Context: an optimization exercise on an open-source flow, tuned for small area, a short achievable clock period and few clock cycles. The choices shown serve that exercise and are no tape-out recipe. Where RTL was checked, it was by simulation tests only, not by an equivalence proof against the original. Some runs may be left out. An edit can pass the tests and still lose a function that they never use. For runs 2 to 13 and 15, only the layout was checked, not whether the RTL still works.

$ cat flow/design.v
module modulo_is_zero #(
    parameter WIDTH=32
)
(
    input              clk,
    input              rst_n,
    input              valid_i,
    output             ready_i,
    input  [WIDTH-1:0] a,
    input  [WIDTH-1:0] b,
    output             y,
    output             valid_o,
    input              ready_o
);
localparam COUNTER_WIDTH = $clog2(WIDTH+2);
reg [WIDTH-1:0] dividend;
reg [(2*WIDTH-1)-1:0] divisor;
reg busy;
reg [COUNTER_WIDTH-1:0] counter;
wire compute_done = (busy) && ((counter == 0) || (dividend == 0));
wire is_zero = (dividend == 0);
always @(posedge clk) begin
    if (~rst_n)
        busy <= 1'b0;
    else if (valid_i && ready_i)
        busy <= 1'b1;
    else if (valid_o && ready_o)
        busy <= 1'b0;
    else
        busy <= busy;
end
always @(posedge clk) begin
    if (valid_i && ready_i)
        counter <= WIDTH;
    else if (busy)
        counter <= counter - 1;
    else
        counter <= counter;
end
always @(posedge clk) begin
    if (valid_i && ready_i)
        divisor <= b << (WIDTH-1);
    else if (busy)
        divisor <= divisor >> 1;
    else
        divisor <= divisor;
end
always @(posedge clk) begin
    if (valid_i && ready_i)
        dividend <= a;
    else if (busy)
        dividend <= (dividend < divisor) ? dividend : (dividend - divisor);
    else
        dividend <= dividend;
end
assign ready_i = ~busy;
assign valid_o = compute_done;
assign y = is_zero;
endmodule
`timescale 1ns / 1ps
module is_prime
#(
    parameter WIDTH = 32
) (
    input clk,
    input rst_n,
    input valid_i,
    output ready_i,
    input [WIDTH-1:0] number,
    output reg result,
    output valid_o,
    input ready_o
);
    parameter IDLE=3'b000, PRE_CHECK = 3'b001, START = 3'b010, WAIT = 3'b011, DONE = 3'b100, FAIL= 3'b101;
    reg [2:0] state, next_state;
    reg [WIDTH-1:0] testnum;
    reg plusone;
    reg [WIDTH-1:0] num_q;
    wire sub_valid_i, sub_ready_i;
    wire sub_valid_o, sub_ready_o;
    wire modulo_result;
    assign valid_o = state==DONE;
    assign ready_i = state==IDLE;
    assign sub_valid_i = state == START;
    assign sub_ready_o = 1;
     modulo_is_zero m1(.clk(clk), .rst_n(rst_n), .a(num_q), .b(testnum), .y(modulo_result), .valid_o(sub_valid_o), .valid_i(sub_valid_i), .ready_i(sub_ready_i), .ready_o(sub_ready_o));
    always @(*) begin
        plusone = 0;
        if (state == WAIT) begin
            if ((sub_valid_o == 1) && (modulo_result == 0) && ( (num_q>>1) >= testnum) &&
                    testnum <= {(WIDTH/2){1'b1}})
                plusone = 1;
        end
    end
    always @(posedge clk, negedge rst_n) begin
        if (!rst_n) begin
            result <= 1'b0;
        end else begin
            case (state)
            PRE_CHECK: begin
                if(num_q == 2)
                    result <= 1;
                else
                    result <= 0;
            end
            WAIT: begin
                if((testnum > (num_q>>1) || testnum > {(WIDTH/2){1'b1}}) && (sub_valid_o == 1) && (modulo_result == 0))
                    result <= 1;
                else
                    result <= 0;
            end
            default: begin
                result <= result;
            end
            endcase
        end
    end
    always @(*) begin
        next_state = state;
        casex(state)
            IDLE:       begin
                            if(valid_i) begin
                                next_state = PRE_CHECK;
                            end else begin
                                next_state = IDLE;
                            end
                        end
            PRE_CHECK:  begin
                            if(num_q == 1 || num_q == 2) begin
                                next_state = DONE;
                            end else begin
                                next_state = START;
                            end
                        end
            START:      begin
                            next_state = WAIT;
                        end
            WAIT:       begin
                            if ((modulo_result == 1 && sub_valid_o == 1 ) || ((testnum > (num_q>>1) || testnum > {(WIDTH/2){1'b1}})   && sub_valid_o == 1 && modulo_result == 0)) begin
                                next_state = DONE;
                            end else if (!modulo_result && sub_valid_o == 1 && (  (num_q>>1) >= testnum) && testnum <= {(WIDTH/2){1'b1}}) begin
                                next_state = START;
                            end else begin
                                next_state = WAIT;
                            end
                        end
            DONE:       begin
                            if (ready_o) begin
                                next_state = IDLE;
                            end else begin
                                next_state = DONE;
                            end
                        end
            default:    begin
                            next_state = IDLE;
                        end
        endcase
    end
    always @(posedge clk, negedge rst_n) begin
        if (!rst_n) begin
            state <= IDLE;
        end else begin
            state <= next_state;
        end
    end
    always @(posedge clk) begin
            if (valid_i && ready_i)
                num_q <= number;
            if( state == IDLE) begin
                testnum <= 2;
            end
            else if(testnum[0] == 1'b1 && plusone) begin
                testnum <= testnum + 2;
            end
            else if(testnum[0] != 1'b1 && plusone) begin
                testnum <= testnum + 1;
            end 
            else begin
                testnum <= testnum;
            end
    end
endmodule
$ cat flow/run.sh
#!/bin/bash
# synth_recipe.tcl (not shown) runs the flow's synth.tcl, then flattens the netlist and writes it again
# the make line also repeats each setting of config.mk as NAME=value (left out here)
make -C /OpenROAD-flow-scripts/flow DESIGN_CONFIG=/design/flow/config.mk WORK_HOME=/design/flow/orfs CLKGATE_MAP_FILE= SYNTH_SCRIPT=/design/flow/synth_recipe.tcl finish
$ cat flow/config.mk
export PLATFORM = sky130hd
export DESIGN_NAME = is_prime
export DESIGN_NICKNAME = is_prime
export VERILOG_FILES = /design/flow/design.v
export SDC_FILE = /design/flow/constraint.sdc
export NUM_CORES = 4
export LEC_CHECK = 0
export CAP_MARGIN = 20
export CORE_MARGIN = 2
export CORE_UTILIZATION = 40
export SLEW_MARGIN = 20
$ cat flow/constraint.sdc
create_clock -name core_clock -period 5.0 [get_ports {clk}]
set_input_delay 1.0000 -clock core_clock [delete_from_list [all_inputs] [get_ports {clk}]]
set_output_delay 1.0000 -clock core_clock [all_outputs]
set_load 0.01 [all_outputs]
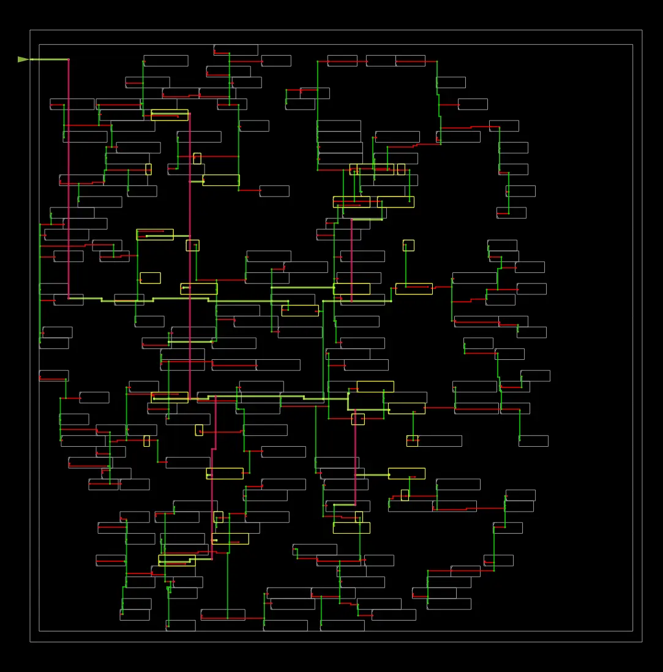
run_1/final_clocks.png
CTS buffer count: 17
clk latency of the worst-skew pair: 0.43 ns
TritonCTS Sinks: 170

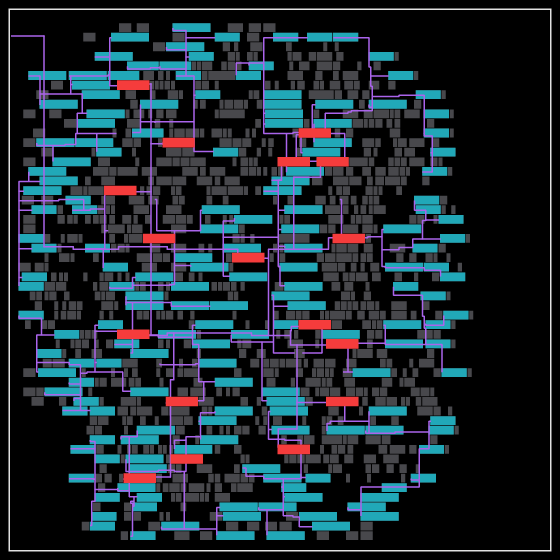
run_1/clock_map.png
- clock wires: purple (length 2090 µm)
- cells driving clock nets: red (count 17)
- flip-flops: cyan (count 170)
- flops lie: all over the die
- routed clock nets: 18

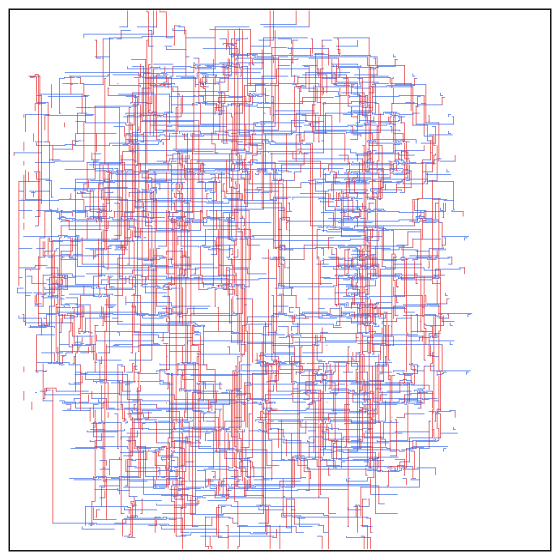
run_1/metal_stack.png
Two of the layers only.
- met2: red (wire length 9670 µm)
- met1: blue (wire length 10400 µm)

==> impl_metrics.ini, run 1 <==
[run_status]
status = timing/DRC/antenna clean

[global_routing]
grt_pass1_wl_um = 34190
grt_overflow = 0
grt.total_usage = 0.1854
antenna_found_initial = 0

[synthesis]
synthTopCellsByArea = edfxtp_1 (32%), dfxtp_1 (16%), ha_1 (9.3%)
synth_ff_type = edfxtp_1
synthMuxAreaShare = 0.004635
synthSimpleGateAreaFrac = 0.1613
ys_seq_area_frac = 0.4922
synth_adder_area_share = 0.09496

[placed_design]
io_buffers = 38
dp_cells = 1199
dp_slack_ns = 2.007

[worst_setup_path]
cp_slowest_cell = or3_1
critPathCaptureType = output pin
crit_chain = or3_1 -> inv_1 -> clkdlybuf4s50_1
reg2reg_slack_ns = 1.95
cp.buffers_inverters = 2
crit_cells = 3
critPathTopFamily = buffers and inverters
critical_path_class = reg2out
critPathMaxStageDelay_ns = 0.66

[hold_path]
whs_endpoint = testnum[5]
min_from = testnum[5]

[clock_tree]
cts_hold_buf = 0
cts_max_level = 4
cts.clk_slew.worst_paths_ns = 0.06
post_cts_buffers = 0

[route]
wl_um = 21330
met2_length_um = 9669

[timing]
fin_skew_ns = 0.009341
hold_viol = 0
fin_hold_ws_ns = 0.4759
fin_tns_setup_ns = 0
worstMarginPinSlew_ns = 0.9063

[finish]
area_delta_synth_final_pct = 13.58
fin_util = 0.4636

[floorplanning]
ios = 39
core_um2 = 21820

[job]
maxCapViolations = 0
Testbench counts for the RTL of run 1, summed over its fixed seeds: cycles 14,012,754.
==> run 1: worst min-delay path, cell delays in order (launching register included) <==
cell and delay [ns]:
dfxtp_1 0.32, nand2_1 0.06, a21oi_1 0.05
==> run 1: layout make-up <==
| class | instances | area [µm²] |
|---|---|---|
| flip-flops and latches | 170 | 4384 |
| clock buffers | 21 | 471.7 |
| clock inverters | 11 | 68.82 |
| multi-input cells | 617 | 4079 |
| fillers | 2075 | 11710 |
| well taps | 280 | 350.3 |
| repair buffers | 46 | 440.4 |
| inverters | 86 | 322.8 |
==> run 1: placed cells by master (no fill, tap or decap), drive strengths merged, types with 4 or more instances in the layout <==
master	count
a211oi	4
a21o	13
a21oi	62
a31oi	5
and2	18
and3	5
and4	6
buf	8
clkbuf	21
clkdlybuf4s50	38
clkinv	7
dfrtp	4
dfxtp	70
edfxtp	96
ha	66
inv	88
nand2	102
nand2b	6
nand3	10
nand4	16
nor2	43
nor2b	4
nor3	17
nor4	31
o211ai	7
o21ai	80
o22ai	31
o31ai	7
or3	8
xnor2	13
xor2	13
==> run 1: flip-flops by register name, summed over array words and instances (netlist names) <==
name	count
m1.divisor	63
m1.dividend	32
num_q	32
testnum	32
m1.counter	6
state	3
m1.busy	1
result	1
==> run 2: a larger rewrite; changed files in full <==
==> flow/design.v <==
module mont_step #(
    parameter K = 2,
    parameter W = 34
) (
    input  [W-1:0] s,
    input  [W-1:0] c,
    input  [K-1:0] a,
    input  [32:0]  b,
    input  [31:0]  n,
    output [W-1:0] s_o,
    output [W-1:0] c_o
);
    wire [W-1:0] ss [0:K];
    wire [W-1:0] cc [0:K];
    assign ss[0] = s;
    assign cc[0] = c;
    genvar k;
    generate
        for (k = 0; k < K; k = k + 1) begin : g_it
            wire [W-1:0] pp = a[k] ? {{(W-33){1'b0}}, b} : {W{1'b0}};
            wire         q  = ss[k][0] ^ cc[k][0] ^ pp[0];
            wire [W-1:0] qn = q ? {{(W-32){1'b0}}, n} : {W{1'b0}};
            wire [W-1:0] s1 = ss[k] ^ cc[k] ^ pp;
            wire [W:0]   c1 = {(ss[k] & cc[k]) | (ss[k] & pp) | (cc[k] & pp), 1'b0};
            wire [W:0]   s1x = {1'b0, s1};
            wire [W:0]   qnx = {1'b0, qn};
            wire [W:0]   s2 = s1x ^ c1 ^ qnx;
            wire [W:0]   c2 = (s1x & c1) | (s1x & qnx) | (c1 & qnx);
            assign ss[k+1] = s2[W:1];
            assign cc[k+1] = c2[W-1:0];
        end
    endgenerate
    assign s_o = ss[K];
    assign c_o = cc[K];
endmodule
`timescale 1ns / 1ps
module is_prime
#(
    parameter WIDTH = 32
) (
    input clk,
    input rst_n,
    input valid_i,
    output ready_i,
    input [WIDTH-1:0] number,
    output reg result,
    output valid_o,
    input ready_o
);
    localparam K  = 2;           
    localparam NC = 17;          
    localparam M  = K * NC;      
    localparam W  = 34;          
    localparam S_IDLE  = 0,
               S_CLASS = 1,
               S_SETUP = 2,      
               S_EXP   = 3,      
               S_MUL   = 4,      
               S_CONV  = 5,      
               S_DBL   = 6,      
               S_CHK   = 7,      
               S_DONE  = 8;
    localparam NS = 9;
    localparam [1:0] OP_SQR  = 2'd0,     
                     OP_SQRC = 2'd1,     
                     OP_MULA = 2'd2,     
                     OP_CHK  = 2'd3;     
    reg [NS-1:0] st;
    reg [1:0]   op;
    reg [31:0]  n;
    reg [32:0]  x;           
    reg [32:0]  ar;          
    reg [W-1:0] sr, cr;      
    reg [K-1:0] ab;          
    reg [5:0]   cnt;
    reg [4:0]   e;           
    reg [4:0]   spos;        
    reg [1:0]   base;        
    reg [1:0]   r3;
    reg [2:0]   r5, r7;
    reg [3:0]   r11, r13;
    reg [4:0]   r17, r19, r23;
    assign ready_i = st[S_IDLE];
    assign valid_o = st[S_DONE];
    wire nbit = n[e];
    wire at_s = (e == spos);
    wire any_zero = (r3 == 0) | (r5 == 0) | (r7 == 0) | (r11 == 0) |
                    (r13 == 0) | (r17 == 0) | (r19 == 0) | (r23 == 0);
    wire small_n = (n[31:9] == 0);
    reg  small_prime;
    always @(*) begin
        case (n[4:0])
            5'd3, 5'd5, 5'd7, 5'd11, 5'd13, 5'd17, 5'd19, 5'd23: small_prime = (n[31:5] == 0);
            default: small_prime = 1'b0;
        endcase
    end
    wire [32:0]  bop   = op[1] ? ar : x;
    wire [K-1:0] abits = (cnt == 0) ? x[K-1:0] : ab;
    wire [W-1:0] s_nx, c_nx;
    mont_step #(.K(K), .W(W)) u_step (
        .s(sr), .c(cr), .a(abits), .b(bop), .n(n), .s_o(s_nx), .c_o(c_nx)
    );
    wire [K*NC+K-1:0] xz = {{(K*NC+K-33){1'b0}}, x};
    wire [K-1:0] ab_nx = xz[K * cnt[4:0] + K +: K];
    wire        conv = st[S_CONV];
    wire [34:0] ca   = {1'b0, sr} | (conv ? 35'd0 : {1'b0, x, 1'b0});
    wire [34:0] cb   = {1'b0, cr} | (conv ? 35'd0 : {2'b11, ~n, 1'b1});
    wire [34:0] sum  = ca + cb + {34'd0, ~conv};
    wire [32:0] dsel = sum[34] ? {x[31:0], 1'b0} : sum[32:0];
    wire [32:0] y    = sum[32:0];
    wire chk_pass = (ar == {1'b0, n[31:1], 1'b0}) | (at_s & (ar == 33'd1));
    reg [NS-1:0] st_n;
    reg [1:0] op_n;
    reg [4:0] e_n;
    reg [1:0] base_n;
    reg [5:0] cnt_n;
    reg       res_n;
    reg       setup_start;     
    task advance;
        begin
            st_n[S_MUL] = 1'b1;
            cnt_n = 0;
            if (at_s) op_n = OP_CHK;
            else begin op_n = OP_SQR; e_n = e - 1; end
        end
    endtask
    always @(*) begin
        st_n = {NS{1'b0}}; op_n = op; e_n = e; base_n = base; cnt_n = cnt + 1;
        res_n = result; setup_start = 1'b0;
        if (st[S_IDLE]) begin
            if (valid_i) st_n[S_CLASS] = 1'b1;
            else st_n[S_IDLE] = 1'b1;
        end
        if (st[S_CLASS]) begin
            if (!n[0] || n[31:1] == 0) begin
                res_n = (n == 32'd2);
                st_n[S_DONE] = 1'b1;
            end else begin
                base_n = 2'd0;
                setup_start = 1'b1;
            end
        end
        if (st[S_SETUP]) begin
            e_n = e - 1;
            if (cnt == 32 && base == 0 && (small_n || any_zero)) begin
                res_n = !any_zero | small_prime;
                st_n[S_DONE] = 1'b1;
            end else if (cnt == M - 1) begin
                e_n = 5'd31;
                st_n[S_EXP] = 1'b1;
            end else
                st_n[S_SETUP] = 1'b1;
        end
        if (st[S_EXP]) begin
            if (!nbit) begin
                e_n = e - 1;
                st_n[S_EXP] = 1'b1;
            end else
                advance;
        end
        if (st[S_DBL])
            advance;
        if (st[S_MUL]) begin
            if (cnt == NC - 1) st_n[S_CONV] = 1'b1;
            else st_n[S_MUL] = 1'b1;
        end
        if (st[S_CONV]) begin
            cnt_n = 0;
            case (op)
                OP_SQR: begin
                    if (nbit) begin
                        if (base == 0) st_n[S_DBL] = 1'b1;
                        else begin op_n = OP_MULA; st_n[S_MUL] = 1'b1; end
                    end else advance;
                end
                OP_MULA: advance;
                OP_SQRC: begin op_n = OP_CHK; st_n[S_MUL] = 1'b1; end
                default: st_n[S_CHK] = 1'b1;
            endcase
        end
        if (st[S_CHK]) begin
            cnt_n = 0;
            if (chk_pass) begin
                if (base == 2) begin
                    res_n = 1'b1;
                    st_n[S_DONE] = 1'b1;
                end else begin
                    base_n = base + 1;
                    setup_start = 1'b1;
                end
            end else if (e == 1) begin
                res_n = 1'b0;
                st_n[S_DONE] = 1'b1;
            end else begin
                op_n = OP_SQRC;
                e_n  = e - 1;
                st_n[S_MUL] = 1'b1;
            end
        end
        if (st[S_DONE]) begin
            if (ready_o) st_n[S_IDLE] = 1'b1;
            else st_n[S_DONE] = 1'b1;
        end
        if (setup_start) begin
            st_n[S_SETUP] = 1'b1;
            cnt_n = 0;
            e_n   = 5'd31;
        end
    end
    always @(posedge clk, negedge rst_n) begin
        if (!rst_n) begin
            st     <= {{(NS-1){1'b0}}, 1'b1};
            result <= 1'b0;
        end else begin
            st     <= st_n;
            result <= res_n;
        end
    end
    always @(posedge clk) begin
        op   <= op_n;
        e    <= e_n;
        base <= base_n;
        cnt  <= cnt_n;
        if (st[S_IDLE] && valid_i)
            n <= number;
        sr <= st[S_MUL] ? s_nx : {W{1'b0}};
        cr <= st[S_MUL] ? c_nx : {W{1'b0}};
        ab <= ab_nx;
        if (setup_start)
            x <= st[S_CLASS] ? 33'd2 : (base == 0) ? 33'd7 : 33'd61;
        else if (st[S_SETUP] || st[S_DBL])
            x <= dsel;
        else if (st[S_CONV] && op != OP_CHK)
            x <= y;
        if (st[S_SETUP] && cnt == M - 1)
            ar <= dsel;
        else if (st[S_CONV] && op == OP_CHK)
            ar <= y;
        else if (st_n[S_MUL] && op_n == OP_CHK)
            ar <= 33'd1;
        if (st[S_SETUP] && !cnt[5] && nbit && e != 0)
            spos <= e;
        if (setup_start) begin
            r3 <= 0; r5 <= 0; r7 <= 0; r11 <= 0; r13 <= 0; r17 <= 0; r19 <= 0; r23 <= 0;
        end else begin
            r3  <= rmod3 ({r3,  nbit});
            r5  <= rmod5 ({r5,  nbit});
            r7  <= rmod7 ({r7,  nbit});
            r11 <= rmod11({r11, nbit});
            r13 <= rmod13({r13, nbit});
            r17 <= rmod17({r17, nbit});
            r19 <= rmod19({r19, nbit});
            r23 <= rmod23({r23, nbit});
        end
    end
    function [1:0] rmod3(input [2:0] t);  rmod3  = (t >= 3)  ? t - 3  : t; endfunction
    function [2:0] rmod5(input [3:0] t);  rmod5  = (t >= 5)  ? t - 5  : t; endfunction
    function [2:0] rmod7(input [3:0] t);  rmod7  = (t >= 7)  ? t - 7  : t; endfunction
    function [3:0] rmod11(input [4:0] t); rmod11 = (t >= 11) ? t - 11 : t; endfunction
    function [3:0] rmod13(input [4:0] t); rmod13 = (t >= 13) ? t - 13 : t; endfunction
    function [4:0] rmod17(input [5:0] t); rmod17 = (t >= 17) ? t - 17 : t; endfunction
    function [4:0] rmod19(input [5:0] t); rmod19 = (t >= 19) ? t - 19 : t; endfunction
    function [4:0] rmod23(input [5:0] t); rmod23 = (t >= 23) ? t - 23 : t; endfunction
endmodule
==> flow/config.mk <==
export PLATFORM = sky130hd
export DESIGN_NAME = is_prime
export DESIGN_NICKNAME = is_prime
export VERILOG_FILES = /design/flow/design.v
export SDC_FILE = /design/flow/constraint.sdc
export NUM_CORES = 4
export LEC_CHECK = 0
export ABC_CLOCK_PERIOD_IN_PS = 2500
export CAP_MARGIN = 20
export CORE_MARGIN = 2
export CORE_UTILIZATION = 40
export SETUP_SLACK_MARGIN = 2.0
export SLEW_MARGIN = 20
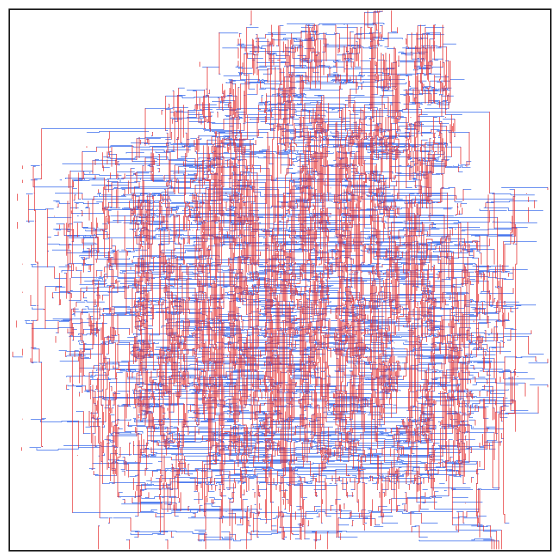
run_2/metal_stack.png
Two of the layers only.
- met1: blue (wire length 22.2 mm)
- met2: red (wire length 25.0 mm)

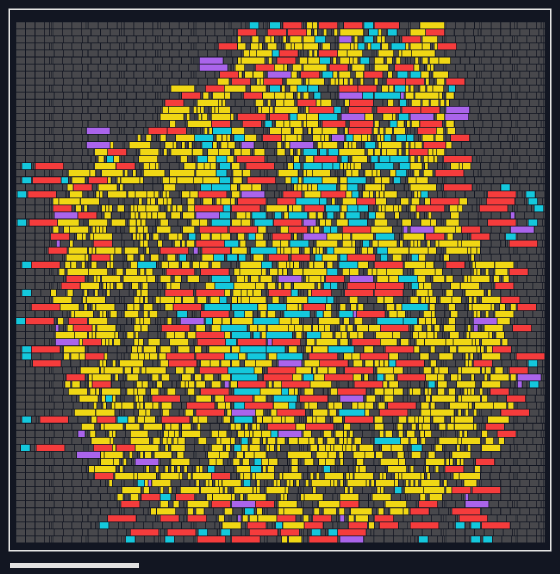
run_2/cell_classes.png
Bar = 50 µm. Fill, decap, tap and diode cells in gray.
- other buffers and delay cells: cyan (cells 206; share of their area 12%)
- clock drivers and dummy loads: purple (cells 52; share of their area 4.3%)
- flip-flops: red (cells 229; share of their area 26%)
- all other logic: yellow (cells 1404; share of their area 57%)

==> impl_metrics.ini, run 2 <==
[clock_tree]
cts_hold_buf = 0
clk-insertion-delay-late_ns = 0.58
cts_made_buffers = 29
cts.clk_slew.worst_paths_ns = 0.06
cts_max_level = 1
cts_sinks = 229

[finish]
reg_top3 = cr x34, sr x34
area_delta_synth_final_pct = 33.59
fin_util = 0.5439
mostFrequentLayoutCells = inv_1 (161), nor2_1 (129), dfxtp_1 (109)

[placed_design]
io_buffers = 38
dp_cells = 2228

[timing]
hold_viol = 0
worstMarginPinSlew_ns = 1.173
fin_skew_ns = 0.03325

[synthesis]
synthMuxAreaShare = 0.05936
ys_seq_area_frac = 0.3386
synth_adder_area_share = 0.2008
synthSimpleGateAreaFrac = 0.1598

[worst_setup_path]
critPathCaptureType = register
cp_slowest_cell = fa_2
critPathTopFamily = adder cells
critical_path_class = reg2reg
cp.buffers_inverters = 3

[route]
wl_um = 53790

[global_routing]
grt_overflow = 0
grt.total_usage = 0.2433
grt_pass1_wl_um = 82300
antenna_found_initial = 1

[hold_path]
min_from = st[0]

[floorplanning]
core_um2 = 41110
ios = 39

[job]
maxCapViolations = 0

[run_status]
status = timing/DRC/antenna clean
## run 2: layout make-up
class	count	area, µm²	area share
Timing Repair inverter	2	25.02	0.001119
Sequential cell	229	5688	0.2544
Inverter	179	688.2	0.03078
Clock inverter	11	81.33	0.003638
Tap cell	532	665.6	0.02977
Antenna cell	1	2.502	0.0001119
Multi-Input combinational cell	1223	11730	0.5247
Timing Repair Buffer	206	2623	0.1173
Clock buffer	41	853.3	0.03817
## run 2: per-layer routing
| layer | GRT usage | wire (µm) | up-vias |
|---|---|---|---|
| li1 | - | - | 6260 |
| met1 | 0.3231 | 22180 | 7020 |
| met2 | 0.3989 | 25040 | 595 |
| met3 | 0.04181 | 4416 | 151 |
| met4 | 0.09138 | 2155 | 0 |
| met5 | 0 | 0 | - |
## run 2: what timing repair did
item / 4_1_cts / 5_1_grt
setup endpoints to repair: 242 / 239
pin swaps: 69 / 94
setup buffers: 96 / 23
gates cloned: 22 / 2
resized for setup: 246 / 154
==> run 2 -> run 3 <==
--- a/flow/design.v
+++ b/flow/design.v
@@ -47,8 +47,8 @@
     output valid_o,
     input ready_o
 );
-    localparam K  = 2;           
-    localparam NC = 17;          
+    localparam K  = 4;           
+    localparam NC = 9;           
     localparam M  = K * NC;      
     localparam W  = 34;          
     localparam S_IDLE  = 0,
@@ -101,7 +101,7 @@
         .s(sr), .c(cr), .a(abits), .b(bop), .n(n), .s_o(s_nx), .c_o(c_nx)
     );
     wire [K*NC+K-1:0] xz = {{(K*NC+K-33){1'b0}}, x};
-    wire [K-1:0] ab_nx = xz[K * cnt[4:0] + K +: K];
+    wire [K-1:0] ab_nx = xz[K * cnt + K +: K];
     wire        conv = st[S_CONV];
     wire [34:0] ca   = {1'b0, sr} | (conv ? 35'd0 : {1'b0, x, 1'b0});
     wire [34:0] cb   = {1'b0, cr} | (conv ? 35'd0 : {2'b11, ~n, 1'b1});
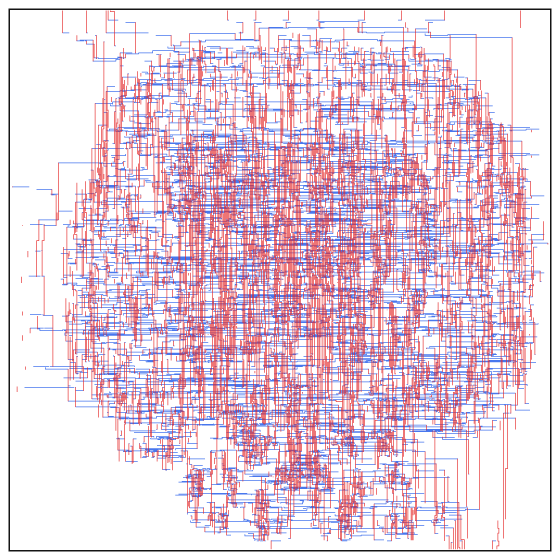
run_3/metal_stack.png
Two of the layers only.
- met2: red (wire length 29.0 mm)
- met1: blue (wire length 25.2 mm)

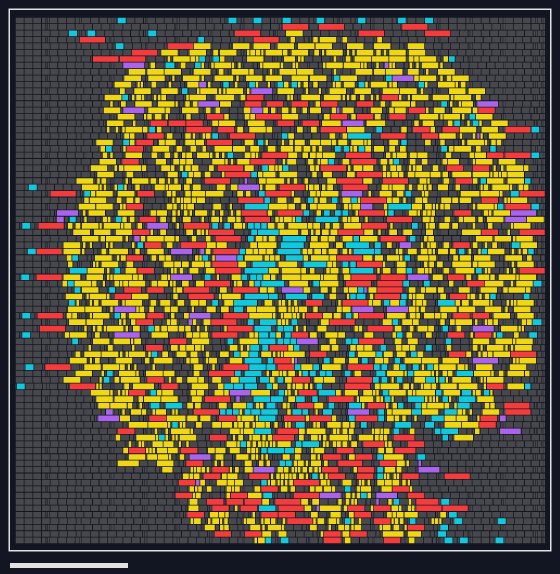
run_3/cell_classes.png
Bar = 50 µm. Fill, decap, tap and diode cells in gray.
- other buffers and delay cells: cyan (cells 317; share of their area 13%)
- flip-flops: red (cells 231; share of their area 23%)
- clock drivers and dummy loads: purple (cells 56; share of their area 4.1%)
- all other logic: yellow (cells 1680; share of their area 60%)

==> impl_metrics.ini, run 3 <==
[run_status]
status = failed layout checks
so_faults = negative setup slack

[worst_setup_path]
crit_chain = or3_4 -> nand2b_4 -> mux2i_4 -> inv_2 -> nand2_2 -> fa_2 -> buf_6 -> nand2b_4 -> fa_1 -> fa_1 -> inv_2 -> fa_1 -> inv_1 -> fa_1 -> nand2b_4 -> fa_1 -> fa_2 -> buf_6 -> buf_12 -> nor2b_1 -> fa_1 -> and2_1
critPathCaptureType = register
reg2reg_slack_ns = -1.37
cp_slowest_cell = fa_2
critical_path_class = reg2reg

[timing]
fin_skew_ns = 0.01728
setup_violations = 66
worstMarginPinSlew_ns = 0.9827
hold_viol = 0
fin_tns_setup_ns = -80.99
fin_ws_ns = -1.371
fin_hold_ws_ns = 0.4958

[finish]
final_common_cell = fa_1
fin_util = 0.5233
reg_top3 = cr x34, sr x34
n_fill_cell = 4465

[clock_tree]
cts_made_buffers = 30
cts_max_level = 1
cts_hold_buf = 0
postCtsResizedCells = 179
cts_sinks = 231
post_cts_buffers = 40
clk-insertion-delay-late_ns = 0.58
cts.clk_slew.worst_paths_ns = 0.06

[global_routing]
grt_pass1_wl_um = 93850
grt_overflow = 0

[synthesis]
ys_seq_area_frac = 0.2822
synthMuxAreaShare = 0.06305
synth_adder_area_share = 0.2980
synthSimpleGateAreaFrac = 0.1699

[job]
maxCapViolations = 0

[hold_path]
whs_endpoint = r5[2]
min_from = r5[1]

[placed_design]
dp_slack_ns = -1.381
io_buffers = 38

[floorplanning]
ios = 39
core_um2 = 50070

[route]
wl_um = 60520
-- run 3: cell types whose count changed in the layout (fill, tap and decap cells not counted), moves of 38 or more --
cell      delta
buf_4      +138
fa_1       +126
inv_1       +38
nand2_1     +72
nand2b_1    +83
-- run 3: critical path: cells and delay by family (launching register included) --
kind / cells / cell delay, ns
fa+ha+maj: 8 / 3.99
simple gates: 7 / 1.13
buf+inv: 6 / 0.58
flops: 1 / 0.32
mux: 1 / 0.22
-- run 3: cell type report --
cell class | instances | area, µm² | area share
Sequential cell | 231 | 5723 | 0.2184
Clock inverter | 18 | 175.2 | 0.006686
Timing Repair Buffer | 317 | 3282 | 0.1253
Clock buffer | 38 | 853.3 | 0.03257
Inverter | 208 | 790.8 | 0.03018
Multi-Input combinational cell | 1472 | 14530 | 0.5548
Tap cell | 672 | 840.8 | 0.03209
-- run 3: layer usage --
metal,track usage,part of all wire,vias up
met4,0.07386,0.035,0
met3,0.03568,0.071,121
met1,0.3060,0.42,8027
met5,0,0,-
li1,-,-,7155
met2,0.3848,0.48,552
==> run 3 -> run 4 <==
--- a/flow/design.v
+++ b/flow/design.v
@@ -47,8 +47,8 @@
     output valid_o,
     input ready_o
 );
-    localparam K  = 4;           
-    localparam NC = 9;           
+    localparam K  = 2;           
+    localparam NC = 17;          
     localparam M  = K * NC;      
     localparam W  = 34;          
     localparam S_IDLE  = 0,
@@ -72,6 +72,7 @@
     reg [32:0]  ar;          
     reg [W-1:0] sr, cr;      
     reg [K-1:0] ab;          
+    reg         first;       
     reg [5:0]   cnt;
     reg [4:0]   e;           
     reg [4:0]   spos;        
@@ -95,7 +96,7 @@
         endcase
     end
     wire [32:0]  bop   = op[1] ? ar : x;
-    wire [K-1:0] abits = (cnt == 0) ? x[K-1:0] : ab;
+    wire [K-1:0] abits = first ? x[K-1:0] : ab;
     wire [W-1:0] s_nx, c_nx;
     mont_step #(.K(K), .W(W)) u_step (
         .s(sr), .c(cr), .a(abits), .b(bop), .n(n), .s_o(s_nx), .c_o(c_nx)
@@ -226,6 +227,7 @@
         sr <= st[S_MUL] ? s_nx : {W{1'b0}};
         cr <= st[S_MUL] ? c_nx : {W{1'b0}};
         ab <= ab_nx;
+        first <= !st[S_MUL];
         if (setup_start)
             x <= st[S_CLASS] ? 33'd2 : (base == 0) ? 33'd7 : 33'd61;
         else if (st[S_SETUP] || st[S_DBL])
==> flow/config.mk (replaced) <==
export PLATFORM = sky130hd
export DESIGN_NAME = is_prime
export DESIGN_NICKNAME = is_prime
export VERILOG_FILES = /design/flow/design.v
export SDC_FILE = /design/flow/constraint.sdc
export NUM_CORES = 4
export LEC_CHECK = 0
export CAP_MARGIN = 20
export CORE_MARGIN = 2
export CORE_UTILIZATION = 40
export SLEW_MARGIN = 20
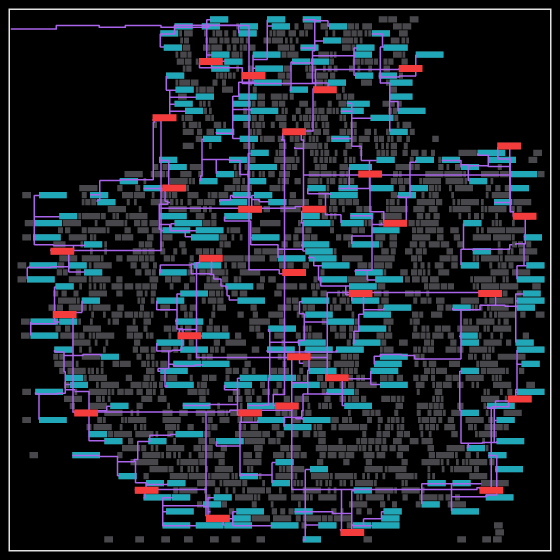
run_4/clock_map.png
- flip-flops: cyan (count 230)
- cells driving clock nets: red (count 30)
- clock wires: purple (length 3740 µm)
- routed clock nets: 31

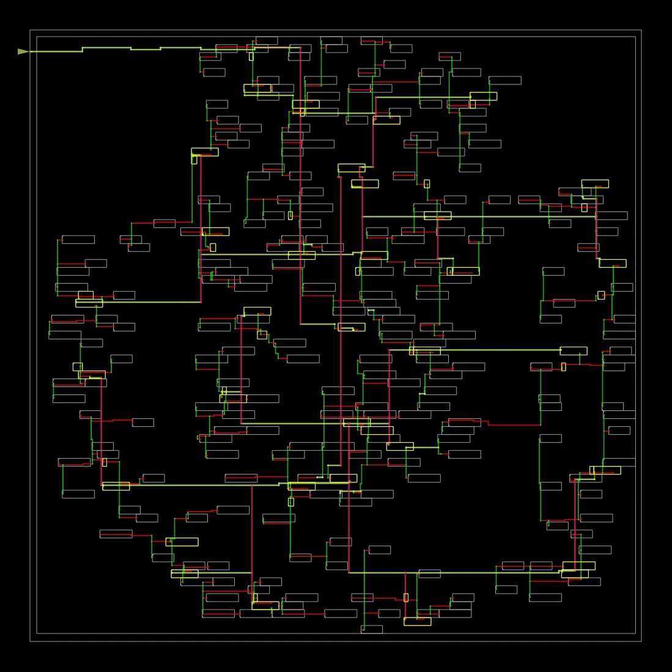
run_4/final_clocks.png
FF+latch count: 230
Clock buffer cells: 38

==> impl_metrics.ini, run 4 <==
[clock_tree]
cts_made_buffers = 30
cts_sinks = 230
cts_max_level = 1
cts_hold_buf = 0
cts.clk_slew.worst_paths_ns = 0.06
clk-insertion-delay-late_ns = 0.59
postCtsResizedCells = 0

[route]
drtAntennaViolNets = 0

[timing]
fin_ws_ns = 0.2238
fin_tns_setup_ns = 0
hold_viol = 0
worstMarginPinSlew_ns = 1.076
fin_skew_ns = 0.03664
setup_violations = 0

[worst_setup_path]
critPathMaxStageDelay_ns = 0.80
cp_slowest_cell = nor3_2
critPathTopFamily = compound AO/OA/AOI/OAI gates
cp.buffers_inverters = 2
critPathCaptureType = register
reg2reg_slack_ns = 0.22
crit_cells = 13
crit_chain = inv_2 -> fa_1 -> fa_1 -> a211oi_1 -> o21ai_1 -> nand4_1 -> a41o_1 -> a211o_1 -> o211a_1 -> nor3_2 -> nor3_4 -> buf_4 -> mux2_2
critical_path_class = reg2reg

[finish]
clkCellAreaFrac = 0.05201
ff_latch_area_um2 = 5689
fin_util = 0.4511
reg_top3 = cr x34, sr x34
nNonClkBuffers = 72
antenna_cells = 0
inv_count = 170
mostFrequentLayoutCells = inv_1 (168), nor2_1 (166), fa_1 (131)
n_fill_cell = 3954
multi_input_area_share = 0.5425
area_delta_synth_final_pct = 12.04
largestClassByArea = multi-input combinational cells
multi_input_area_um2 = 10220
buf_share = 0.03375
nMultiInputCombCells = 1233

[synthesis]
synthMuxAreaShare = 0.06892
ys_seq_area_frac = 0.3383
synthTopCellsByArea = edfxtp_1 (18%), fa_1 (16%), dfxtp_1 (14%)
synth_ff_type = dfxtp_1
synthSimpleGateAreaFrac = 0.1637

[global_routing]
grt_pass1_wl_um = 74710
grt_overflow = 0

[hold_path]
whs_endpoint = st[0]
min_from = st[0]

[run_status]
status = timing/DRC/antenna clean

[floorplanning]
ios = 39
tap_cells = 539
-- run 4: per-stage QoR --
stage	hold slack [ns]	std cells
after floorplan	0.4029	1712
after global placement	0.4530	2244
after detailed placement	0.4825	2244
after CTS	0.4909	2300
after global routing	0.5134	2300
final	0.4827	2300
-- run 4: per-layer routing --
layer,wire length (µm),global-route usage,up-vias
met3,3664,0.03637,97
met2,21190,0.3474,472
li1,-,-,5944
met4,1608,0.07685,0
met1,20160,0.2995,6422
met5,0,0,-
-- run 4: logic make-up after synthesis --
family / after synthesis
flops: 230
compound gates: 335
simple gates: 547
buf+inv: 249
fa+ha+maj: 190
mux: 88
xor+xnor: 73
==> run 4 -> run 5 <==
--- a/flow/config.mk
+++ b/flow/config.mk
@@ -5,7 +5,9 @@
 export SDC_FILE = /design/flow/constraint.sdc
 export NUM_CORES = 4
 export LEC_CHECK = 0
+export ABC_CLOCK_PERIOD_IN_PS = 2000
 export CAP_MARGIN = 20
 export CORE_MARGIN = 2
 export CORE_UTILIZATION = 40
+export SETUP_SLACK_MARGIN = 2.5
 export SLEW_MARGIN = 20
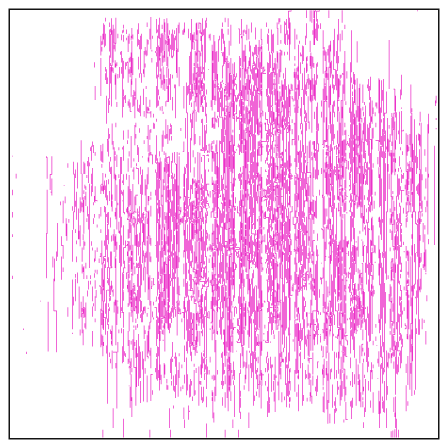
run_5/met2.png
- longest straight run: 78.5 µm
- share of all routed wire: 47%
- nets with wire on the layer: 1920
- main direction: vertical

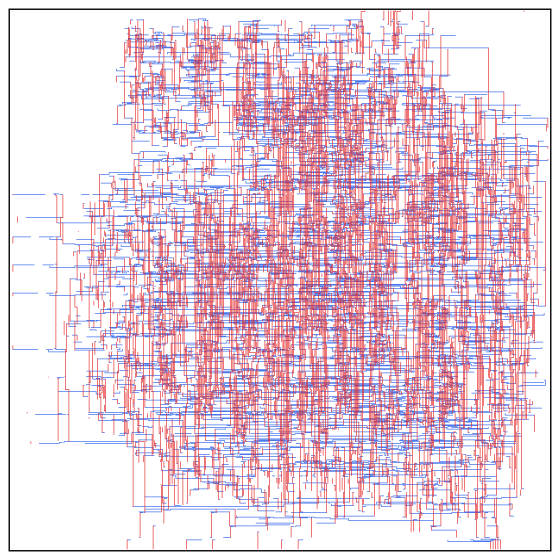
run_5/metal_stack.png
Two of the layers only.
- met1: blue (wire length 22.4 mm)
- met2: red (wire length 26.7 mm)

==> impl_metrics.ini, run 5 <==
[finish]
reg_top3 = cr x34, sr x34
antenna_cells = 0
n_fill_cell = 3398
area_delta_synth_final_pct = 38.98
final_common_cell = nor2_1

[worst_setup_path]
critical_path_class = reg2reg
critPathMaxStageDelay_ns = 0.48

[placed_design]
io_buffers = 38
dp_cells = 2241
dp_slack_ns = 0.5201

[timing]
fin_hold_ws_ns = 0.4921
fin_skew_ns = 0.01841
hold_viol = 0

[clock_tree]
cts_hold_buf = 0
cts_made_buffers = 30

[global_routing]
grt.total_usage = 0.2505
use_met2 = 0.4114
grt_overflow = 0

[synthesis]
synth_adder_area_share = 0.1999
ys_seq_area_frac = 0.3383
synthMuxAreaShare = 0.06892
synthSimpleGateAreaFrac = 0.1637

[run_status]
status = timing/DRC/antenna clean
[run 5: cell types whose count changed in the layout (fill, tap and decap cells not counted), moves of 39 or more]
cell and change:
buf_6 +81, nand2_1 -39, buf_4 +77, fa_1 -43
fa_2 +43
[run 5: logic make-up (layout without fill, tap and decap cells)]
| kind of cell | count (synthesis) | count (layout) |
|---|---|---|
| xor gates and xnor gates | 73 | 73 |
| muxes | 88 | 88 |
| buffers and inverters | 249 | 509 |
| DFF | 230 | 230 |
| adders and majority gates | 190 | 190 |
| and+or+nand+nor | 547 | 549 |
| AOI/OAI and AO/OA | 335 | 339 |
[run 5: layout make-up]
class                   count  share of cell area
well taps                 539             0.02887
multi-input cells        1239              0.5177
repair buffers            281              0.1380
clock buffers              41             0.03749
inverters                 170             0.02833
flip-flops and latches    230              0.2441
repair inverters            2           0.0009640
clock inverters            15            0.004498
[run 5: final timing paths]
kind	from	end	slack, ns	cells after the start
worst min register to register	st[0]	st[0]	0.49	2
worst max-delay path	x[0]	x[19]	1.06	18
worst min-delay path	st[0]	st[0]	0.49	2
min in group asynchronous	rst_n	st[8]	0.76	1
worst max register to register	x[0]	x[19]	1.06	18
max in group asynchronous	rst_n	st[5]	3.86	1
==> run 5 -> run 6 <==
==> flow/config.mk (replaced) <==
export PLATFORM = sky130hd
export DESIGN_NAME = is_prime
export DESIGN_NICKNAME = is_prime
export VERILOG_FILES = /design/flow/design.v
export SDC_FILE = /design/flow/constraint.sdc
export NUM_CORES = 4
export LEC_CHECK = 0
export ABC_CLOCK_PERIOD_IN_PS = 3000
export CAP_MARGIN = 20
export CORE_MARGIN = 2
export CORE_UTILIZATION = 40
export SETUP_SLACK_MARGIN = 1.7
export SLEW_MARGIN = 20
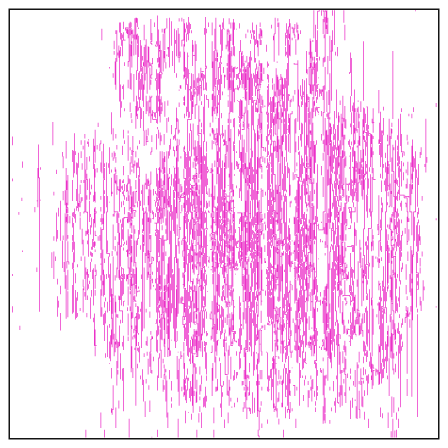
run_6/met2.png
- nets with wire on the layer: 1827
- wire length on this layer: 24.5 mm
- share of all routed wire: 46%
- main direction: vertical
- longest straight run: 65.3 µm

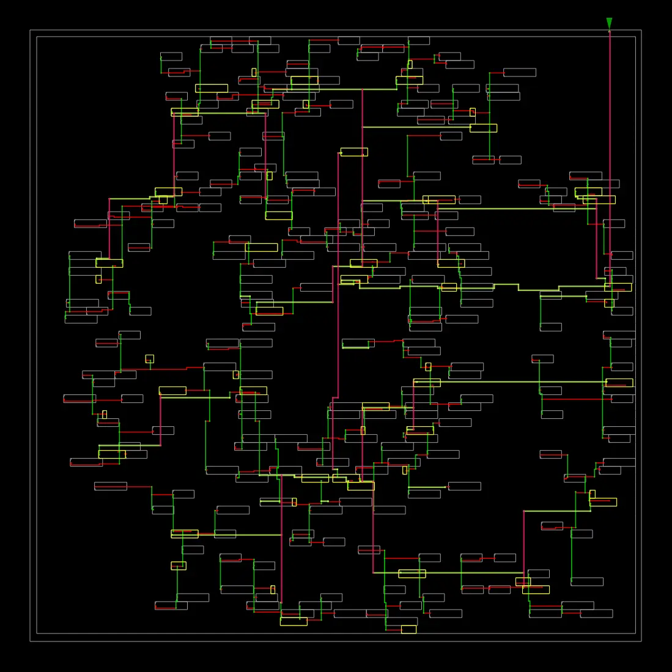
run_6/final_clocks.png
CTS buffer count: 30
clk latency of the worst-skew pair: 0.58 ns
Final Skew: 0.01080 ns

==> impl_metrics.ini, run 6 <==
[timing]
fin_hold_ws_ns = 0.4947
fin_ws_ns = 1.154
fin_tns_setup_ns = 0
setup_violations = 0

[floorplanning]
ios = 39
core_um2 = 41760

[placed_design]
dp_slack_ns = 0.5688
dp_cells = 2244
io_buffers = 38

[synthesis]
synthTopCellsByArea = edfxtp_1 (18%), fa_1 (16%), dfxtp_1 (14%)
synthSimpleGateAreaFrac = 0.1637
ys_seq_area_frac = 0.3383
synth_ff_type = dfxtp_1
synth_adder_area_share = 0.1999

[global_routing]
grt_util_met3 = 0.03772
grt-busiest-layer = met2
met1_usage = 0.3208
grt_overflow = 0
use_met2 = 0.3780

[finish]
n_fill_cell = 3642
fin_util = 0.5220
reg_top3 = cr x34, sr x34
antenna_cells = 0
area_delta_synth_final_pct = 29.67
mostFrequentLayoutCells = inv_1 (166), nor2_1 (157), dfxtp_1 (112)
multi_input_area_um2 = 11490
final_common_cell = inv_1

[route]
drt-met1-wl_um = 22200
route.met3.wl_um = 4338
drtAntennaViolNets = 0

[worst_setup_path]
critPathMaxStageDelay_ns = 0.56
cp.buffers_inverters = 4
critPathTopFamily = adder cells
r2r_start = x[0]
crit_chain = mux2i_4 -> nor2_2 -> fa_1 -> buf_6 -> nand2_4 -> fa_1 -> fa_1 -> buf_6 -> buf_12 -> buf_16 -> nor2b_4 -> fa_2 -> and2_4

[hold_path]
min_from = st[0]

[job]
maxCapViolations = 0

[clock_tree]
cts_max_level = 1
cts_sinks = 230
cts.clk_slew.worst_paths_ns = 0.06

[run_status]
status = timing/DRC/antenna clean
[run 6: cell counts after synthesis]
No cell type changed its count.
[run 6: cell type report]
| cell class | instances | area share |
|---|---|---|
| Timing Repair Buffer | 193 | 0.1036 |
| Clock buffer | 41 | 0.03914 |
| Sequential cell | 230 | 0.2613 |
| Multi-Input combinational cell | 1242 | 0.5269 |
| Tap cell | 539 | 0.03094 |
| Clock inverter | 15 | 0.007232 |
| Timing Repair inverter | 2 | 0.0005740 |
| Inverter | 170 | 0.03025 |
[run 6: path summary, 6_finish.rpt]
path / to / slack, ns / depth (start not counted)
setup reg to reg: sr[8] / 1.15 / 13
min in group asynchronous: st[4] / 0.75 / 1
max in group asynchronous: st[5] / 3.89 / 1
setup / recovery: sr[8] / 1.15 / 13
hold reg to reg: st[0] / 0.49 / 2
hold / removal: st[0] / 0.49 / 2
[run 6: what timing repair did]
action	4_1_cts	5_1_grt
pin swaps	54	67
setup buffers	66	39
cloned	19	8
hold buffers	0	0
gates resized for setup	234	123
setup endpoints to repair	240	231
--- run 7 (changed files replaced; the others as in run 6) ---
==> flow/design.v <==
module mont_step #(
    parameter W = 34
) (
    input  [W-1:0] s,
    input  [W-1:0] c,
    input  [1:0]   a,
    input  [32:0]  b,
    input  [31:0]  n,
    output [W-1:0] s_o,
    output [W-1:0] c_o
);
    wire [W-1:0] p0 = a[0] ? {{(W-33){1'b0}}, b} : {W{1'b0}};
    wire [W-1:0] p1 = a[1] ? {{(W-33){1'b0}}, b} : {W{1'b0}};
    wire q0 = s[0] ^ c[0] ^ p0[0];
    wire m0 = (s[0] & c[0]) | (s[0] & p0[0]) | (c[0] & p0[0]);
    wire q1 = s[1] ^ c[1] ^ p0[1] ^ p1[0] ^ m0 ^ (q0 & ~n[1]);
    wire [W-1:0] n0 = q0 ? {{(W-32){1'b0}}, n} : {W{1'b0}};
    wire [W-1:0] n1 = q1 ? {{(W-32){1'b0}}, n} : {W{1'b0}};
    wire [W-1:0] u1 = s ^ c ^ p0;
    wire [W:0]   v1 = {(s & c) | (s & p0) | (c & p0), 1'b0};
    wire [W:0]   u1x = {1'b0, u1};
    wire [W:0]   n0x = {1'b0, n0};
    wire [W:0]   u2 = u1x ^ v1 ^ n0x;
    wire [W:0]   v2 = (u1x & v1) | (u1x & n0x) | (v1 & n0x);
    wire [W-1:0] ts = u2[W:1];
    wire [W-1:0] tc = v2[W-1:0];
    wire [W-1:0] u3 = ts ^ tc ^ p1;
    wire [W:0]   v3 = {(ts & tc) | (ts & p1) | (tc & p1), 1'b0};
    wire [W:0]   u3x = {1'b0, u3};
    wire [W:0]   n1x = {1'b0, n1};
    wire [W:0]   u4 = u3x ^ v3 ^ n1x;
    wire [W:0]   v4 = (u3x & v3) | (u3x & n1x) | (v3 & n1x);
    assign s_o = u4[W:1];
    assign c_o = v4[W-1:0];
endmodule
`timescale 1ns / 1ps
module is_prime
#(
    parameter WIDTH = 32
) (
    input clk,
    input rst_n,
    input valid_i,
    output ready_i,
    input [WIDTH-1:0] number,
    output reg result,
    output valid_o,
    input ready_o
);
    localparam K  = 2;           
    localparam NC = 17;          
    localparam M  = K * NC;      
    localparam W  = 34;          
    localparam S_IDLE  = 0,
               S_CLASS = 1,
               S_SETUP = 2,      
               S_EXP   = 3,      
               S_MUL   = 4,      
               S_CONV  = 5,      
               S_DBL   = 6,      
               S_CHK   = 7,      
               S_DONE  = 8,
               S_HORN  = 9;      
    localparam NS = 10;
    localparam [1:0] OP_SQR  = 2'd0,     
                     OP_SQRC = 2'd1,     
                     OP_CHK  = 2'd3;     
    reg [NS-1:0] st;
    reg [1:0]   op;
    reg [31:0]  n;
    reg [33:0]  x;           
    reg [32:0]  ar;          
    reg [W-1:0] sr, cr;      
    reg [K-1:0] ab;          
    reg [5:0]   cnt;
    reg [4:0]   e;           
    reg [4:0]   spos;        
    reg [1:0]   base;        
    reg [1:0]   r3;
    reg [2:0]   r5, r7;
    reg [3:0]   r11, r13;
    reg [4:0]   r17, r19, r23;
    assign ready_i = st[S_IDLE];
    assign valid_o = st[S_DONE];
    wire nbit = n[e];
    wire at_s = (e == spos);
    wire any_zero = (r3 == 0) | (r5 == 0) | (r7 == 0) | (r11 == 0) |
                    (r13 == 0) | (r17 == 0) | (r19 == 0) | (r23 == 0);
    wire small_n = (n[31:9] == 0);
    reg  small_prime;
    always @(*) begin
        case (n[4:0])
            5'd3, 5'd5, 5'd7, 5'd11, 5'd13, 5'd17, 5'd19, 5'd23: small_prime = (n[31:5] == 0);
            default: small_prime = 1'b0;
        endcase
    end
    wire [32:0]  bop   = op[1] ? ar : x[32:0];
    wire         mul   = st[S_MUL];
    wire [K-1:0] abits = mul ? ab : {K{1'b0}};
    wire [W-1:0] s_in  = mul ? sr : {W{1'b0}};
    wire [W-1:0] c_in  = mul ? cr : {W{1'b0}};
    wire [W-1:0] s_nx, c_nx;
    mont_step #(.W(W)) u_step (
        .s(s_in), .c(c_in), .a(abits), .b(bop), .n(n), .s_o(s_nx), .c_o(c_nx)
    );
    wire [K*NC+K-1:0] xz = {{(K*NC+K-33){1'b0}}, x[32:0]};
    wire [K-1:0] ab_nx = xz[K * cnt + K +: K];
    localparam [1:0] H_DBL = 2'd0, H_ADD = 2'd1, H_RED = 2'd2;
    reg [1:0] hop;
    reg       hlast;
    always @(*) begin
        hop = H_DBL; hlast = 1'b0;
        if (base == 1) begin           
            case (cnt[3:0])
                4'd1, 4'd4: hop = H_ADD;
                4'd2, 4'd5: hop = H_RED;
                default:    hop = H_DBL;
            endcase
            hlast = (cnt[3:0] == 4'd5);
        end else begin                 
            case (cnt[3:0])
                4'd1, 4'd4, 4'd7, 4'd11: hop = H_ADD;
                4'd2, 4'd5, 4'd8, 4'd12: hop = H_RED;
                default:                 hop = H_DBL;
            endcase
            hlast = (cnt[3:0] == 4'd12);
        end
    end
    wire do_dbl = st[S_SETUP] | st[S_DBL] | (st[S_HORN] & (hop == H_DBL));
    wire do_add = st[S_HORN] & (hop == H_ADD);
    wire do_red = st[S_HORN] & (hop == H_RED);
    wire        conv = st[S_CONV];
    wire [34:0] ca   = {1'b0, sr} | (do_dbl ? {1'b0, x[32:0], 1'b0} : 35'd0)
                                  | (do_add | do_red ? {1'b0, x} : 35'd0);
    wire [34:0] cb   = {1'b0, cr} | (do_dbl | do_red ? {2'b11, ~n, 1'b1} : 35'd0)
                                  | (do_add ? {2'b00, ar} : 35'd0);
    wire [34:0] sum  = ca + cb + {34'd0, do_dbl | do_red};
    wire        neg  = sum[34];
    wire [32:0] y    = sum[32:0];
    wire chk_pass = (ar == {1'b0, n[31:1], 1'b0}) | (at_s & (ar == 33'd1));
    reg [NS-1:0] st_n;
    reg [1:0] op_n;
    reg [4:0] e_n;
    reg [1:0] base_n;
    reg [5:0] cnt_n;
    reg       res_n;
    reg       setup_start;     
    task advance;
        begin
            st_n[S_MUL] = 1'b1;
            cnt_n = 0;
            if (at_s) op_n = OP_CHK;
            else begin op_n = OP_SQR; e_n = e - 1; end
        end
    endtask
    always @(*) begin
        st_n = {NS{1'b0}}; op_n = op; e_n = e; base_n = base; cnt_n = cnt + 1;
        res_n = result; setup_start = 1'b0;
        if (st[S_IDLE]) begin
            if (valid_i) st_n[S_CLASS] = 1'b1;
            else st_n[S_IDLE] = 1'b1;
        end
        if (st[S_CLASS]) begin
            if (!n[0] || n[31:1] == 0) begin
                res_n = (n == 32'd2);
                st_n[S_DONE] = 1'b1;
            end else begin
                base_n = 2'd0;
                setup_start = 1'b1;
            end
        end
        if (st[S_SETUP]) begin
            e_n = e - 1;
            if (cnt == 32 && base == 0 && (small_n || any_zero)) begin
                res_n = !any_zero | small_prime;
                st_n[S_DONE] = 1'b1;
            end else if (cnt == M - 1) begin
                e_n = 5'd31;
                st_n[S_EXP] = 1'b1;
            end else
                st_n[S_SETUP] = 1'b1;
        end
        if (st[S_EXP]) begin
            if (!nbit) begin
                e_n = e - 1;
                st_n[S_EXP] = 1'b1;
            end else
                advance;
        end
        if (st[S_DBL])
            advance;
        if (st[S_HORN]) begin
            if (hlast) advance;
            else st_n[S_HORN] = 1'b1;
        end
        if (st[S_MUL]) begin
            if (cnt == NC - 1) st_n[S_CONV] = 1'b1;
            else st_n[S_MUL] = 1'b1;
        end
        if (st[S_CONV]) begin
            cnt_n = 0;
            case (op)
                OP_SQR: begin
                    if (nbit) begin
                        if (base == 0) st_n[S_DBL] = 1'b1;
                        else begin cnt_n = 0; st_n[S_HORN] = 1'b1; end
                    end else advance;
                end
                OP_SQRC: begin op_n = OP_CHK; st_n[S_MUL] = 1'b1; end
                default: st_n[S_CHK] = 1'b1;
            endcase
        end
        if (st[S_CHK]) begin
            cnt_n = 0;
            if (chk_pass) begin
                if (base == 2) begin
                    res_n = 1'b1;
                    st_n[S_DONE] = 1'b1;
                end else begin
                    base_n = base + 1;
                    setup_start = 1'b1;
                end
            end else if (e == 1) begin
                res_n = 1'b0;
                st_n[S_DONE] = 1'b1;
            end else begin
                op_n = OP_SQRC;
                e_n  = e - 1;
                st_n[S_MUL] = 1'b1;
            end
        end
        if (st[S_DONE]) begin
            if (ready_o) st_n[S_IDLE] = 1'b1;
            else st_n[S_DONE] = 1'b1;
        end
        if (setup_start) begin
            st_n[S_SETUP] = 1'b1;
            cnt_n = 0;
            e_n   = 5'd31;
        end
    end
    reg [33:0] x_nx;
    always @(*) begin
        x_nx = x;
        if (setup_start)
            x_nx = st[S_CLASS] ? 34'd2 : (base == 0) ? 34'd7 : 34'd61;
        else if (do_dbl)
            x_nx = neg ? {x[32:0], 1'b0} : sum[33:0];
        else if ((do_red && !neg) || do_add || (st[S_CONV] && op != OP_CHK))
            x_nx = sum[33:0];
    end
    always @(posedge clk, negedge rst_n) begin
        if (!rst_n) begin
            st     <= {{(NS-1){1'b0}}, 1'b1};
            result <= 1'b0;
        end else begin
            st     <= st_n;
            result <= res_n;
        end
    end
    always @(posedge clk) begin
        op   <= op_n;
        e    <= e_n;
        base <= base_n;
        cnt  <= cnt_n;
        if (st[S_IDLE] && valid_i)
            n <= number;
        sr <= s_nx;
        cr <= c_nx;
        ab <= (st_n[S_MUL] && !mul) ? x_nx[K-1:0] : ab_nx;
        x  <= x_nx;
        if (st_n[S_MUL] && op_n == OP_CHK)
            ar <= 33'd1;
        else if (st[S_CONV])
            ar <= y;
        if (st[S_SETUP] && !cnt[5] && nbit && e != 0)
            spos <= e;
        if (setup_start) begin
            r3 <= 0; r5 <= 0; r7 <= 0; r11 <= 0; r13 <= 0; r17 <= 0; r19 <= 0; r23 <= 0;
        end else begin
            r3  <= rmod3 ({r3,  nbit});
            r5  <= rmod5 ({r5,  nbit});
            r7  <= rmod7 ({r7,  nbit});
            r11 <= rmod11({r11, nbit});
            r13 <= rmod13({r13, nbit});
            r17 <= rmod17({r17, nbit});
            r19 <= rmod19({r19, nbit});
            r23 <= rmod23({r23, nbit});
        end
    end
    function [1:0] rmod3(input [2:0] t);  rmod3  = (t >= 3)  ? t - 3  : t; endfunction
    function [2:0] rmod5(input [3:0] t);  rmod5  = (t >= 5)  ? t - 5  : t; endfunction
    function [2:0] rmod7(input [3:0] t);  rmod7  = (t >= 7)  ? t - 7  : t; endfunction
    function [3:0] rmod11(input [4:0] t); rmod11 = (t >= 11) ? t - 11 : t; endfunction
    function [3:0] rmod13(input [4:0] t); rmod13 = (t >= 13) ? t - 13 : t; endfunction
    function [4:0] rmod17(input [5:0] t); rmod17 = (t >= 17) ? t - 17 : t; endfunction
    function [4:0] rmod19(input [5:0] t); rmod19 = (t >= 19) ? t - 19 : t; endfunction
    function [4:0] rmod23(input [5:0] t); rmod23 = (t >= 23) ? t - 23 : t; endfunction
endmodule
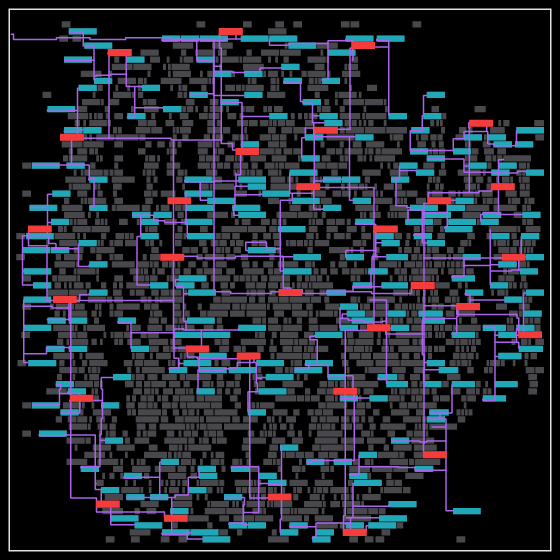
run_7/clock_map.png
- cells driving clock nets: red (count 30)
- flip-flops: cyan (count 233)
- clock wires: purple (length 3970 µm)
- flops lie: all over the die
- routed clock nets: 31

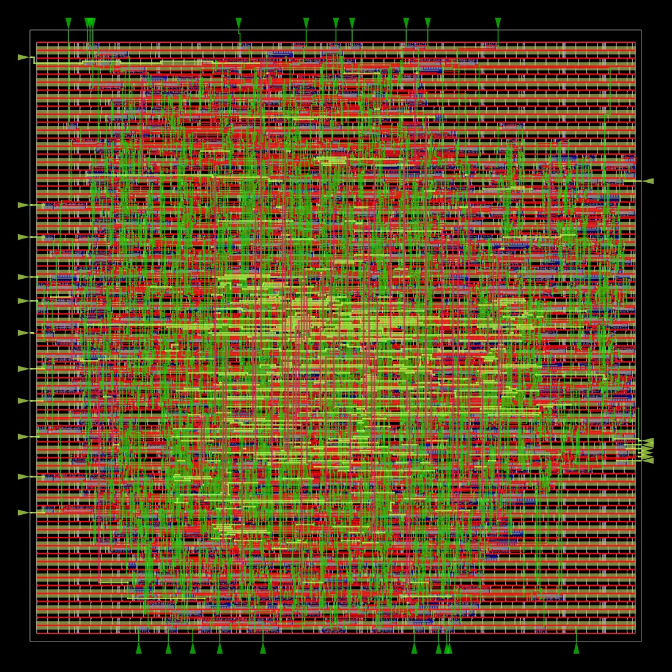
run_7/final_routing.png
GR Util All Layers: 0.2460
routed wl met2: 25480 µm
metal3 WL: 3983 µm
final WL: 54440 µm
DR top layer: met4

==> impl_metrics.ini, run 7 <==
[run_status]
status = timing/DRC/antenna clean

[finish]
area_delta_synth_final_pct = 30.41
ff_latch_area_um2 = 5435
n_fill_cell = 3595
multi_input_area_um2 = 12060
mostFrequentLayoutCells = nor2_1 (182), dfxtp_1 (144), inv_1 (132)
instances_no_fill = 2447

[worst_setup_path]
crit_start = cnt[1]
r2r_end = ab[1]
cp_slowest_cell = ha_1
crit_cells = 21
critical_path_class = reg2reg
critPathMaxStageDelay_ns = 0.41
cp.buffers_inverters = 6

[timing]
fin_skew_ns = 0.01077
fin_tns_setup_ns = 0

[hold_path]
min_from = r5[2]
min_path_cells = 2
whs_endpoint = r5[2]

[synthesis]
synthTopCellsByArea = dfxtp_1 (18%), fa_1 (16%), edfxtp_1 (12%)
ys_seq_area_frac = 0.3244

[clock_tree]
postCtsResizedCells = 230
cts.clk_slew.worst_paths_ns = 0.06
post_cts_buffers = 71

[global_routing]
antenna_found_initial = 0
grt_overflow = 0
grt_pass1_wl_um = 83370
grt-busiest-layer = met2
met1_usage = 0.3141

[floorplanning]
core_um2 = 41020
ios = 39

[placed_design]
dp_cells = 2279
[run 7: cell count changes after synthesis, moves of 21 or more]
| cell | change |
|---|---|
| a21oi_1 | +48 |
| a21o_1 | -39 |
| dfxtp_1 | +36 |
| o21bai_1 | -36 |
| a221o_1 | +34 |
| edfxtp_1 | -34 |
| nor2b_1 | -32 |
| and2_1 | +31 |
| mux2i_1 | +31 |
| o21ai_0 | +27 |
| nor2_1 | +21 |
| o211ai_1 | -21 |
[run 7: logic make-up after synthesis]
kind of cell / share of synthesized area
AND/OR/NAND/NOR: 0.1648
AO/OA/AOI/OAI: 0.1422
buffers and inverters: 0.05416
flip-flops: 0.3244
adder cells (fa/ha/maj): 0.2022
multiplexers: 0.06646
XOR/XNOR: 0.04568
[run 7: per-layer routing]
metal  up-vias  wire length, µm
li1       6347                -
met1      7038            22200
met2       558            25480
met3       159             3983
met4         0             2781
met5         -                0
[run 7: area by class of cell]
| cell class | count | share of cell area |
|---|---|---|
| multi-input cells | 1283 | 0.5542 |
| flip-flops and latches | 233 | 0.2499 |
| repair buffers | 185 | 0.08645 |
| clock buffers | 36 | 0.03699 |
| well taps | 532 | 0.03060 |
| inverters | 158 | 0.02784 |
| clock inverters | 20 | 0.01404 |
==> run 7 -> run 8 <==
==> flow/config.mk (replaced) <==
export PLATFORM = sky130hd
export DESIGN_NAME = is_prime
export DESIGN_NICKNAME = is_prime
export VERILOG_FILES = /design/flow/design.v
export SDC_FILE = /design/flow/constraint.sdc
export NUM_CORES = 4
export LEC_CHECK = 0
export ABC_CLOCK_PERIOD_IN_PS = 2500
export CAP_MARGIN = 20
export CORE_MARGIN = 2
export CORE_UTILIZATION = 40
export SETUP_SLACK_MARGIN = 2.2
export SLEW_MARGIN = 20
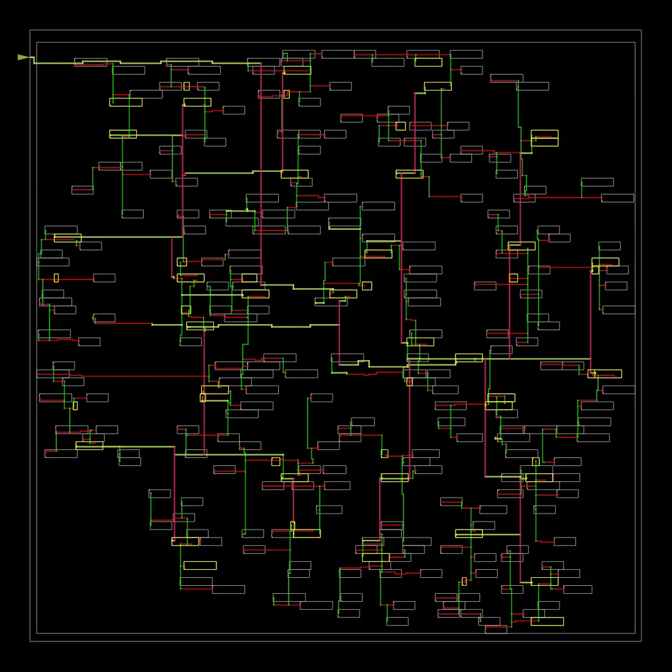
run_8/final_clocks.png
FF+latch count: 233
Clock buffer cells: 34

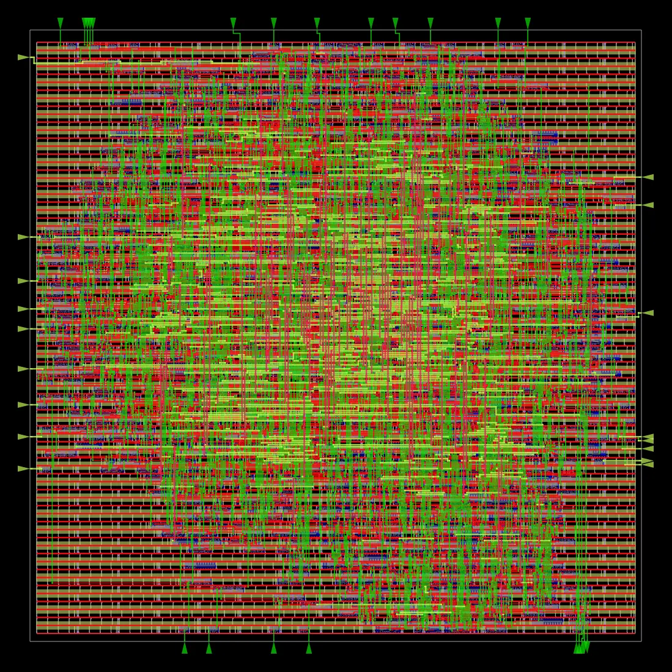
run_8/final_routing.png
Via Count: 15220
metal3 WL: 6312 µm
routed wl met2: 28060 µm

==> impl_metrics.ini, run 8 <==
[worst_setup_path]
critical_path_class = reg2reg
critPathCaptureType = register
cp.buffers_inverters = 4

[timing]
fin_skew_ns = 0.03771
fin_ws_ns = 0.4459

[synthesis]
synth_ff_type = dfxtp_1
synth_top_family_by_area = adder cells
synthTopCellsByArea = dfxtp_1 (18%), fa_1 (16%), edfxtp_1 (12%)

[global_routing]
grt-busiest-layer = met2
grt.total_usage = 0.2697
use_met2 = 0.4279
met1_usage = 0.3526

[clock_tree]
cts_hold_buf = 0
cts_made_buffers = 29
cts.clk_slew.worst_paths_ns = 0.06

[run_status]
status = timing/DRC/antenna clean

[finish]
ff_latch_area_um2 = 5444
reg_top3 = cr x34, sr x34, x x34
n_fill_cell = 3283

[route]
drtAntennaViolNets = 0
highest_layer = met4

[job]
maxCapViolations = 0

[floorplanning]
ios = 39
[run 8: cell counts after synthesis]
Identical to the previous run, type by type.
[run 8: final cells by class]
cell class,count,area share
repair buffers,280,0.1382
inverters,158,0.02566
flip-flops and latches,233,0.2279
clock inverters,20,0.008222
diodes,2,0.0002095
clock buffers,34,0.03425
well taps,532,0.02786
multi-input cells,1284,0.5378
[run 8: what timing repair did]
| action | in CTS | in global routing |
|---|---|---|
| buffers inserted | 110 | 72 |
| cloned | 25 | 2 |
| pin swaps | 116 | 115 |
| endpoints found under the setup margin | 226 | 218 |
| resized for setup | 298 | 186 |
[run 8: final timing paths]
| kind | depth (start not counted) | slack [ns] | from | end |
|---|---|---|---|---|
| setup / recovery | 18 | 0.45 | base[1] | ab[1] |
| setup reg to reg | 18 | 0.45 | base[1] | ab[1] |
| hold reg to reg | 2 | 0.49 | st[0] | st[0] |
| min in group asynchronous | 1 | 0.81 | rst_n | st[3] |
| hold / removal | 2 | 0.49 | st[0] | st[0] |
| max in group asynchronous | 1 | 3.69 | rst_n | st[4] |
==> run 8 -> run 9 <==
--- a/flow/design.v
+++ b/flow/design.v
@@ -106,29 +106,26 @@
     wire [K*NC+K-1:0] xz = {{(K*NC+K-33){1'b0}}, x[32:0]};
     wire [K-1:0] ab_nx = xz[K * cnt + K +: K];
     localparam [1:0] H_DBL = 2'd0, H_ADD = 2'd1, H_RED = 2'd2;
-    reg [1:0] hop;
-    reg       hlast;
-    always @(*) begin
-        hop = H_DBL; hlast = 1'b0;
-        if (base == 1) begin           
-            case (cnt[3:0])
-                4'd1, 4'd4: hop = H_ADD;
-                4'd2, 4'd5: hop = H_RED;
-                default:    hop = H_DBL;
-            endcase
-            hlast = (cnt[3:0] == 4'd5);
-        end else begin                 
-            case (cnt[3:0])
-                4'd1, 4'd4, 4'd7, 4'd11: hop = H_ADD;
-                4'd2, 4'd5, 4'd8, 4'd12: hop = H_RED;
-                default:                 hop = H_DBL;
-            endcase
-            hlast = (cnt[3:0] == 4'd12);
-        end
-    end
-    wire do_dbl = st[S_SETUP] | st[S_DBL] | (st[S_HORN] & (hop == H_DBL));
-    wire do_add = st[S_HORN] & (hop == H_ADD);
-    wire do_red = st[S_HORN] & (hop == H_RED);
+    function [1:0] hop_of(input [1:0] b, input [3:0] k);
+        begin
+            hop_of = H_DBL;
+            if (b == 1) begin              
+                case (k)
+                    4'd1, 4'd4: hop_of = H_ADD;
+                    4'd2, 4'd5: hop_of = H_RED;
+                    default:    hop_of = H_DBL;
+                endcase
+            end else begin                 
+                case (k)
+                    4'd1, 4'd4, 4'd7, 4'd11: hop_of = H_ADD;
+                    4'd2, 4'd5, 4'd8, 4'd12: hop_of = H_RED;
+                    default:                 hop_of = H_DBL;
+                endcase
+            end
+        end
+    endfunction
+    wire hlast = (base == 1) ? (cnt[3:0] == 4'd5) : (cnt[3:0] == 4'd12);
+    reg do_dbl, do_add, do_red, do_cx;
     wire        conv = st[S_CONV];
     wire [34:0] ca   = {1'b0, sr} | (do_dbl ? {1'b0, x[32:0], 1'b0} : 35'd0)
                                   | (do_add | do_red ? {1'b0, x} : 35'd0);
@@ -246,7 +243,7 @@
             x_nx = st[S_CLASS] ? 34'd2 : (base == 0) ? 34'd7 : 34'd61;
         else if (do_dbl)
             x_nx = neg ? {x[32:0], 1'b0} : sum[33:0];
-        else if ((do_red && !neg) || do_add || (st[S_CONV] && op != OP_CHK))
+        else if ((do_red && !neg) || do_add || do_cx)
             x_nx = sum[33:0];
     end
     always @(posedge clk, negedge rst_n) begin
@@ -265,6 +262,10 @@
         cnt  <= cnt_n;
         if (st[S_IDLE] && valid_i)
             n <= number;
+        do_dbl <= st_n[S_SETUP] | st_n[S_DBL] | (st_n[S_HORN] & (hop_of(base_n, cnt_n[3:0]) == H_DBL));
+        do_add <= st_n[S_HORN] & (hop_of(base_n, cnt_n[3:0]) == H_ADD);
+        do_red <= st_n[S_HORN] & (hop_of(base_n, cnt_n[3:0]) == H_RED);
+        do_cx  <= st_n[S_CONV] & (op_n != OP_CHK);
         sr <= s_nx;
         cr <= c_nx;
         ab <= (st_n[S_MUL] && !mul) ? x_nx[K-1:0] : ab_nx;
==> flow/config.mk (replaced) <==
export PLATFORM = sky130hd
export DESIGN_NAME = is_prime
export DESIGN_NICKNAME = is_prime
export VERILOG_FILES = /design/flow/design.v
export SDC_FILE = /design/flow/constraint.sdc
export NUM_CORES = 4
export LEC_CHECK = 0
export ABC_CLOCK_PERIOD_IN_PS = 3000
export CAP_MARGIN = 20
export CORE_MARGIN = 2
export CORE_UTILIZATION = 40
export SETUP_SLACK_MARGIN = 1.7
export SLEW_MARGIN = 20
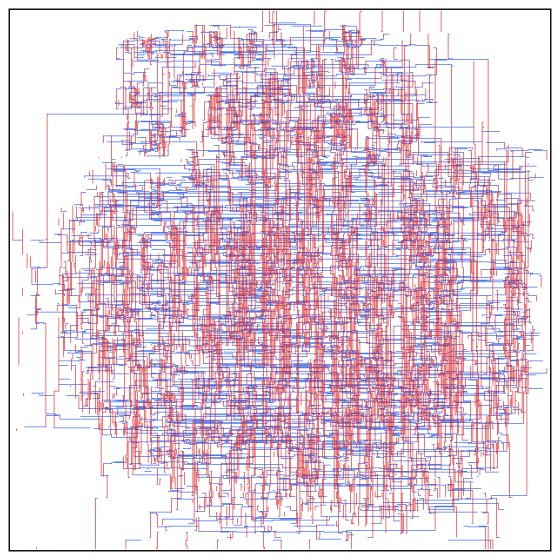
run_9/metal_stack.png
Two of the layers only.
- met2: red (wire length 25.7 mm)
- met1: blue (wire length 23.8 mm)

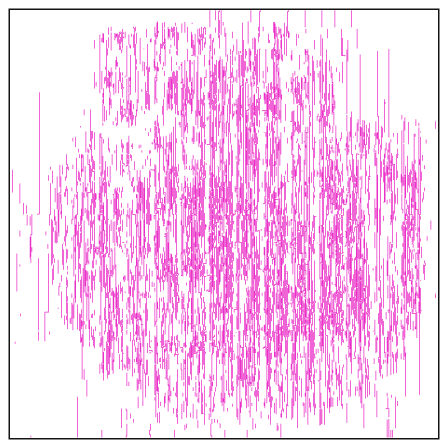
run_9/met2.png
- wire length on this layer: 25.7 mm
- share of all routed wire: 46%
- longest straight run: 70.7 µm

==> impl_metrics.ini, run 9 <==
[global_routing]
grt.total_usage = 0.2461
antenna_found_initial = 0
grt_util_met3 = 0.03940

[placed_design]
dp_cells = 2350

[route]
met2_length_um = 25740
drt-met1-wl_um = 23830
drtAntennaViolNets = 0

[timing]
fin_skew_ns = 0.02061
setup_violations = 0

[clock_tree]
cts_sinks = 235
clk-insertion-delay-late_ns = 0.59
cts_made_buffers = 30
post_cts_buffers = 88
postCtsResizedCells = 185

[finish]
antenna_cells = 0
n_fill_cell = 3694
fin_util = 0.5264
mostFrequentLayoutCells = nor2_1 (184), inv_1 (145), dfxtp_1 (145)
instances_no_fill = 2561
reg_top3 = cr x34, sr x34, x x34

[worst_setup_path]
crit_chain = or2_4 -> a21o_1 -> fa_2 -> fa_2 -> a211oi_2 -> o21bai_2 -> a221oi_4 -> o22ai_4 -> a211oi_4 -> or2_4 -> buf_12 -> buf_4 -> mux2_4 -> nand2_1 -> a21oi_1

[synthesis]
synth_adder_area_share = 0.1957
synthTopCellsByArea = dfxtp_1 (18%), fa_1 (15%), edfxtp_1 (12%)
synthSimpleGateAreaFrac = 0.1773
synth_compound_area_frac = 0.1362

[job]
maxCapViolations = 0

[run_status]
status = timing/DRC/antenna clean

[floorplanning]
ios = 39
-- run 9: changes by cell type in the layout (fill, tap and decap cells not counted), sizes merged, moves of 11 or more --
cell / delta
a22oi: -15
buf: -60
clkbuf: +13
mux2: +11
nand2: +31
-- run 9: area by class of cell --
| cell class | instances | area share |
|---|---|---|
| clock buffer | 46 | 0.03932 |
| inverter | 166 | 0.02832 |
| sequential | 235 | 0.2471 |
| tap | 539 | 0.03041 |
| multi-input combinational | 1347 | 0.5516 |
| timing repair buffer | 218 | 0.09986 |
| clock inverter | 10 | 0.003329 |
-- run 9: path summary, 6_finish.rpt --
check	slack [ns]	cells after the start	from	endpoint
max	0.97	15	do_add	x[8]
min	0.48	2	st[0]	st[0]
max reg2reg	0.97	15	do_add	x[8]
min reg2reg	0.48	2	st[0]	st[0]
max in group asynchronous	3.79	1	rst_n	st[4]
min in group asynchronous	0.79	1	rst_n	st[2]
==> run 9 -> run 10 <==
--- a/flow/design.v
+++ b/flow/design.v
@@ -3,35 +3,37 @@
 ) (
     input  [W-1:0] s,
     input  [W-1:0] c,
+    input          ci,
     input  [1:0]   a,
     input  [32:0]  b,
     input  [31:0]  n,
     output [W-1:0] s_o,
-    output [W-1:0] c_o
+    output [W-1:0] c_o,
+    output         ci_o
 );
-    wire [W-1:0] p0 = a[0] ? {{(W-33){1'b0}}, b} : {W{1'b0}};
-    wire [W-1:0] p1 = a[1] ? {{(W-33){1'b0}}, b} : {W{1'b0}};
-    wire q0 = s[0] ^ c[0] ^ p0[0];
-    wire m0 = (s[0] & c[0]) | (s[0] & p0[0]) | (c[0] & p0[0]);
-    wire q1 = s[1] ^ c[1] ^ p0[1] ^ p1[0] ^ m0 ^ (q0 & ~n[1]);
-    wire [W-1:0] n0 = q0 ? {{(W-32){1'b0}}, n} : {W{1'b0}};
-    wire [W-1:0] n1 = q1 ? {{(W-32){1'b0}}, n} : {W{1'b0}};
-    wire [W-1:0] u1 = s ^ c ^ p0;
-    wire [W:0]   v1 = {(s & c) | (s & p0) | (c & p0), 1'b0};
-    wire [W:0]   u1x = {1'b0, u1};
-    wire [W:0]   n0x = {1'b0, n0};
-    wire [W:0]   u2 = u1x ^ v1 ^ n0x;
-    wire [W:0]   v2 = (u1x & v1) | (u1x & n0x) | (v1 & n0x);
-    wire [W-1:0] ts = u2[W:1];
-    wire [W-1:0] tc = v2[W-1:0];
-    wire [W-1:0] u3 = ts ^ tc ^ p1;
-    wire [W:0]   v3 = {(ts & tc) | (ts & p1) | (tc & p1), 1'b0};
-    wire [W:0]   u3x = {1'b0, u3};
-    wire [W:0]   n1x = {1'b0, n1};
-    wire [W:0]   u4 = u3x ^ v3 ^ n1x;
-    wire [W:0]   v4 = (u3x & v3) | (u3x & n1x) | (v3 & n1x);
-    assign s_o = u4[W:1];
-    assign c_o = v4[W-1:0];
+    localparam WT = W + 3;
+    wire [WT-1:0] p0 = a[0] ? {{(WT-33){1'b0}}, b} : {WT{1'b0}};
+    wire [WT-1:0] p1 = a[1] ? {{(WT-33){1'b0}}, b} : {WT{1'b0}};
+    wire [WT-1:0] sx = {{(WT-W){1'b0}}, s};
+    wire [WT-1:0] cx = {{(WT-W){1'b0}}, c};
+    wire [2:0] k0 = s[0] + c[0] + ci + p0[0];
+    wire q0  = s[0] ^ c[0] ^ ci ^ p0[0];
+    wire c0m = (k0 == 3'd1) | (k0 == 3'd2);      
+    wire q1  = s[1] ^ c[1] ^ p0[1] ^ (q0 & n[1]) ^ c0m ^ p1[0];
+    wire [WT-1:0] m0 = q0 ? {{(WT-32){1'b0}}, n} : {WT{1'b0}};
+    wire [WT-1:0] m1 = q1 ? {{(WT-33){1'b0}}, n, 1'b0} : {WT{1'b0}};
+    wire [WT-1:0] o2 = {p1[WT-2:0], ci};
+    wire [WT-1:0] u1 = sx ^ cx ^ p0;
+    wire [WT-1:0] v1 = {((sx & cx) | (sx & p0) | (cx & p0)), 1'b0};
+    wire [WT-1:0] u2 = u1 ^ v1 ^ o2;
+    wire [WT-1:0] v2 = {((u1 & v1) | (u1 & o2) | (v1 & o2)), 1'b0};
+    wire [WT-1:0] u3 = u2 ^ v2 ^ m0;
+    wire [WT-1:0] v3 = {((u2 & v2) | (u2 & m0) | (v2 & m0)), 1'b0};
+    wire [WT-1:0] u4 = u3 ^ v3 ^ m1;
+    wire [WT-1:0] v4 = (u3 & v3) | (u3 & m1) | (v3 & m1);
+    assign s_o  = u4[W+1:2];
+    assign c_o  = v4[W:1];
+    assign ci_o = v4[0];
 endmodule
 `timescale 1ns / 1ps
 module is_prime
@@ -71,6 +73,7 @@
     reg [33:0]  x;           
     reg [32:0]  ar;          
     reg [W-1:0] sr, cr;      
+    reg         ci;
     reg [K-1:0] ab;          
     reg [5:0]   cnt;
     reg [4:0]   e;           
@@ -99,9 +102,12 @@
     wire [K-1:0] abits = mul ? ab : {K{1'b0}};
     wire [W-1:0] s_in  = mul ? sr : {W{1'b0}};
     wire [W-1:0] c_in  = mul ? cr : {W{1'b0}};
+    wire         ci_in = mul & ci;
     wire [W-1:0] s_nx, c_nx;
+    wire         ci_nx;
     mont_step #(.W(W)) u_step (
-        .s(s_in), .c(c_in), .a(abits), .b(bop), .n(n), .s_o(s_nx), .c_o(c_nx)
+        .s(s_in), .c(c_in), .ci(ci_in), .a(abits), .b(bop), .n(n),
+        .s_o(s_nx), .c_o(c_nx), .ci_o(ci_nx)
     );
     wire [K*NC+K-1:0] xz = {{(K*NC+K-33){1'b0}}, x[32:0]};
     wire [K-1:0] ab_nx = xz[K * cnt + K +: K];
@@ -126,12 +132,13 @@
     endfunction
     wire hlast = (base == 1) ? (cnt[3:0] == 4'd5) : (cnt[3:0] == 4'd12);
     reg do_dbl, do_add, do_red, do_cx;
+    reg sa_x2, sa_x1, sb_n, sb_ar;    
     wire        conv = st[S_CONV];
-    wire [34:0] ca   = {1'b0, sr} | (do_dbl ? {1'b0, x[32:0], 1'b0} : 35'd0)
-                                  | (do_add | do_red ? {1'b0, x} : 35'd0);
-    wire [34:0] cb   = {1'b0, cr} | (do_dbl | do_red ? {2'b11, ~n, 1'b1} : 35'd0)
-                                  | (do_add ? {2'b00, ar} : 35'd0);
-    wire [34:0] sum  = ca + cb + {34'd0, do_dbl | do_red};
+    wire [34:0] ca   = {1'b0, sr} | (sa_x2 ? {1'b0, x[32:0], 1'b0} : 35'd0)
+                                  | (sa_x1 ? {1'b0, x} : 35'd0);
+    wire [34:0] cb   = {1'b0, cr} | (sb_n ? {2'b11, ~n, 1'b1} : 35'd0)
+                                  | (sb_ar ? {2'b00, ar} : 35'd0);
+    wire [34:0] sum  = ca + cb + {34'd0, sb_n | ci};
     wire        neg  = sum[34];
     wire [32:0] y    = sum[32:0];
     wire chk_pass = (ar == {1'b0, n[31:1], 1'b0}) | (at_s & (ar == 33'd1));
@@ -266,6 +273,11 @@
         do_add <= st_n[S_HORN] & (hop_of(base_n, cnt_n[3:0]) == H_ADD);
         do_red <= st_n[S_HORN] & (hop_of(base_n, cnt_n[3:0]) == H_RED);
         do_cx  <= st_n[S_CONV] & (op_n != OP_CHK);
+        sa_x2 <= st_n[S_SETUP] | st_n[S_DBL] | (st_n[S_HORN] & (hop_of(base_n, cnt_n[3:0]) == H_DBL));
+        sa_x1 <= st_n[S_HORN] & (hop_of(base_n, cnt_n[3:0]) != H_DBL);
+        sb_n  <= st_n[S_SETUP] | st_n[S_DBL] | (st_n[S_HORN] & (hop_of(base_n, cnt_n[3:0]) != H_ADD));
+        sb_ar <= st_n[S_HORN] & (hop_of(base_n, cnt_n[3:0]) == H_ADD);
+        ci <= ci_nx;
         sr <= s_nx;
         cr <= c_nx;
         ab <= (st_n[S_MUL] && !mul) ? x_nx[K-1:0] : ab_nx;
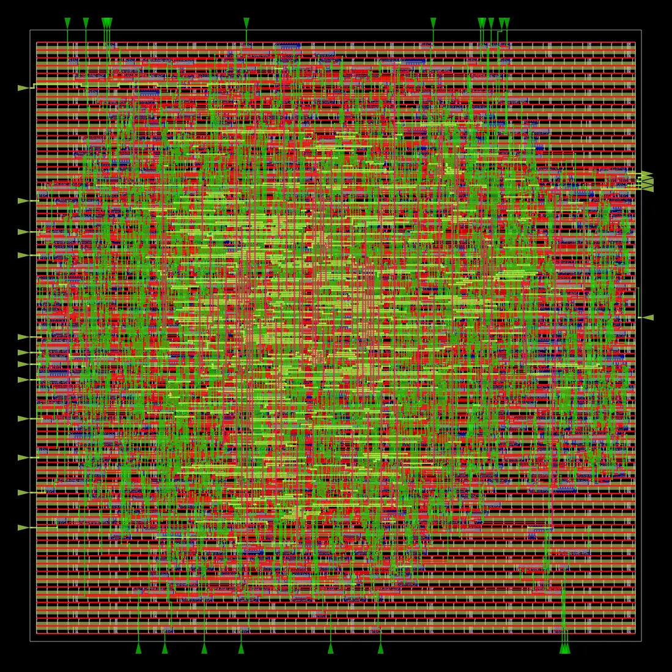
run_10/final_routing.png
wl on met1: 24950 µm
routed wl met2: 29120 µm
WL/cell: 23.37 µm
metal3 WL: 5585 µm

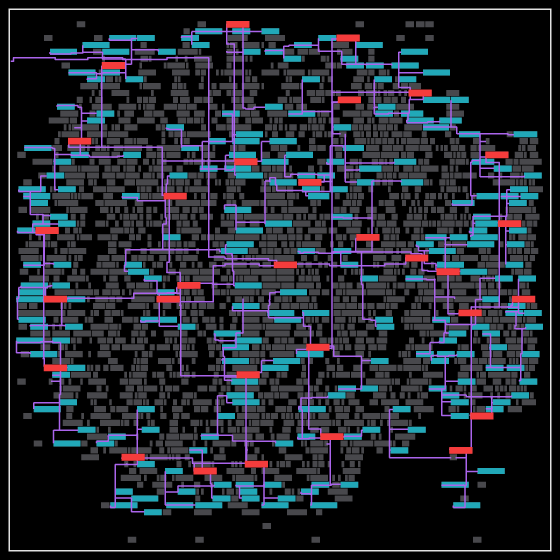
run_10/clock_map.png
- clock wires: purple (length 3910 µm)
- flip-flops: cyan (count 237)
- cells driving clock nets: red (count 30)
- routed clock nets: 31
- flops lie: all over the die

==> impl_metrics.ini, run 10 <==
[finish]
area_delta_synth_final_pct = 33.03
mostFrequentLayoutCells = inv_1 (170), dfxtp_1 (151), buf_4 (147)
antenna_cells = 0
multi_input_area_um2 = 12460
ff_latch_area_um2 = 5518

[synthesis]
synth_compound_area_frac = 0.1495
synthTopCellsByArea = dfxtp_1 (18%), fa_1 (15%), edfxtp_1 (12%)
ys_seq_area_frac = 0.3121
synth_ff_type = dfxtp_1
synthMuxAreaShare = 0.05973
synthSimpleGateAreaFrac = 0.1839
synth-xor-area-share = 0.03982
synth_adder_area_share = 0.1916

[worst_setup_path]
critical_path_class = reg2reg
critPathTopFamily = compound AO/OA/AOI/OAI gates
reg2reg_depth = 13
cp.buffers_inverters = 2
r2r_end = x[5]

[hold_path]
min_from = st[0]
min_path_cells = 2
whs_endpoint = st[0]

[timing]
fin_tns_setup_ns = 0
fin_skew_ns = 0.01610
worstMarginPinSlew_ns = 0.9040
setup_violations = 0

[clock_tree]
cts_sinks = 237
cts.clk_slew.worst_paths_ns = 0.07
clk-insertion-delay-late_ns = 0.59
cts_hold_buf = 0

[global_routing]
grt_pass1_wl_um = 93930
met1_usage = 0.3518
grt_overflow = 0
grt_util_met3 = 0.04511
grt-busiest-layer = met2
use_met2 = 0.4442

[route]
via_count = 15840
wl_um = 62930
highest_layer = met4

[placed_design]
io_buffers = 38

[job]
maxCapViolations = 0

[run_status]
status = timing/DRC/antenna clean

[floorplanning]
ios = 39
core_um2 = 43270
run 10: cell type report:
type                    instances  share of cell area
repair buffers                269              0.1253
clock inverters                20            0.009461
well taps                     585             0.03127
repair inverters                1           0.0002673
clock buffers                  36             0.03437
inverters                     193             0.03127
multi-input cells            1352              0.5324
flip-flops and latches        237              0.2357
run 10: worst max-delay path by stage:
stage               endpoint   start  depth (start not counted)
floorplan               x[4]  do_add                         16
global placement      do_add    e[2]                         13
detailed placement    do_add    e[2]                         13
CTS                     x[5]  do_add                         15
global route            x[5]  do_add                         15
finish                  x[5]    n[0]                         13
run 10: per-stage QoR:
stage	cells	util	hold WS, ns	area, µm²	setup slack (ns)
finish	2693	0.5410	0.4868	23410	1.017
global route	2693	0.5410	0.5279	23410	0.9688
CTS	2641	0.5148	0.4910	22270	1.108
detailed placement	2446	0.4370	0.4790	18910	0.6301
global placement	2445	0.4365	0.4549	18890	0.6773
floorplan	1869	-	0.4064	17900	1.159
==> run 10 -> run 11 <==
==> flow/config.mk (replaced) <==
export PLATFORM = sky130hd
export DESIGN_NAME = is_prime
export DESIGN_NICKNAME = is_prime
export VERILOG_FILES = /design/flow/design.v
export SDC_FILE = /design/flow/constraint.sdc
export NUM_CORES = 4
export LEC_CHECK = 0
export ABC_CLOCK_PERIOD_IN_PS = 2200
export CAP_MARGIN = 20
export CORE_MARGIN = 2
export CORE_UTILIZATION = 40
export SETUP_SLACK_MARGIN = 2.0
export SLEW_MARGIN = 20
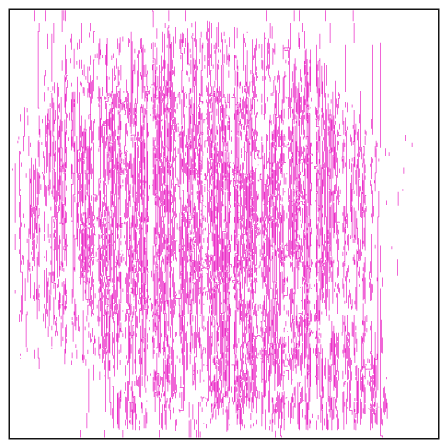
run_11/met2.png
- longest straight run: 86.4 µm
- wire length on this layer: 29.3 mm

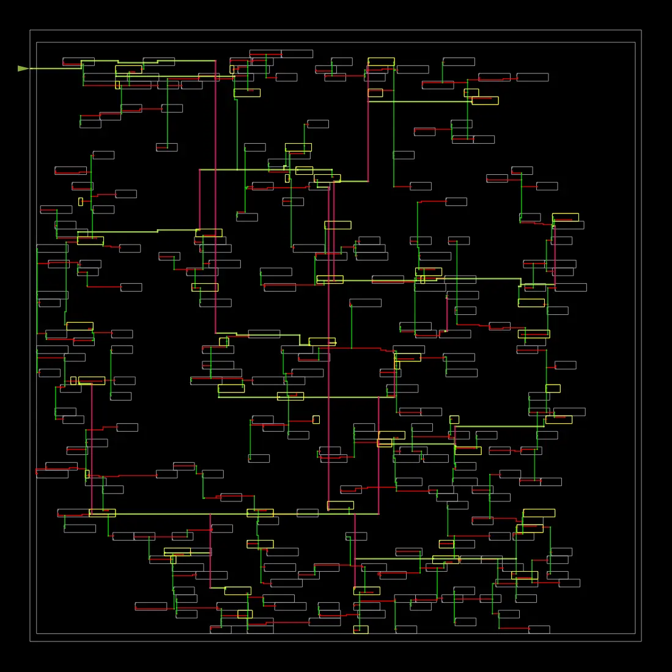
run_11/final_clocks.png
FF+latch count: 237

==> impl_metrics.ini, run 11 <==
[clock_tree]
clk-insertion-delay-late_ns = 0.59
cts_made_buffers = 30
postCtsResizedCells = 264
cts_hold_buf = 0
cts.clk_slew.worst_paths_ns = 0.06
cts_sinks = 237
post_cts_buffers = 128

[floorplanning]
core_um2 = 43270
tap_cells = 585

[worst_setup_path]
cp.buffers_inverters = 4
crit_cells = 15
critPathTopFamily = simple AND/OR/NAND/NOR gates
reg2reg_depth = 15
cp_slowest_cell = or4_1
critical_path_class = reg2reg
reg2reg_slack_ns = 1.04
crit_start = do_add
crit_chain = buf_12 -> buf_4 -> a221o_1 -> ha_1 -> nand3_1 -> nor3_1 -> and2_4 -> o2111a_2 -> a211oi_4 -> buf_6 -> mux2i_4 -> and2_4 -> buf_12 -> or4_1 -> a21oi_1
crit_end = x[20]
r2r_end = x[20]

[finish]
seq-cell-share = 0.2290
n_fill_cell = 3650
ff_latch_area_um2 = 5515
clkCellAreaFrac = 0.04400
nMultiInputCombCells = 1351
buf_share = 0.1293
final_area_um2 = 24080
fin_util = 0.5566
multi_input_area_um2 = 12910
largestClassByArea = multi-input combinational cells
inv_count = 194
instances_no_fill = 2689

[synthesis]
synthTopCellsByArea = dfxtp_1 (18%), fa_1 (15%), edfxtp_1 (12%)
ys_seq_area_frac = 0.3121
synth_ff_type = dfxtp_1

[timing]
fin_hold_ws_ns = 0.4835
fin_tns_setup_ns = 0
fin_skew_ns = 0.01699

[job]
maxCapViolations = 0

[hold_path]
min_path_cells = 2

[global_routing]
grt_overflow = 0
grt_pass1_wl_um = 95080
grt-busiest-layer = met2

[route]
drt-met1-wl_um = 25230
wl_per_cell_um = 23.91
route.met3.wl_um = 6154
drtAntennaViolNets = 0

[placed_design]
io_buffers = 38
placedInstanceArea_um2 = 19280
dp_slack_ns = 0.4076

[run_status]
status = timing/DRC/antenna clean
## run 11: cell count changes in the layout (fill, tap and decap cells not counted), moves of 15 or more
cell    delta
nor2_1    -18
buf_4     -23
fa_1      -15
fa_2      +15
## run 11: logic make-up (layout without fill, tap and decap cells)
logic type	count (synthesis)	in the layout	share of synthesized area
AO/OA/AOI/OAI	360	361	0.1495
AND/OR/NAND/NOR	630	633	0.1839
XOR/XNOR	80	80	0.03982
flip-flops	237	237	0.3121
multiplexers	85	85	0.05973
adder cells (fa/ha/maj)	192	192	0.1916
buffers and inverters	285	516	0.06335
## run 11: worst register-to-register path: cells and delay by family, from the launching register on
kind / cells / cell delay (ns)
AOI/OAI and AO/OA: 4 / 0.77
adders and majority gates: 1 / 0.37
buffers and inverters: 4 / 0.59
DFF: 1 / 0.36
muxes: 1 / 0.21
and+or+nand+nor: 5 / 1.50
## run 11: worst min path at each step
stage / to / slack [ns]
3_5_place_dp: st[0] / 0.46
3_3_place_gp: r5[2] / 0.46
4_1_cts: st[0] / 0.48
2_1_floorplan: spos[3] / 0.41
5_1_grt: st[0] / 0.54
6_report: st[0] / 0.48
==> run 11 -> run 12 <==
--- a/flow/design.v
+++ b/flow/design.v
@@ -132,6 +132,7 @@
     endfunction
     wire hlast = (base == 1) ? (cnt[3:0] == 4'd5) : (cnt[3:0] == 4'd12);
     reg do_dbl, do_add, do_red, do_cx;
+    reg do_sum, do_cond;              
     reg sa_x2, sa_x1, sb_n, sb_ar;    
     wire        conv = st[S_CONV];
     wire [34:0] ca   = {1'b0, sr} | (sa_x2 ? {1'b0, x[32:0], 1'b0} : 35'd0)
@@ -243,16 +244,17 @@
             e_n   = 5'd31;
         end
     end
-    reg [33:0] x_nx;
+    reg [33:0] x_alt;
     always @(*) begin
-        x_nx = x;
-        if (setup_start)
-            x_nx = st[S_CLASS] ? 34'd2 : (base == 0) ? 34'd7 : 34'd61;
-        else if (do_dbl)
-            x_nx = neg ? {x[32:0], 1'b0} : sum[33:0];
-        else if ((do_red && !neg) || do_add || do_cx)
-            x_nx = sum[33:0];
+        if (do_dbl)
+            x_alt = {x[32:0], 1'b0};
+        else if (setup_start)
+            x_alt = st[S_CLASS] ? 34'd2 : (base == 0) ? 34'd7 : 34'd61;
+        else
+            x_alt = x;
     end
+    wire       take_sum = do_sum | (do_cond & !neg);
+    wire [33:0] x_nx = take_sum ? sum[33:0] : x_alt;
     always @(posedge clk, negedge rst_n) begin
         if (!rst_n) begin
             st     <= {{(NS-1){1'b0}}, 1'b1};
@@ -277,6 +279,9 @@
         sa_x1 <= st_n[S_HORN] & (hop_of(base_n, cnt_n[3:0]) != H_DBL);
         sb_n  <= st_n[S_SETUP] | st_n[S_DBL] | (st_n[S_HORN] & (hop_of(base_n, cnt_n[3:0]) != H_ADD));
         sb_ar <= st_n[S_HORN] & (hop_of(base_n, cnt_n[3:0]) == H_ADD);
+        do_sum  <= (st_n[S_HORN] & (hop_of(base_n, cnt_n[3:0]) == H_ADD)) |
+                   (st_n[S_CONV] & (op_n != OP_CHK));
+        do_cond <= st_n[S_SETUP] | st_n[S_DBL] | (st_n[S_HORN] & (hop_of(base_n, cnt_n[3:0]) != H_ADD));
         ci <= ci_nx;
         sr <= s_nx;
         cr <= c_nx;
==> flow/config.mk (replaced) <==
export PLATFORM = sky130hd
export DESIGN_NAME = is_prime
export DESIGN_NICKNAME = is_prime
export VERILOG_FILES = /design/flow/design.v
export SDC_FILE = /design/flow/constraint.sdc
export NUM_CORES = 4
export LEC_CHECK = 0
export ABC_CLOCK_PERIOD_IN_PS = 3000
export CAP_MARGIN = 20
export CORE_MARGIN = 2
export CORE_UTILIZATION = 40
export SETUP_SLACK_MARGIN = 1.7
export SLEW_MARGIN = 20
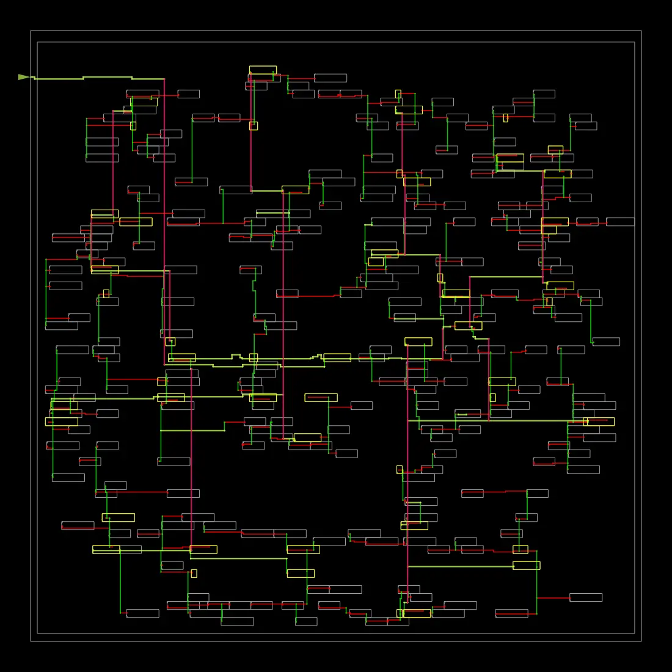
run_12/final_clocks.png
Final Skew: 0.01877 ns
FF+latch count: 236
TritonCTS Sinks: 236

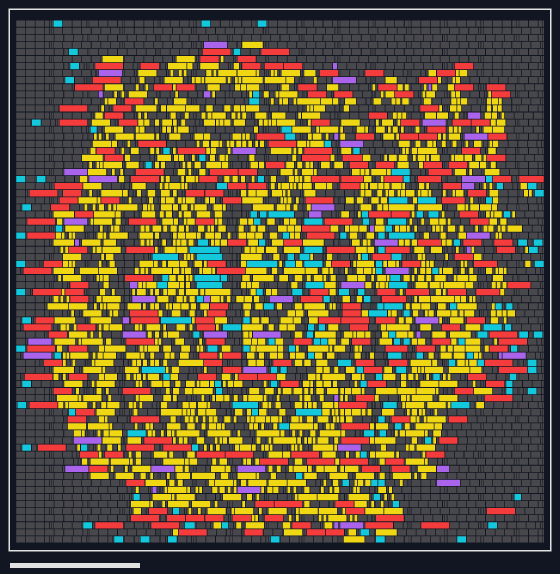
run_12/cell_classes.png
Bar = 50 µm. Fill, decap, tap and diode cells in gray.
- other buffers and delay cells: cyan (cells 187; share of their area 10%)
- all other logic: yellow (cells 1454; share of their area 58%)
- flip-flops: red (cells 236; share of their area 27%)
- clock drivers and dummy loads: purple (cells 54; share of their area 5.0%)

==> impl_metrics.ini, run 12 <==
[run_status]
status = timing/DRC/antenna clean

[finish]
buf_share = 0.09657
mostFrequentLayoutCells = nand2_1 (194), dfxtp_1 (148), inv_1 (125)
ff_latch_area_um2 = 5497
multi_input_area_um2 = 11250
clkCellAreaFrac = 0.04834
inv_count = 162
area_delta_synth_final_pct = 26.82
final_area_um2 = 21090
multi_input_area_share = 0.5334
instances_no_fill = 2464
reg_top3 = cr x34, sr x34, x x34
seq-cell-share = 0.2606
fin_util = 0.5154

[clock_tree]
postCtsResizedCells = 160
post_cts_buffers = 88
cts_hold_buf = 0
cts_max_level = 1
clk-insertion-delay-late_ns = 0.58
cts.clk_slew.worst_paths_ns = 0.06

[global_routing]
antenna_found_initial = 1
grt.total_usage = 0.2362
grt_pass1_wl_um = 80130
grt_overflow = 0

[worst_setup_path]
critPathMaxStageDelay_ns = 0.54
r2r_end = do_dbl
crit_end = do_dbl
reg2reg_slack_ns = 1.44
crit_start = n[29]
critPathCaptureType = register
critPathTopFamily = simple AND/OR/NAND/NOR gates
crit_chain = nor4_2 -> nand4_1 -> buf_4 -> nor4bb_4 -> nor2_1 -> or4_4 -> inv_4 -> nand2_4 -> ha_2 -> o21a_1 -> a31o_1 -> or2_1 -> o31ai_2
cp.buffers_inverters = 2
r2r_start = n[29]
critical_path_class = reg2reg

[placed_design]
placedInstanceArea_um2 = 17730
dp_slack_ns = 0.7103
io_buffers = 38
dp_cells = 2280

[hold_path]
min_from = st[0]
min_path_cells = 2

[timing]
worstMarginPinSlew_ns = 0.9824
fin_ws_ns = 1.439
setup_violations = 0
hold_viol = 0
fin_tns_setup_ns = 0

[floorplanning]
core_um2 = 40920
ios = 39
tap_cells = 532

[route]
via_count = 13750
wl_per_cell_um = 21.00
wl_um = 51740

[synthesis]
synth_ff_type = dfxtp_1
## run 12: cell types whose count changed in the layout (fill, tap and decap cells not counted), sizes merged, moves of 11 or more
| cell | change |
|---|---|
| a21oi | +21 |
| nor2 | -38 |
| o21ai | +30 |
| nand2 | +74 |
| nand3 | -14 |
| nor3 | -16 |
| and3 | -21 |
| inv | -32 |
| clkbuf | -11 |
| buf | -82 |
| a221o | -64 |
## run 12: per-layer routing
metal  up-vias  track usage  share of wire
met5         -            0              0
met4         0      0.09269          0.042
met3       135      0.04513          0.081
met2       510       0.3781           0.46
met1      6834       0.3161           0.42
li1       6266            -              -
## run 12: cell families after synthesis
logic type	synth area share
and+or+nand+nor	0.1779
AOI/OAI and AO/OA	0.1153
buffers and inverters	0.05521
DFF	0.3289
adders and majority gates	0.2026
muxes	0.07470
xor gates and xnor gates	0.04528
==> run 12 -> run 13 <==
--- a/flow/config.mk
+++ b/flow/config.mk
@@ -8,6 +8,6 @@
 export ABC_CLOCK_PERIOD_IN_PS = 3000
 export CAP_MARGIN = 20
 export CORE_MARGIN = 2
-export CORE_UTILIZATION = 40
+export CORE_UTILIZATION = 60
 export SETUP_SLACK_MARGIN = 1.7
 export SLEW_MARGIN = 20
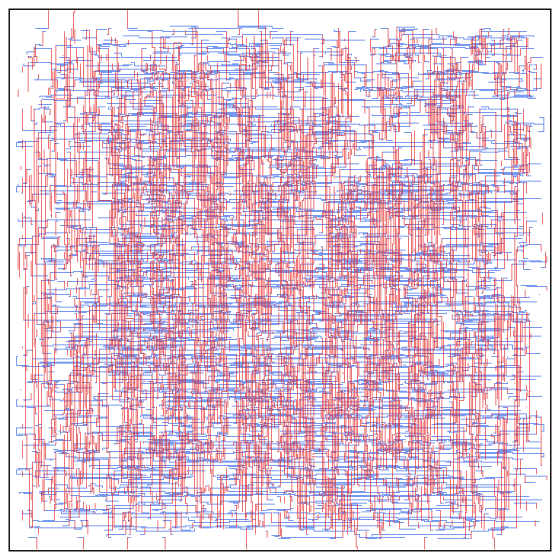
run_13/metal_stack.png
Two of the layers only.
- met1: blue (wire length 20.8 mm)
- met2: red (wire length 23.9 mm)

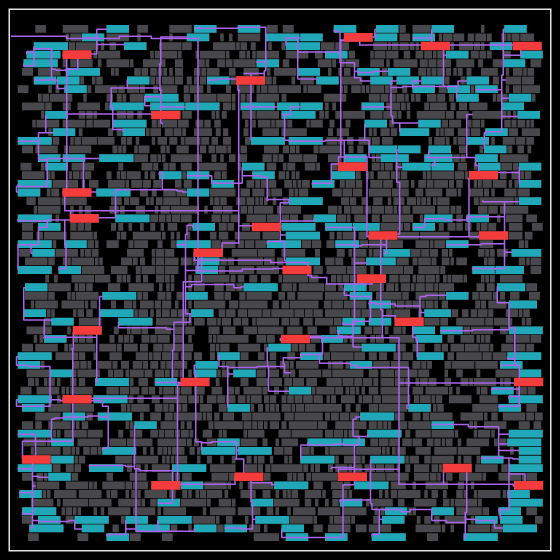
run_13/clock_map.png
- clock wires: purple (length 3450 µm)
- flip-flops: cyan (count 236)
- cells driving clock nets: red (count 28)
- routed clock nets: 29
- flops lie: all over the die

==> impl_metrics.ini, run 13 <==
[route]
route.met3.wl_um = 4890

[clock_tree]
cts.clk_slew.worst_paths_ns = 0.06
cts_sinks = 236
cts_made_buffers = 28
cts_max_level = 1

[timing]
fin_hold_ws_ns = 0.4769
worstMarginPinSlew_ns = 1.054
fin_tns_setup_ns = 0
hold_viol = 0

[finish]
ff_latch_area_um2 = 5500
antenna_cells = 5
nNonClkBuffers = 201
fin_util = 0.7810
seq_cell_count = 236
final_common_cell = nand2_1
mostFrequentLayoutCells = nand2_1 (191), dfxtp_1 (147), inv_1 (144)
reg_top3 = cr x34, sr x34, x x34
n_fill_cell = 1771
seq-cell-share = 0.2599

[worst_setup_path]
r2r_start = do_cond
critical_path_class = reg2reg
reg2reg_slack_ns = 1.43
critPathCaptureType = register
crit_cells = 14
crit_end = x[29]

[hold_path]
min_path_cells = 2
min_from = st[0]

[placed_design]
placedInstanceArea_um2 = 17510
io_buffers = 38
dp_cells = 2119

[floorplanning]
core_um2 = 27100

[global_routing]
antenna_found_initial = 1
grt_pass1_wl_um = 76570
grt_overflow = 0

[run_status]
status = timing/DRC/antenna clean

[synthesis]
synthTopCellsByArea = dfxtp_1 (19%), fa_1 (16%), edfxtp_1 (12%)
==> run 13: worst reg2reg max path, cell delays in order (launching register included) <==
cell and delay [ns]:
dfxtp_4 0.38, clkinvlp_4 0.14, buf_8 0.17, buf_12 0.15, o21ai_0 0.24, ha_1 0.35
a21oi_1 0.19, o21ai_1 0.19, a32o_1 0.29, o21bai_2 0.19, nand2_2 0.11, buf_6 0.14
a211o_4 0.40, buf_12 0.18, a31o_2 0.20
==> run 13: layer usage <==
metal	GRT usage	up-vias
met2	0.5599	746
met4	0.1200	0
met5	0	-
met3	0.06223	175
met1	0.4610	6940
li1	-	6294
==> run 13: cells by family (layout without fill, tap and decap cells) <==
logic type,count (synthesis),count (layout),synth area share
mux,99,99,0.07470
xor+xnor,86,86,0.04528
fa+ha+maj,192,192,0.2026
flops,236,236,0.3289
compound gates,313,314,0.1153
buf+inv,240,412,0.05521
other cells,0,5,0
simple gates,598,601,0.1779
==> run 13 -> run 14 <==
--- a/flow/design.v
+++ b/flow/design.v
@@ -86,6 +86,7 @@
     assign ready_i = st[S_IDLE];
     assign valid_o = st[S_DONE];
     wire nbit = n[e];
+    reg  nbr;                
     wire at_s = (e == spos);
     wire any_zero = (r3 == 0) | (r5 == 0) | (r7 == 0) | (r11 == 0) |
                     (r13 == 0) | (r17 == 0) | (r19 == 0) | (r23 == 0);
@@ -97,7 +98,7 @@
             default: small_prime = 1'b0;
         endcase
     end
-    wire [32:0]  bop   = op[1] ? ar : x[32:0];
+    wire [32:0]  bop   = x[32:0];
     wire         mul   = st[S_MUL];
     wire [K-1:0] abits = mul ? ab : {K{1'b0}};
     wire [W-1:0] s_in  = mul ? sr : {W{1'b0}};
@@ -176,7 +177,7 @@
         end
         if (st[S_SETUP]) begin
             e_n = e - 1;
-            if (cnt == 32 && base == 0 && (small_n || any_zero)) begin
+            if (cnt == M - 1 && base == 0 && (small_n || any_zero)) begin
                 res_n = !any_zero | small_prime;
                 st_n[S_DONE] = 1'b1;
             end else if (cnt == M - 1) begin
@@ -285,25 +286,27 @@
         ci <= ci_nx;
         sr <= s_nx;
         cr <= c_nx;
-        ab <= (st_n[S_MUL] && !mul) ? x_nx[K-1:0] : ab_nx;
+        if (st_n[S_MUL] && !mul)
+            ab <= (op_n == OP_CHK) ? {{(K-1){1'b0}}, 1'b1} : x_nx[K-1:0];
+        else
+            ab <= (op == OP_CHK) ? {K{1'b0}} : ab_nx;
         x  <= x_nx;
-        if (st_n[S_MUL] && op_n == OP_CHK)
-            ar <= 33'd1;
-        else if (st[S_CONV])
+        if (st[S_CONV])
             ar <= y;
         if (st[S_SETUP] && !cnt[5] && nbit && e != 0)
             spos <= e;
-        if (setup_start) begin
+        nbr <= nbit;
+        if (!st[S_SETUP] || cnt == 0) begin
             r3 <= 0; r5 <= 0; r7 <= 0; r11 <= 0; r13 <= 0; r17 <= 0; r19 <= 0; r23 <= 0;
         end else begin
-            r3  <= rmod3 ({r3,  nbit});
-            r5  <= rmod5 ({r5,  nbit});
-            r7  <= rmod7 ({r7,  nbit});
-            r11 <= rmod11({r11, nbit});
-            r13 <= rmod13({r13, nbit});
-            r17 <= rmod17({r17, nbit});
-            r19 <= rmod19({r19, nbit});
-            r23 <= rmod23({r23, nbit});
+            r3  <= rmod3 ({r3,  nbr});
+            r5  <= rmod5 ({r5,  nbr});
+            r7  <= rmod7 ({r7,  nbr});
+            r11 <= rmod11({r11, nbr});
+            r13 <= rmod13({r13, nbr});
+            r17 <= rmod17({r17, nbr});
+            r19 <= rmod19({r19, nbr});
+            r23 <= rmod23({r23, nbr});
         end
     end
     function [1:0] rmod3(input [2:0] t);  rmod3  = (t >= 3)  ? t - 3  : t; endfunction
--- a/flow/config.mk
+++ b/flow/config.mk
@@ -8,6 +8,6 @@
 export ABC_CLOCK_PERIOD_IN_PS = 3000
 export CAP_MARGIN = 20
 export CORE_MARGIN = 2
-export CORE_UTILIZATION = 60
+export CORE_UTILIZATION = 40
 export SETUP_SLACK_MARGIN = 1.7
 export SLEW_MARGIN = 20
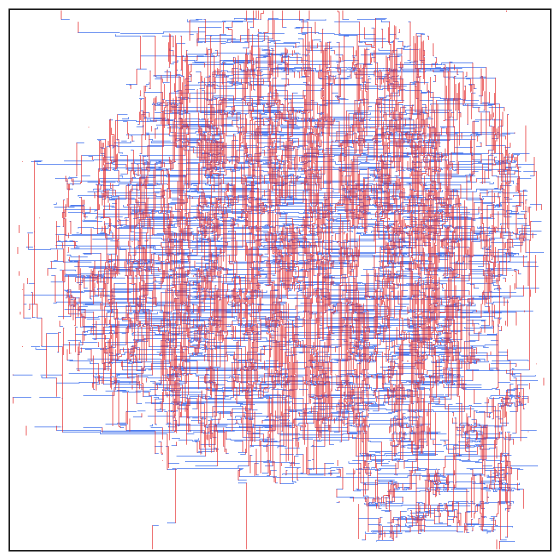
run_14/metal_stack.png
Two of the layers only.
- met2: red (wire length 24.3 mm)
- met1: blue (wire length 22.0 mm)

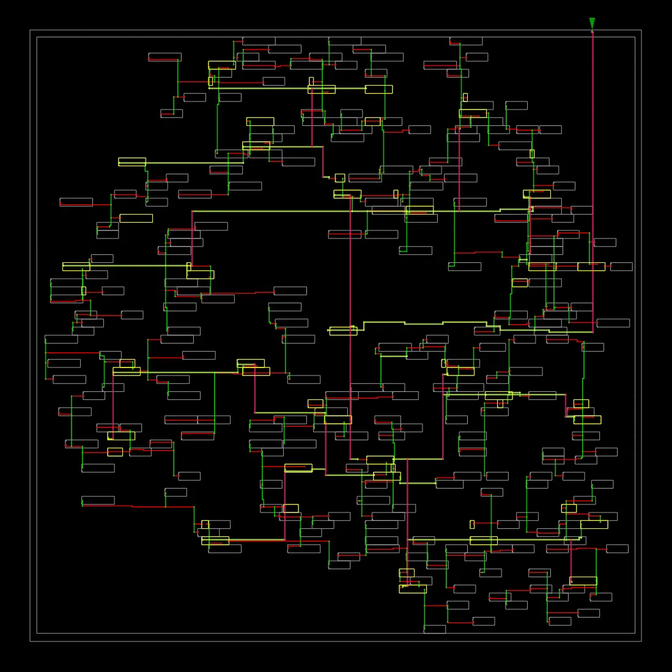
run_14/final_clocks.png
Clock buffer cells: 47
Final Skew: 0.01457 ns
TritonCTS Sinks: 237

==> impl_metrics.ini, run 14 <==
[worst_setup_path]
critical_path_class = reg2reg
cp.buffers_inverters = 2
critPathTopFamily = compound AO/OA/AOI/OAI gates
reg2reg_depth = 14
crit_chain = a211o_1 -> fa_2 -> fa_2 -> a211oi_2 -> o21bai_2 -> a21oi_4 -> o2111ai_2 -> nand2_2 -> a221oi_4 -> a41oi_4 -> buf_12 -> buf_12 -> mux2_4 -> a31o_2
r2r_end = ab[1]
crit_end = ab[1]
crit_start = ar[0]
r2r_start = ar[0]

[timing]
worstMarginPinSlew_ns = 1.100
setup_violations = 0
hold_viol = 0

[floorplanning]
core_um2 = 40650
ios = 39

[finish]
inv_count = 187
area_delta_synth_final_pct = 27.62
multi_input_area_um2 = 10600
n_fill_cell = 3547
clkCellAreaFrac = 0.04722
ff_latch_area_um2 = 5851
final_area_um2 = 20910
mostFrequentLayoutCells = inv_1 (179), nand2_1 (124), fa_1 (123)
fin_util = 0.5143
reg_top3 = cr x34, sr x34, x x34
instances_no_fill = 2358

[route]
drtAntennaViolNets = 0
wl_um = 52530

[placed_design]
io_buffers = 38
placedInstanceArea_um2 = 17480

[hold_path]
min_from = r5[2]

[global_routing]
grt_overflow = 0
antenna_found_initial = 1

[clock_tree]
cts_max_level = 1
cts.clk_slew.worst_paths_ns = 0.06
cts_hold_buf = 0
postCtsResizedCells = 149

[synthesis]
synthMuxAreaShare = 0.03483
synth_adder_area_share = 0.2058
ys_seq_area_frac = 0.3554
synthSimpleGateAreaFrac = 0.1715
synth_compound_area_frac = 0.1282

[job]
maxCapViolations = 0

[run_status]
status = timing/DRC/antenna clean
Testbench counts for the RTL of run 14, summed over its fixed seeds: cycles 36,610.
## run 14: cell count changes after synthesis, moves of 32 or more
| cell | change |
|---|---|
| and3_1 | +42 |
| a21oi_1 | -58 |
| a221o_1 | +49 |
| nand2_1 | -69 |
| edfxtp_1 | +33 |
| o21ai_0 | -41 |
| mux2i_1 | -39 |
| dfxtp_1 | -32 |
## run 14: per-layer routing
metal | vias to the layer above | global-route usage | part of all wire
met3 | 115 | 0.03910 | 0.086
met2 | 610 | 0.3955 | 0.46
li1 | 6044 | - | -
met5 | - | 0 | 0.00017
met4 | 2 | 0.08087 | 0.031
met1 | 6846 | 0.3377 | 0.42
## run 14: stage by stage
step	worst slack, ns	hold slack (ns)
6_report	1.537	0.4915
5_1_grt	1.451	0.5017
4_1_cts	1.501	0.4890
3_5_place_dp	0.9631	0.4793
3_3_place_gp	0.9718	0.4532
2_1_floorplan	1.385	0.4029
## run 14: worst register-to-register path, delay by kind of cell, from the launching register on
kind	cells	cell delay [ns]
muxes	1	0.31
buffers and inverters	2	0.31
AOI/OAI and AO/OA	8	1.46
DFF	1	0.39
adders and majority gates	2	0.73
and+or+nand+nor	1	0.13
==> run 14 -> run 15 <==
--- a/flow/design.v
+++ b/flow/design.v
@@ -62,8 +62,9 @@
                S_DBL   = 6,      
                S_CHK   = 7,      
                S_DONE  = 8,
-               S_HORN  = 9;      
-    localparam NS = 10;
+               S_HORN  = 9,      
+               S_CHKW  = 10;     
+    localparam NS = 11;
     localparam [1:0] OP_SQR  = 2'd0,     
                      OP_SQRC = 2'd1,     
                      OP_CHK  = 2'd3;     
@@ -90,12 +91,12 @@
     wire at_s = (e == spos);
     wire any_zero = (r3 == 0) | (r5 == 0) | (r7 == 0) | (r11 == 0) |
                     (r13 == 0) | (r17 == 0) | (r19 == 0) | (r23 == 0);
-    wire small_n = (n[31:9] == 0);
-    reg  small_prime;
+    reg n_le1, n_eq2, small_n, small_prime;
+    reg sp_in;
     always @(*) begin
-        case (n[4:0])
-            5'd3, 5'd5, 5'd7, 5'd11, 5'd13, 5'd17, 5'd19, 5'd23: small_prime = (n[31:5] == 0);
-            default: small_prime = 1'b0;
+        case (number[4:0])
+            5'd3, 5'd5, 5'd7, 5'd11, 5'd13, 5'd17, 5'd19, 5'd23: sp_in = (number[31:5] == 0);
+            default: sp_in = 1'b0;
         endcase
     end
     wire [32:0]  bop   = x[32:0];
@@ -143,7 +144,8 @@
     wire [34:0] sum  = ca + cb + {34'd0, sb_n | ci};
     wire        neg  = sum[34];
     wire [32:0] y    = sum[32:0];
-    wire chk_pass = (ar == {1'b0, n[31:1], 1'b0}) | (at_s & (ar == 33'd1));
+    reg  eq_m1, eq_1;        
+    wire chk_pass = eq_m1 | (at_s & eq_1);
     reg [NS-1:0] st_n;
     reg [1:0] op_n;
     reg [4:0] e_n;
@@ -167,8 +169,8 @@
             else st_n[S_IDLE] = 1'b1;
         end
         if (st[S_CLASS]) begin
-            if (!n[0] || n[31:1] == 0) begin
-                res_n = (n == 32'd2);
+            if (!n[0] || n_le1) begin
+                res_n = n_eq2;
                 st_n[S_DONE] = 1'b1;
             end else begin
                 base_n = 2'd0;
@@ -213,9 +215,11 @@
                     end else advance;
                 end
                 OP_SQRC: begin op_n = OP_CHK; st_n[S_MUL] = 1'b1; end
-                default: st_n[S_CHK] = 1'b1;
+                default: st_n[S_CHKW] = 1'b1;
             endcase
         end
+        if (st[S_CHKW])
+            st_n[S_CHK] = 1'b1;
         if (st[S_CHK]) begin
             cnt_n = 0;
             if (chk_pass) begin
@@ -270,8 +274,15 @@
         e    <= e_n;
         base <= base_n;
         cnt  <= cnt_n;
-        if (st[S_IDLE] && valid_i)
+        if (st[S_IDLE] && valid_i) begin
             n <= number;
+            n_le1 <= (number[31:1] == 0);
+            n_eq2 <= (number == 32'd2);
+            small_n <= (number[31:9] == 0);
+            small_prime <= sp_in;
+        end
+        eq_m1 <= (ar == {1'b0, n[31:1], 1'b0});
+        eq_1  <= (ar == 33'd1);
         do_dbl <= st_n[S_SETUP] | st_n[S_DBL] | (st_n[S_HORN] & (hop_of(base_n, cnt_n[3:0]) == H_DBL));
         do_add <= st_n[S_HORN] & (hop_of(base_n, cnt_n[3:0]) == H_ADD);
         do_red <= st_n[S_HORN] & (hop_of(base_n, cnt_n[3:0]) == H_RED);
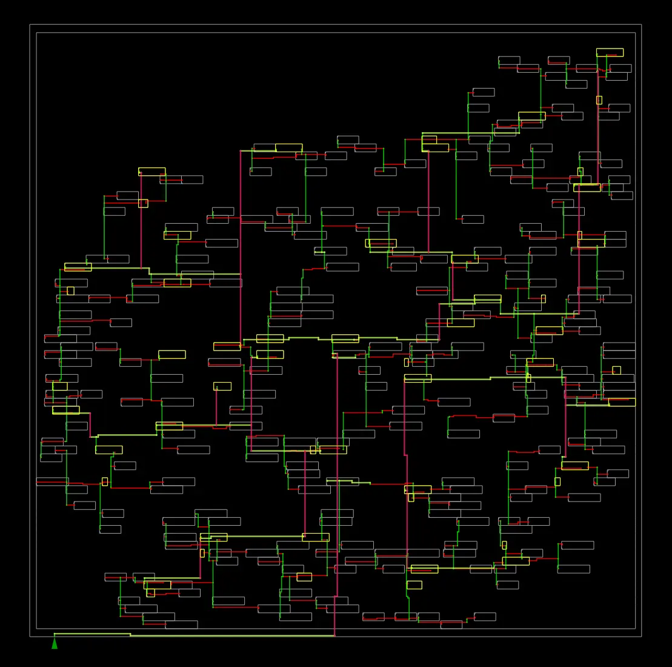
run_15/final_clocks.png
clk latency of the worst-skew pair: 0.59 ns
TritonCTS Sinks: 244
Clock buffer cells: 46

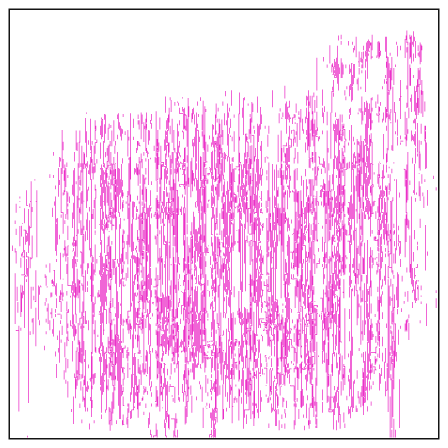
run_15/met2.png
- main direction: vertical
- nets with wire on the layer: 1778
- share of all routed wire: 44%
- longest straight run: 88.7 µm
- wire length on this layer: 23.5 mm

==> impl_metrics.ini, run 15 <==
[run_status]
status = timing/DRC/antenna clean

[clock_tree]
cts.clk_slew.worst_paths_ns = 0.06
cts_made_buffers = 30
cts_max_level = 1

[worst_setup_path]
critPathMaxStageDelay_ns = 0.52
r2r_start = n[19]
critPathCaptureType = register
r2r_end = do_cond
cp.buffers_inverters = 3
cp_slowest_cell = mux4_2
crit_start = n[19]
crit_chain = mux4_2 -> mux2i_4 -> a22oi_2 -> nand2_2 -> clkinv_4 -> a21oi_4 -> nand3_4 -> ha_4 -> or2_4 -> mux2i_1 -> mux4_2 -> o211ai_1 -> o311ai_1 -> o21bai_1 -> buf_4 -> buf_6 -> a221oi_2 -> o21ai_1

[route]
drtAntennaViolNets = 0
via_count = 13760
met2_length_um = 23510
wl_per_cell_um = 22.32
wl_um = 53360
route.met3.wl_um = 4730

[hold_path]
min_path_cells = 0
min_from = st[10]
whs_endpoint = st[7]

[timing]
fin_hold_ws_ns = 0.3532
fin_ws_ns = 1.105
hold_viol = 0
worstMarginPinSlew_ns = 1.067

[finish]
mostFrequentLayoutCells = inv_1 (180), nand2_1 (165), fa_1 (127)
antenna_cells = 0
final_area_um2 = 20480
reg_top3 = cr x34, sr x34, x x34
area_delta_synth_final_pct = 21.18
fin_util = 0.4894
n_fill_cell = 3828
instances_no_fill = 2391

[global_routing]
use_met2 = 0.3857
grt.total_usage = 0.2452
grt_overflow = 0
antenna_found_initial = 0
grt_util_met3 = 0.04788
grt-busiest-layer = met2
met1_usage = 0.3453

[floorplanning]
ios = 39
core_um2 = 41850

[placed_design]
io_buffers = 38
placedInstanceArea_um2 = 18100

[synthesis]
synthTopCellsByArea = edfxtp_1 (19%), fa_1 (15%), dfxtp_1 (15%)
[run 15: cell types whose count changed in the layout (fill, tap and decap cells not counted), moves of 17 or more]
| cell | before | now |
|---|---|---|
| xnor2_1 | 63 | 41 |
| a21oi_1 | 52 | 87 |
| a21o_1 | 18 | 41 |
| nand2_1 | 124 | 165 |
| buf_4 | 102 | 83 |
| a221o_1 | 53 | 36 |
| a211oi_2 | 2 | 26 |
[run 15: cell families (layout without fill, tap and decap cells)]
logic type	Yosys count	after routing	synth area share
compound gates	326	328	0.1401
xor+xnor	83	83	0.04301
fa+ha+maj	192	192	0.1994
buf+inv	252	393	0.05760
flops	244	244	0.3554
mux	48	48	0.03931
simple gates	561	564	0.1651
[run 15: what timing repair did]
action	4_1_cts	5_1_grt
buffers inserted	57	17
gates cloned	7	0
pin swaps	32	32
resized for setup	80	61
endpoints found under the hold margin	0	0
hold buffers	0	0
endpoints found under the setup margin	149	139
[run 15: area by class of cell]
class	count	area, µm²	area share
Multi-Input combinational cell	1215	10570	0.5162
Sequential cell	244	6027	0.2943
Clock buffer	46	939.7	0.04588
Clock inverter	10	68.82	0.003360
Tap cell	539	674.4	0.03293
Timing Repair Buffer	155	1511	0.07380
Inverter	182	688.2	0.03360

static timing again, ports no longer ideal:
In the flow no input, the clock included, has a driving cell. The finished layouts below were timed again as built, in two steps. Step 1 assumes that a clkbuf_16 drives the clock port and a buf_2 every other input. Step 2 moves the port delays by t, midway between the first and last clock arrival at a register: inputs arrive t later, outputs are due t later. That takes back most of the time a late clock gives input paths. Three values: ideal, step 1, step 2; two values: the first two.
| run | t, ns | slack for setup (ns) | hold WS [ns] | worst setup path at the end | slew at the worst register clock pin (ns) |
|---|---|---|---|---|---|
| run 1 | 0.471 | 1.710 / 1.665 / 1.951 | 0.476 / 0.476 / 0.476 | register to register | 0.07 / 0.07 |
| run 2 | 0.623 | 0.976 / 0.976 / 0.976 | 0.479 / 0.479 / 0.479 | register to register | 0.06 / 0.06 |
| run 3 | 0.639 | -1.371 / -1.371 / -1.371 | 0.496 / 0.496 / 0.496 | register to register | 0.06 / 0.06 |
| run 4 | 0.631 | 0.224 / 0.224 / 0.224 | 0.483 / 0.483 / 0.483 | register to register | 0.06 / 0.06 |
| run 5 | 0.640 | 1.057 / 1.057 / 1.057 | 0.492 / 0.492 / 0.492 | register to register | 0.07 / 0.07 |
| run 6 | 0.633 | 1.153 / 1.154 / 1.154 | 0.495 / 0.495 / 0.495 | register to register | 0.06 / 0.06 |
| run 7 | 0.637 | 0.483 / 0.483 / 0.483 | 0.477 / 0.477 / 0.477 | register to register | 0.07 / 0.07 |
| run 8 | 0.635 | 0.446 / 0.446 / 0.446 | 0.486 / 0.486 / 0.486 | register to register | 0.07 / 0.07 |
| run 9 | 0.629 | 0.973 / 0.973 / 0.973 | 0.478 / 0.478 / 0.478 | register to register | 0.06 / 0.06 |
| run 10 | 0.638 | 1.017 / 1.017 / 1.017 | 0.487 / 0.487 / 0.487 | register to register | 0.07 / 0.07 |
| run 11 | 0.643 | 1.035 / 1.035 / 1.035 | 0.483 / 0.483 / 0.483 | register to register | 0.06 / 0.06 |
| run 12 | 0.632 | 1.439 / 1.439 / 1.439 | 0.479 / 0.479 / 0.479 | register to register | 0.07 / 0.07 |
| run 13 | 0.606 | 1.434 / 1.434 / 1.434 | 0.477 / 0.477 / 0.477 | register to register | 0.07 / 0.07 |
| run 14 | 0.623 | 1.537 / 1.537 / 1.537 | 0.491 / 0.491 / 0.491 | register to register | 0.07 / 0.07 |
| run 15 | 0.633 | 1.105 / 1.105 / 1.105 | 0.353 / 0.353 / 0.353 | register to register | 0.06 / 0.06 |
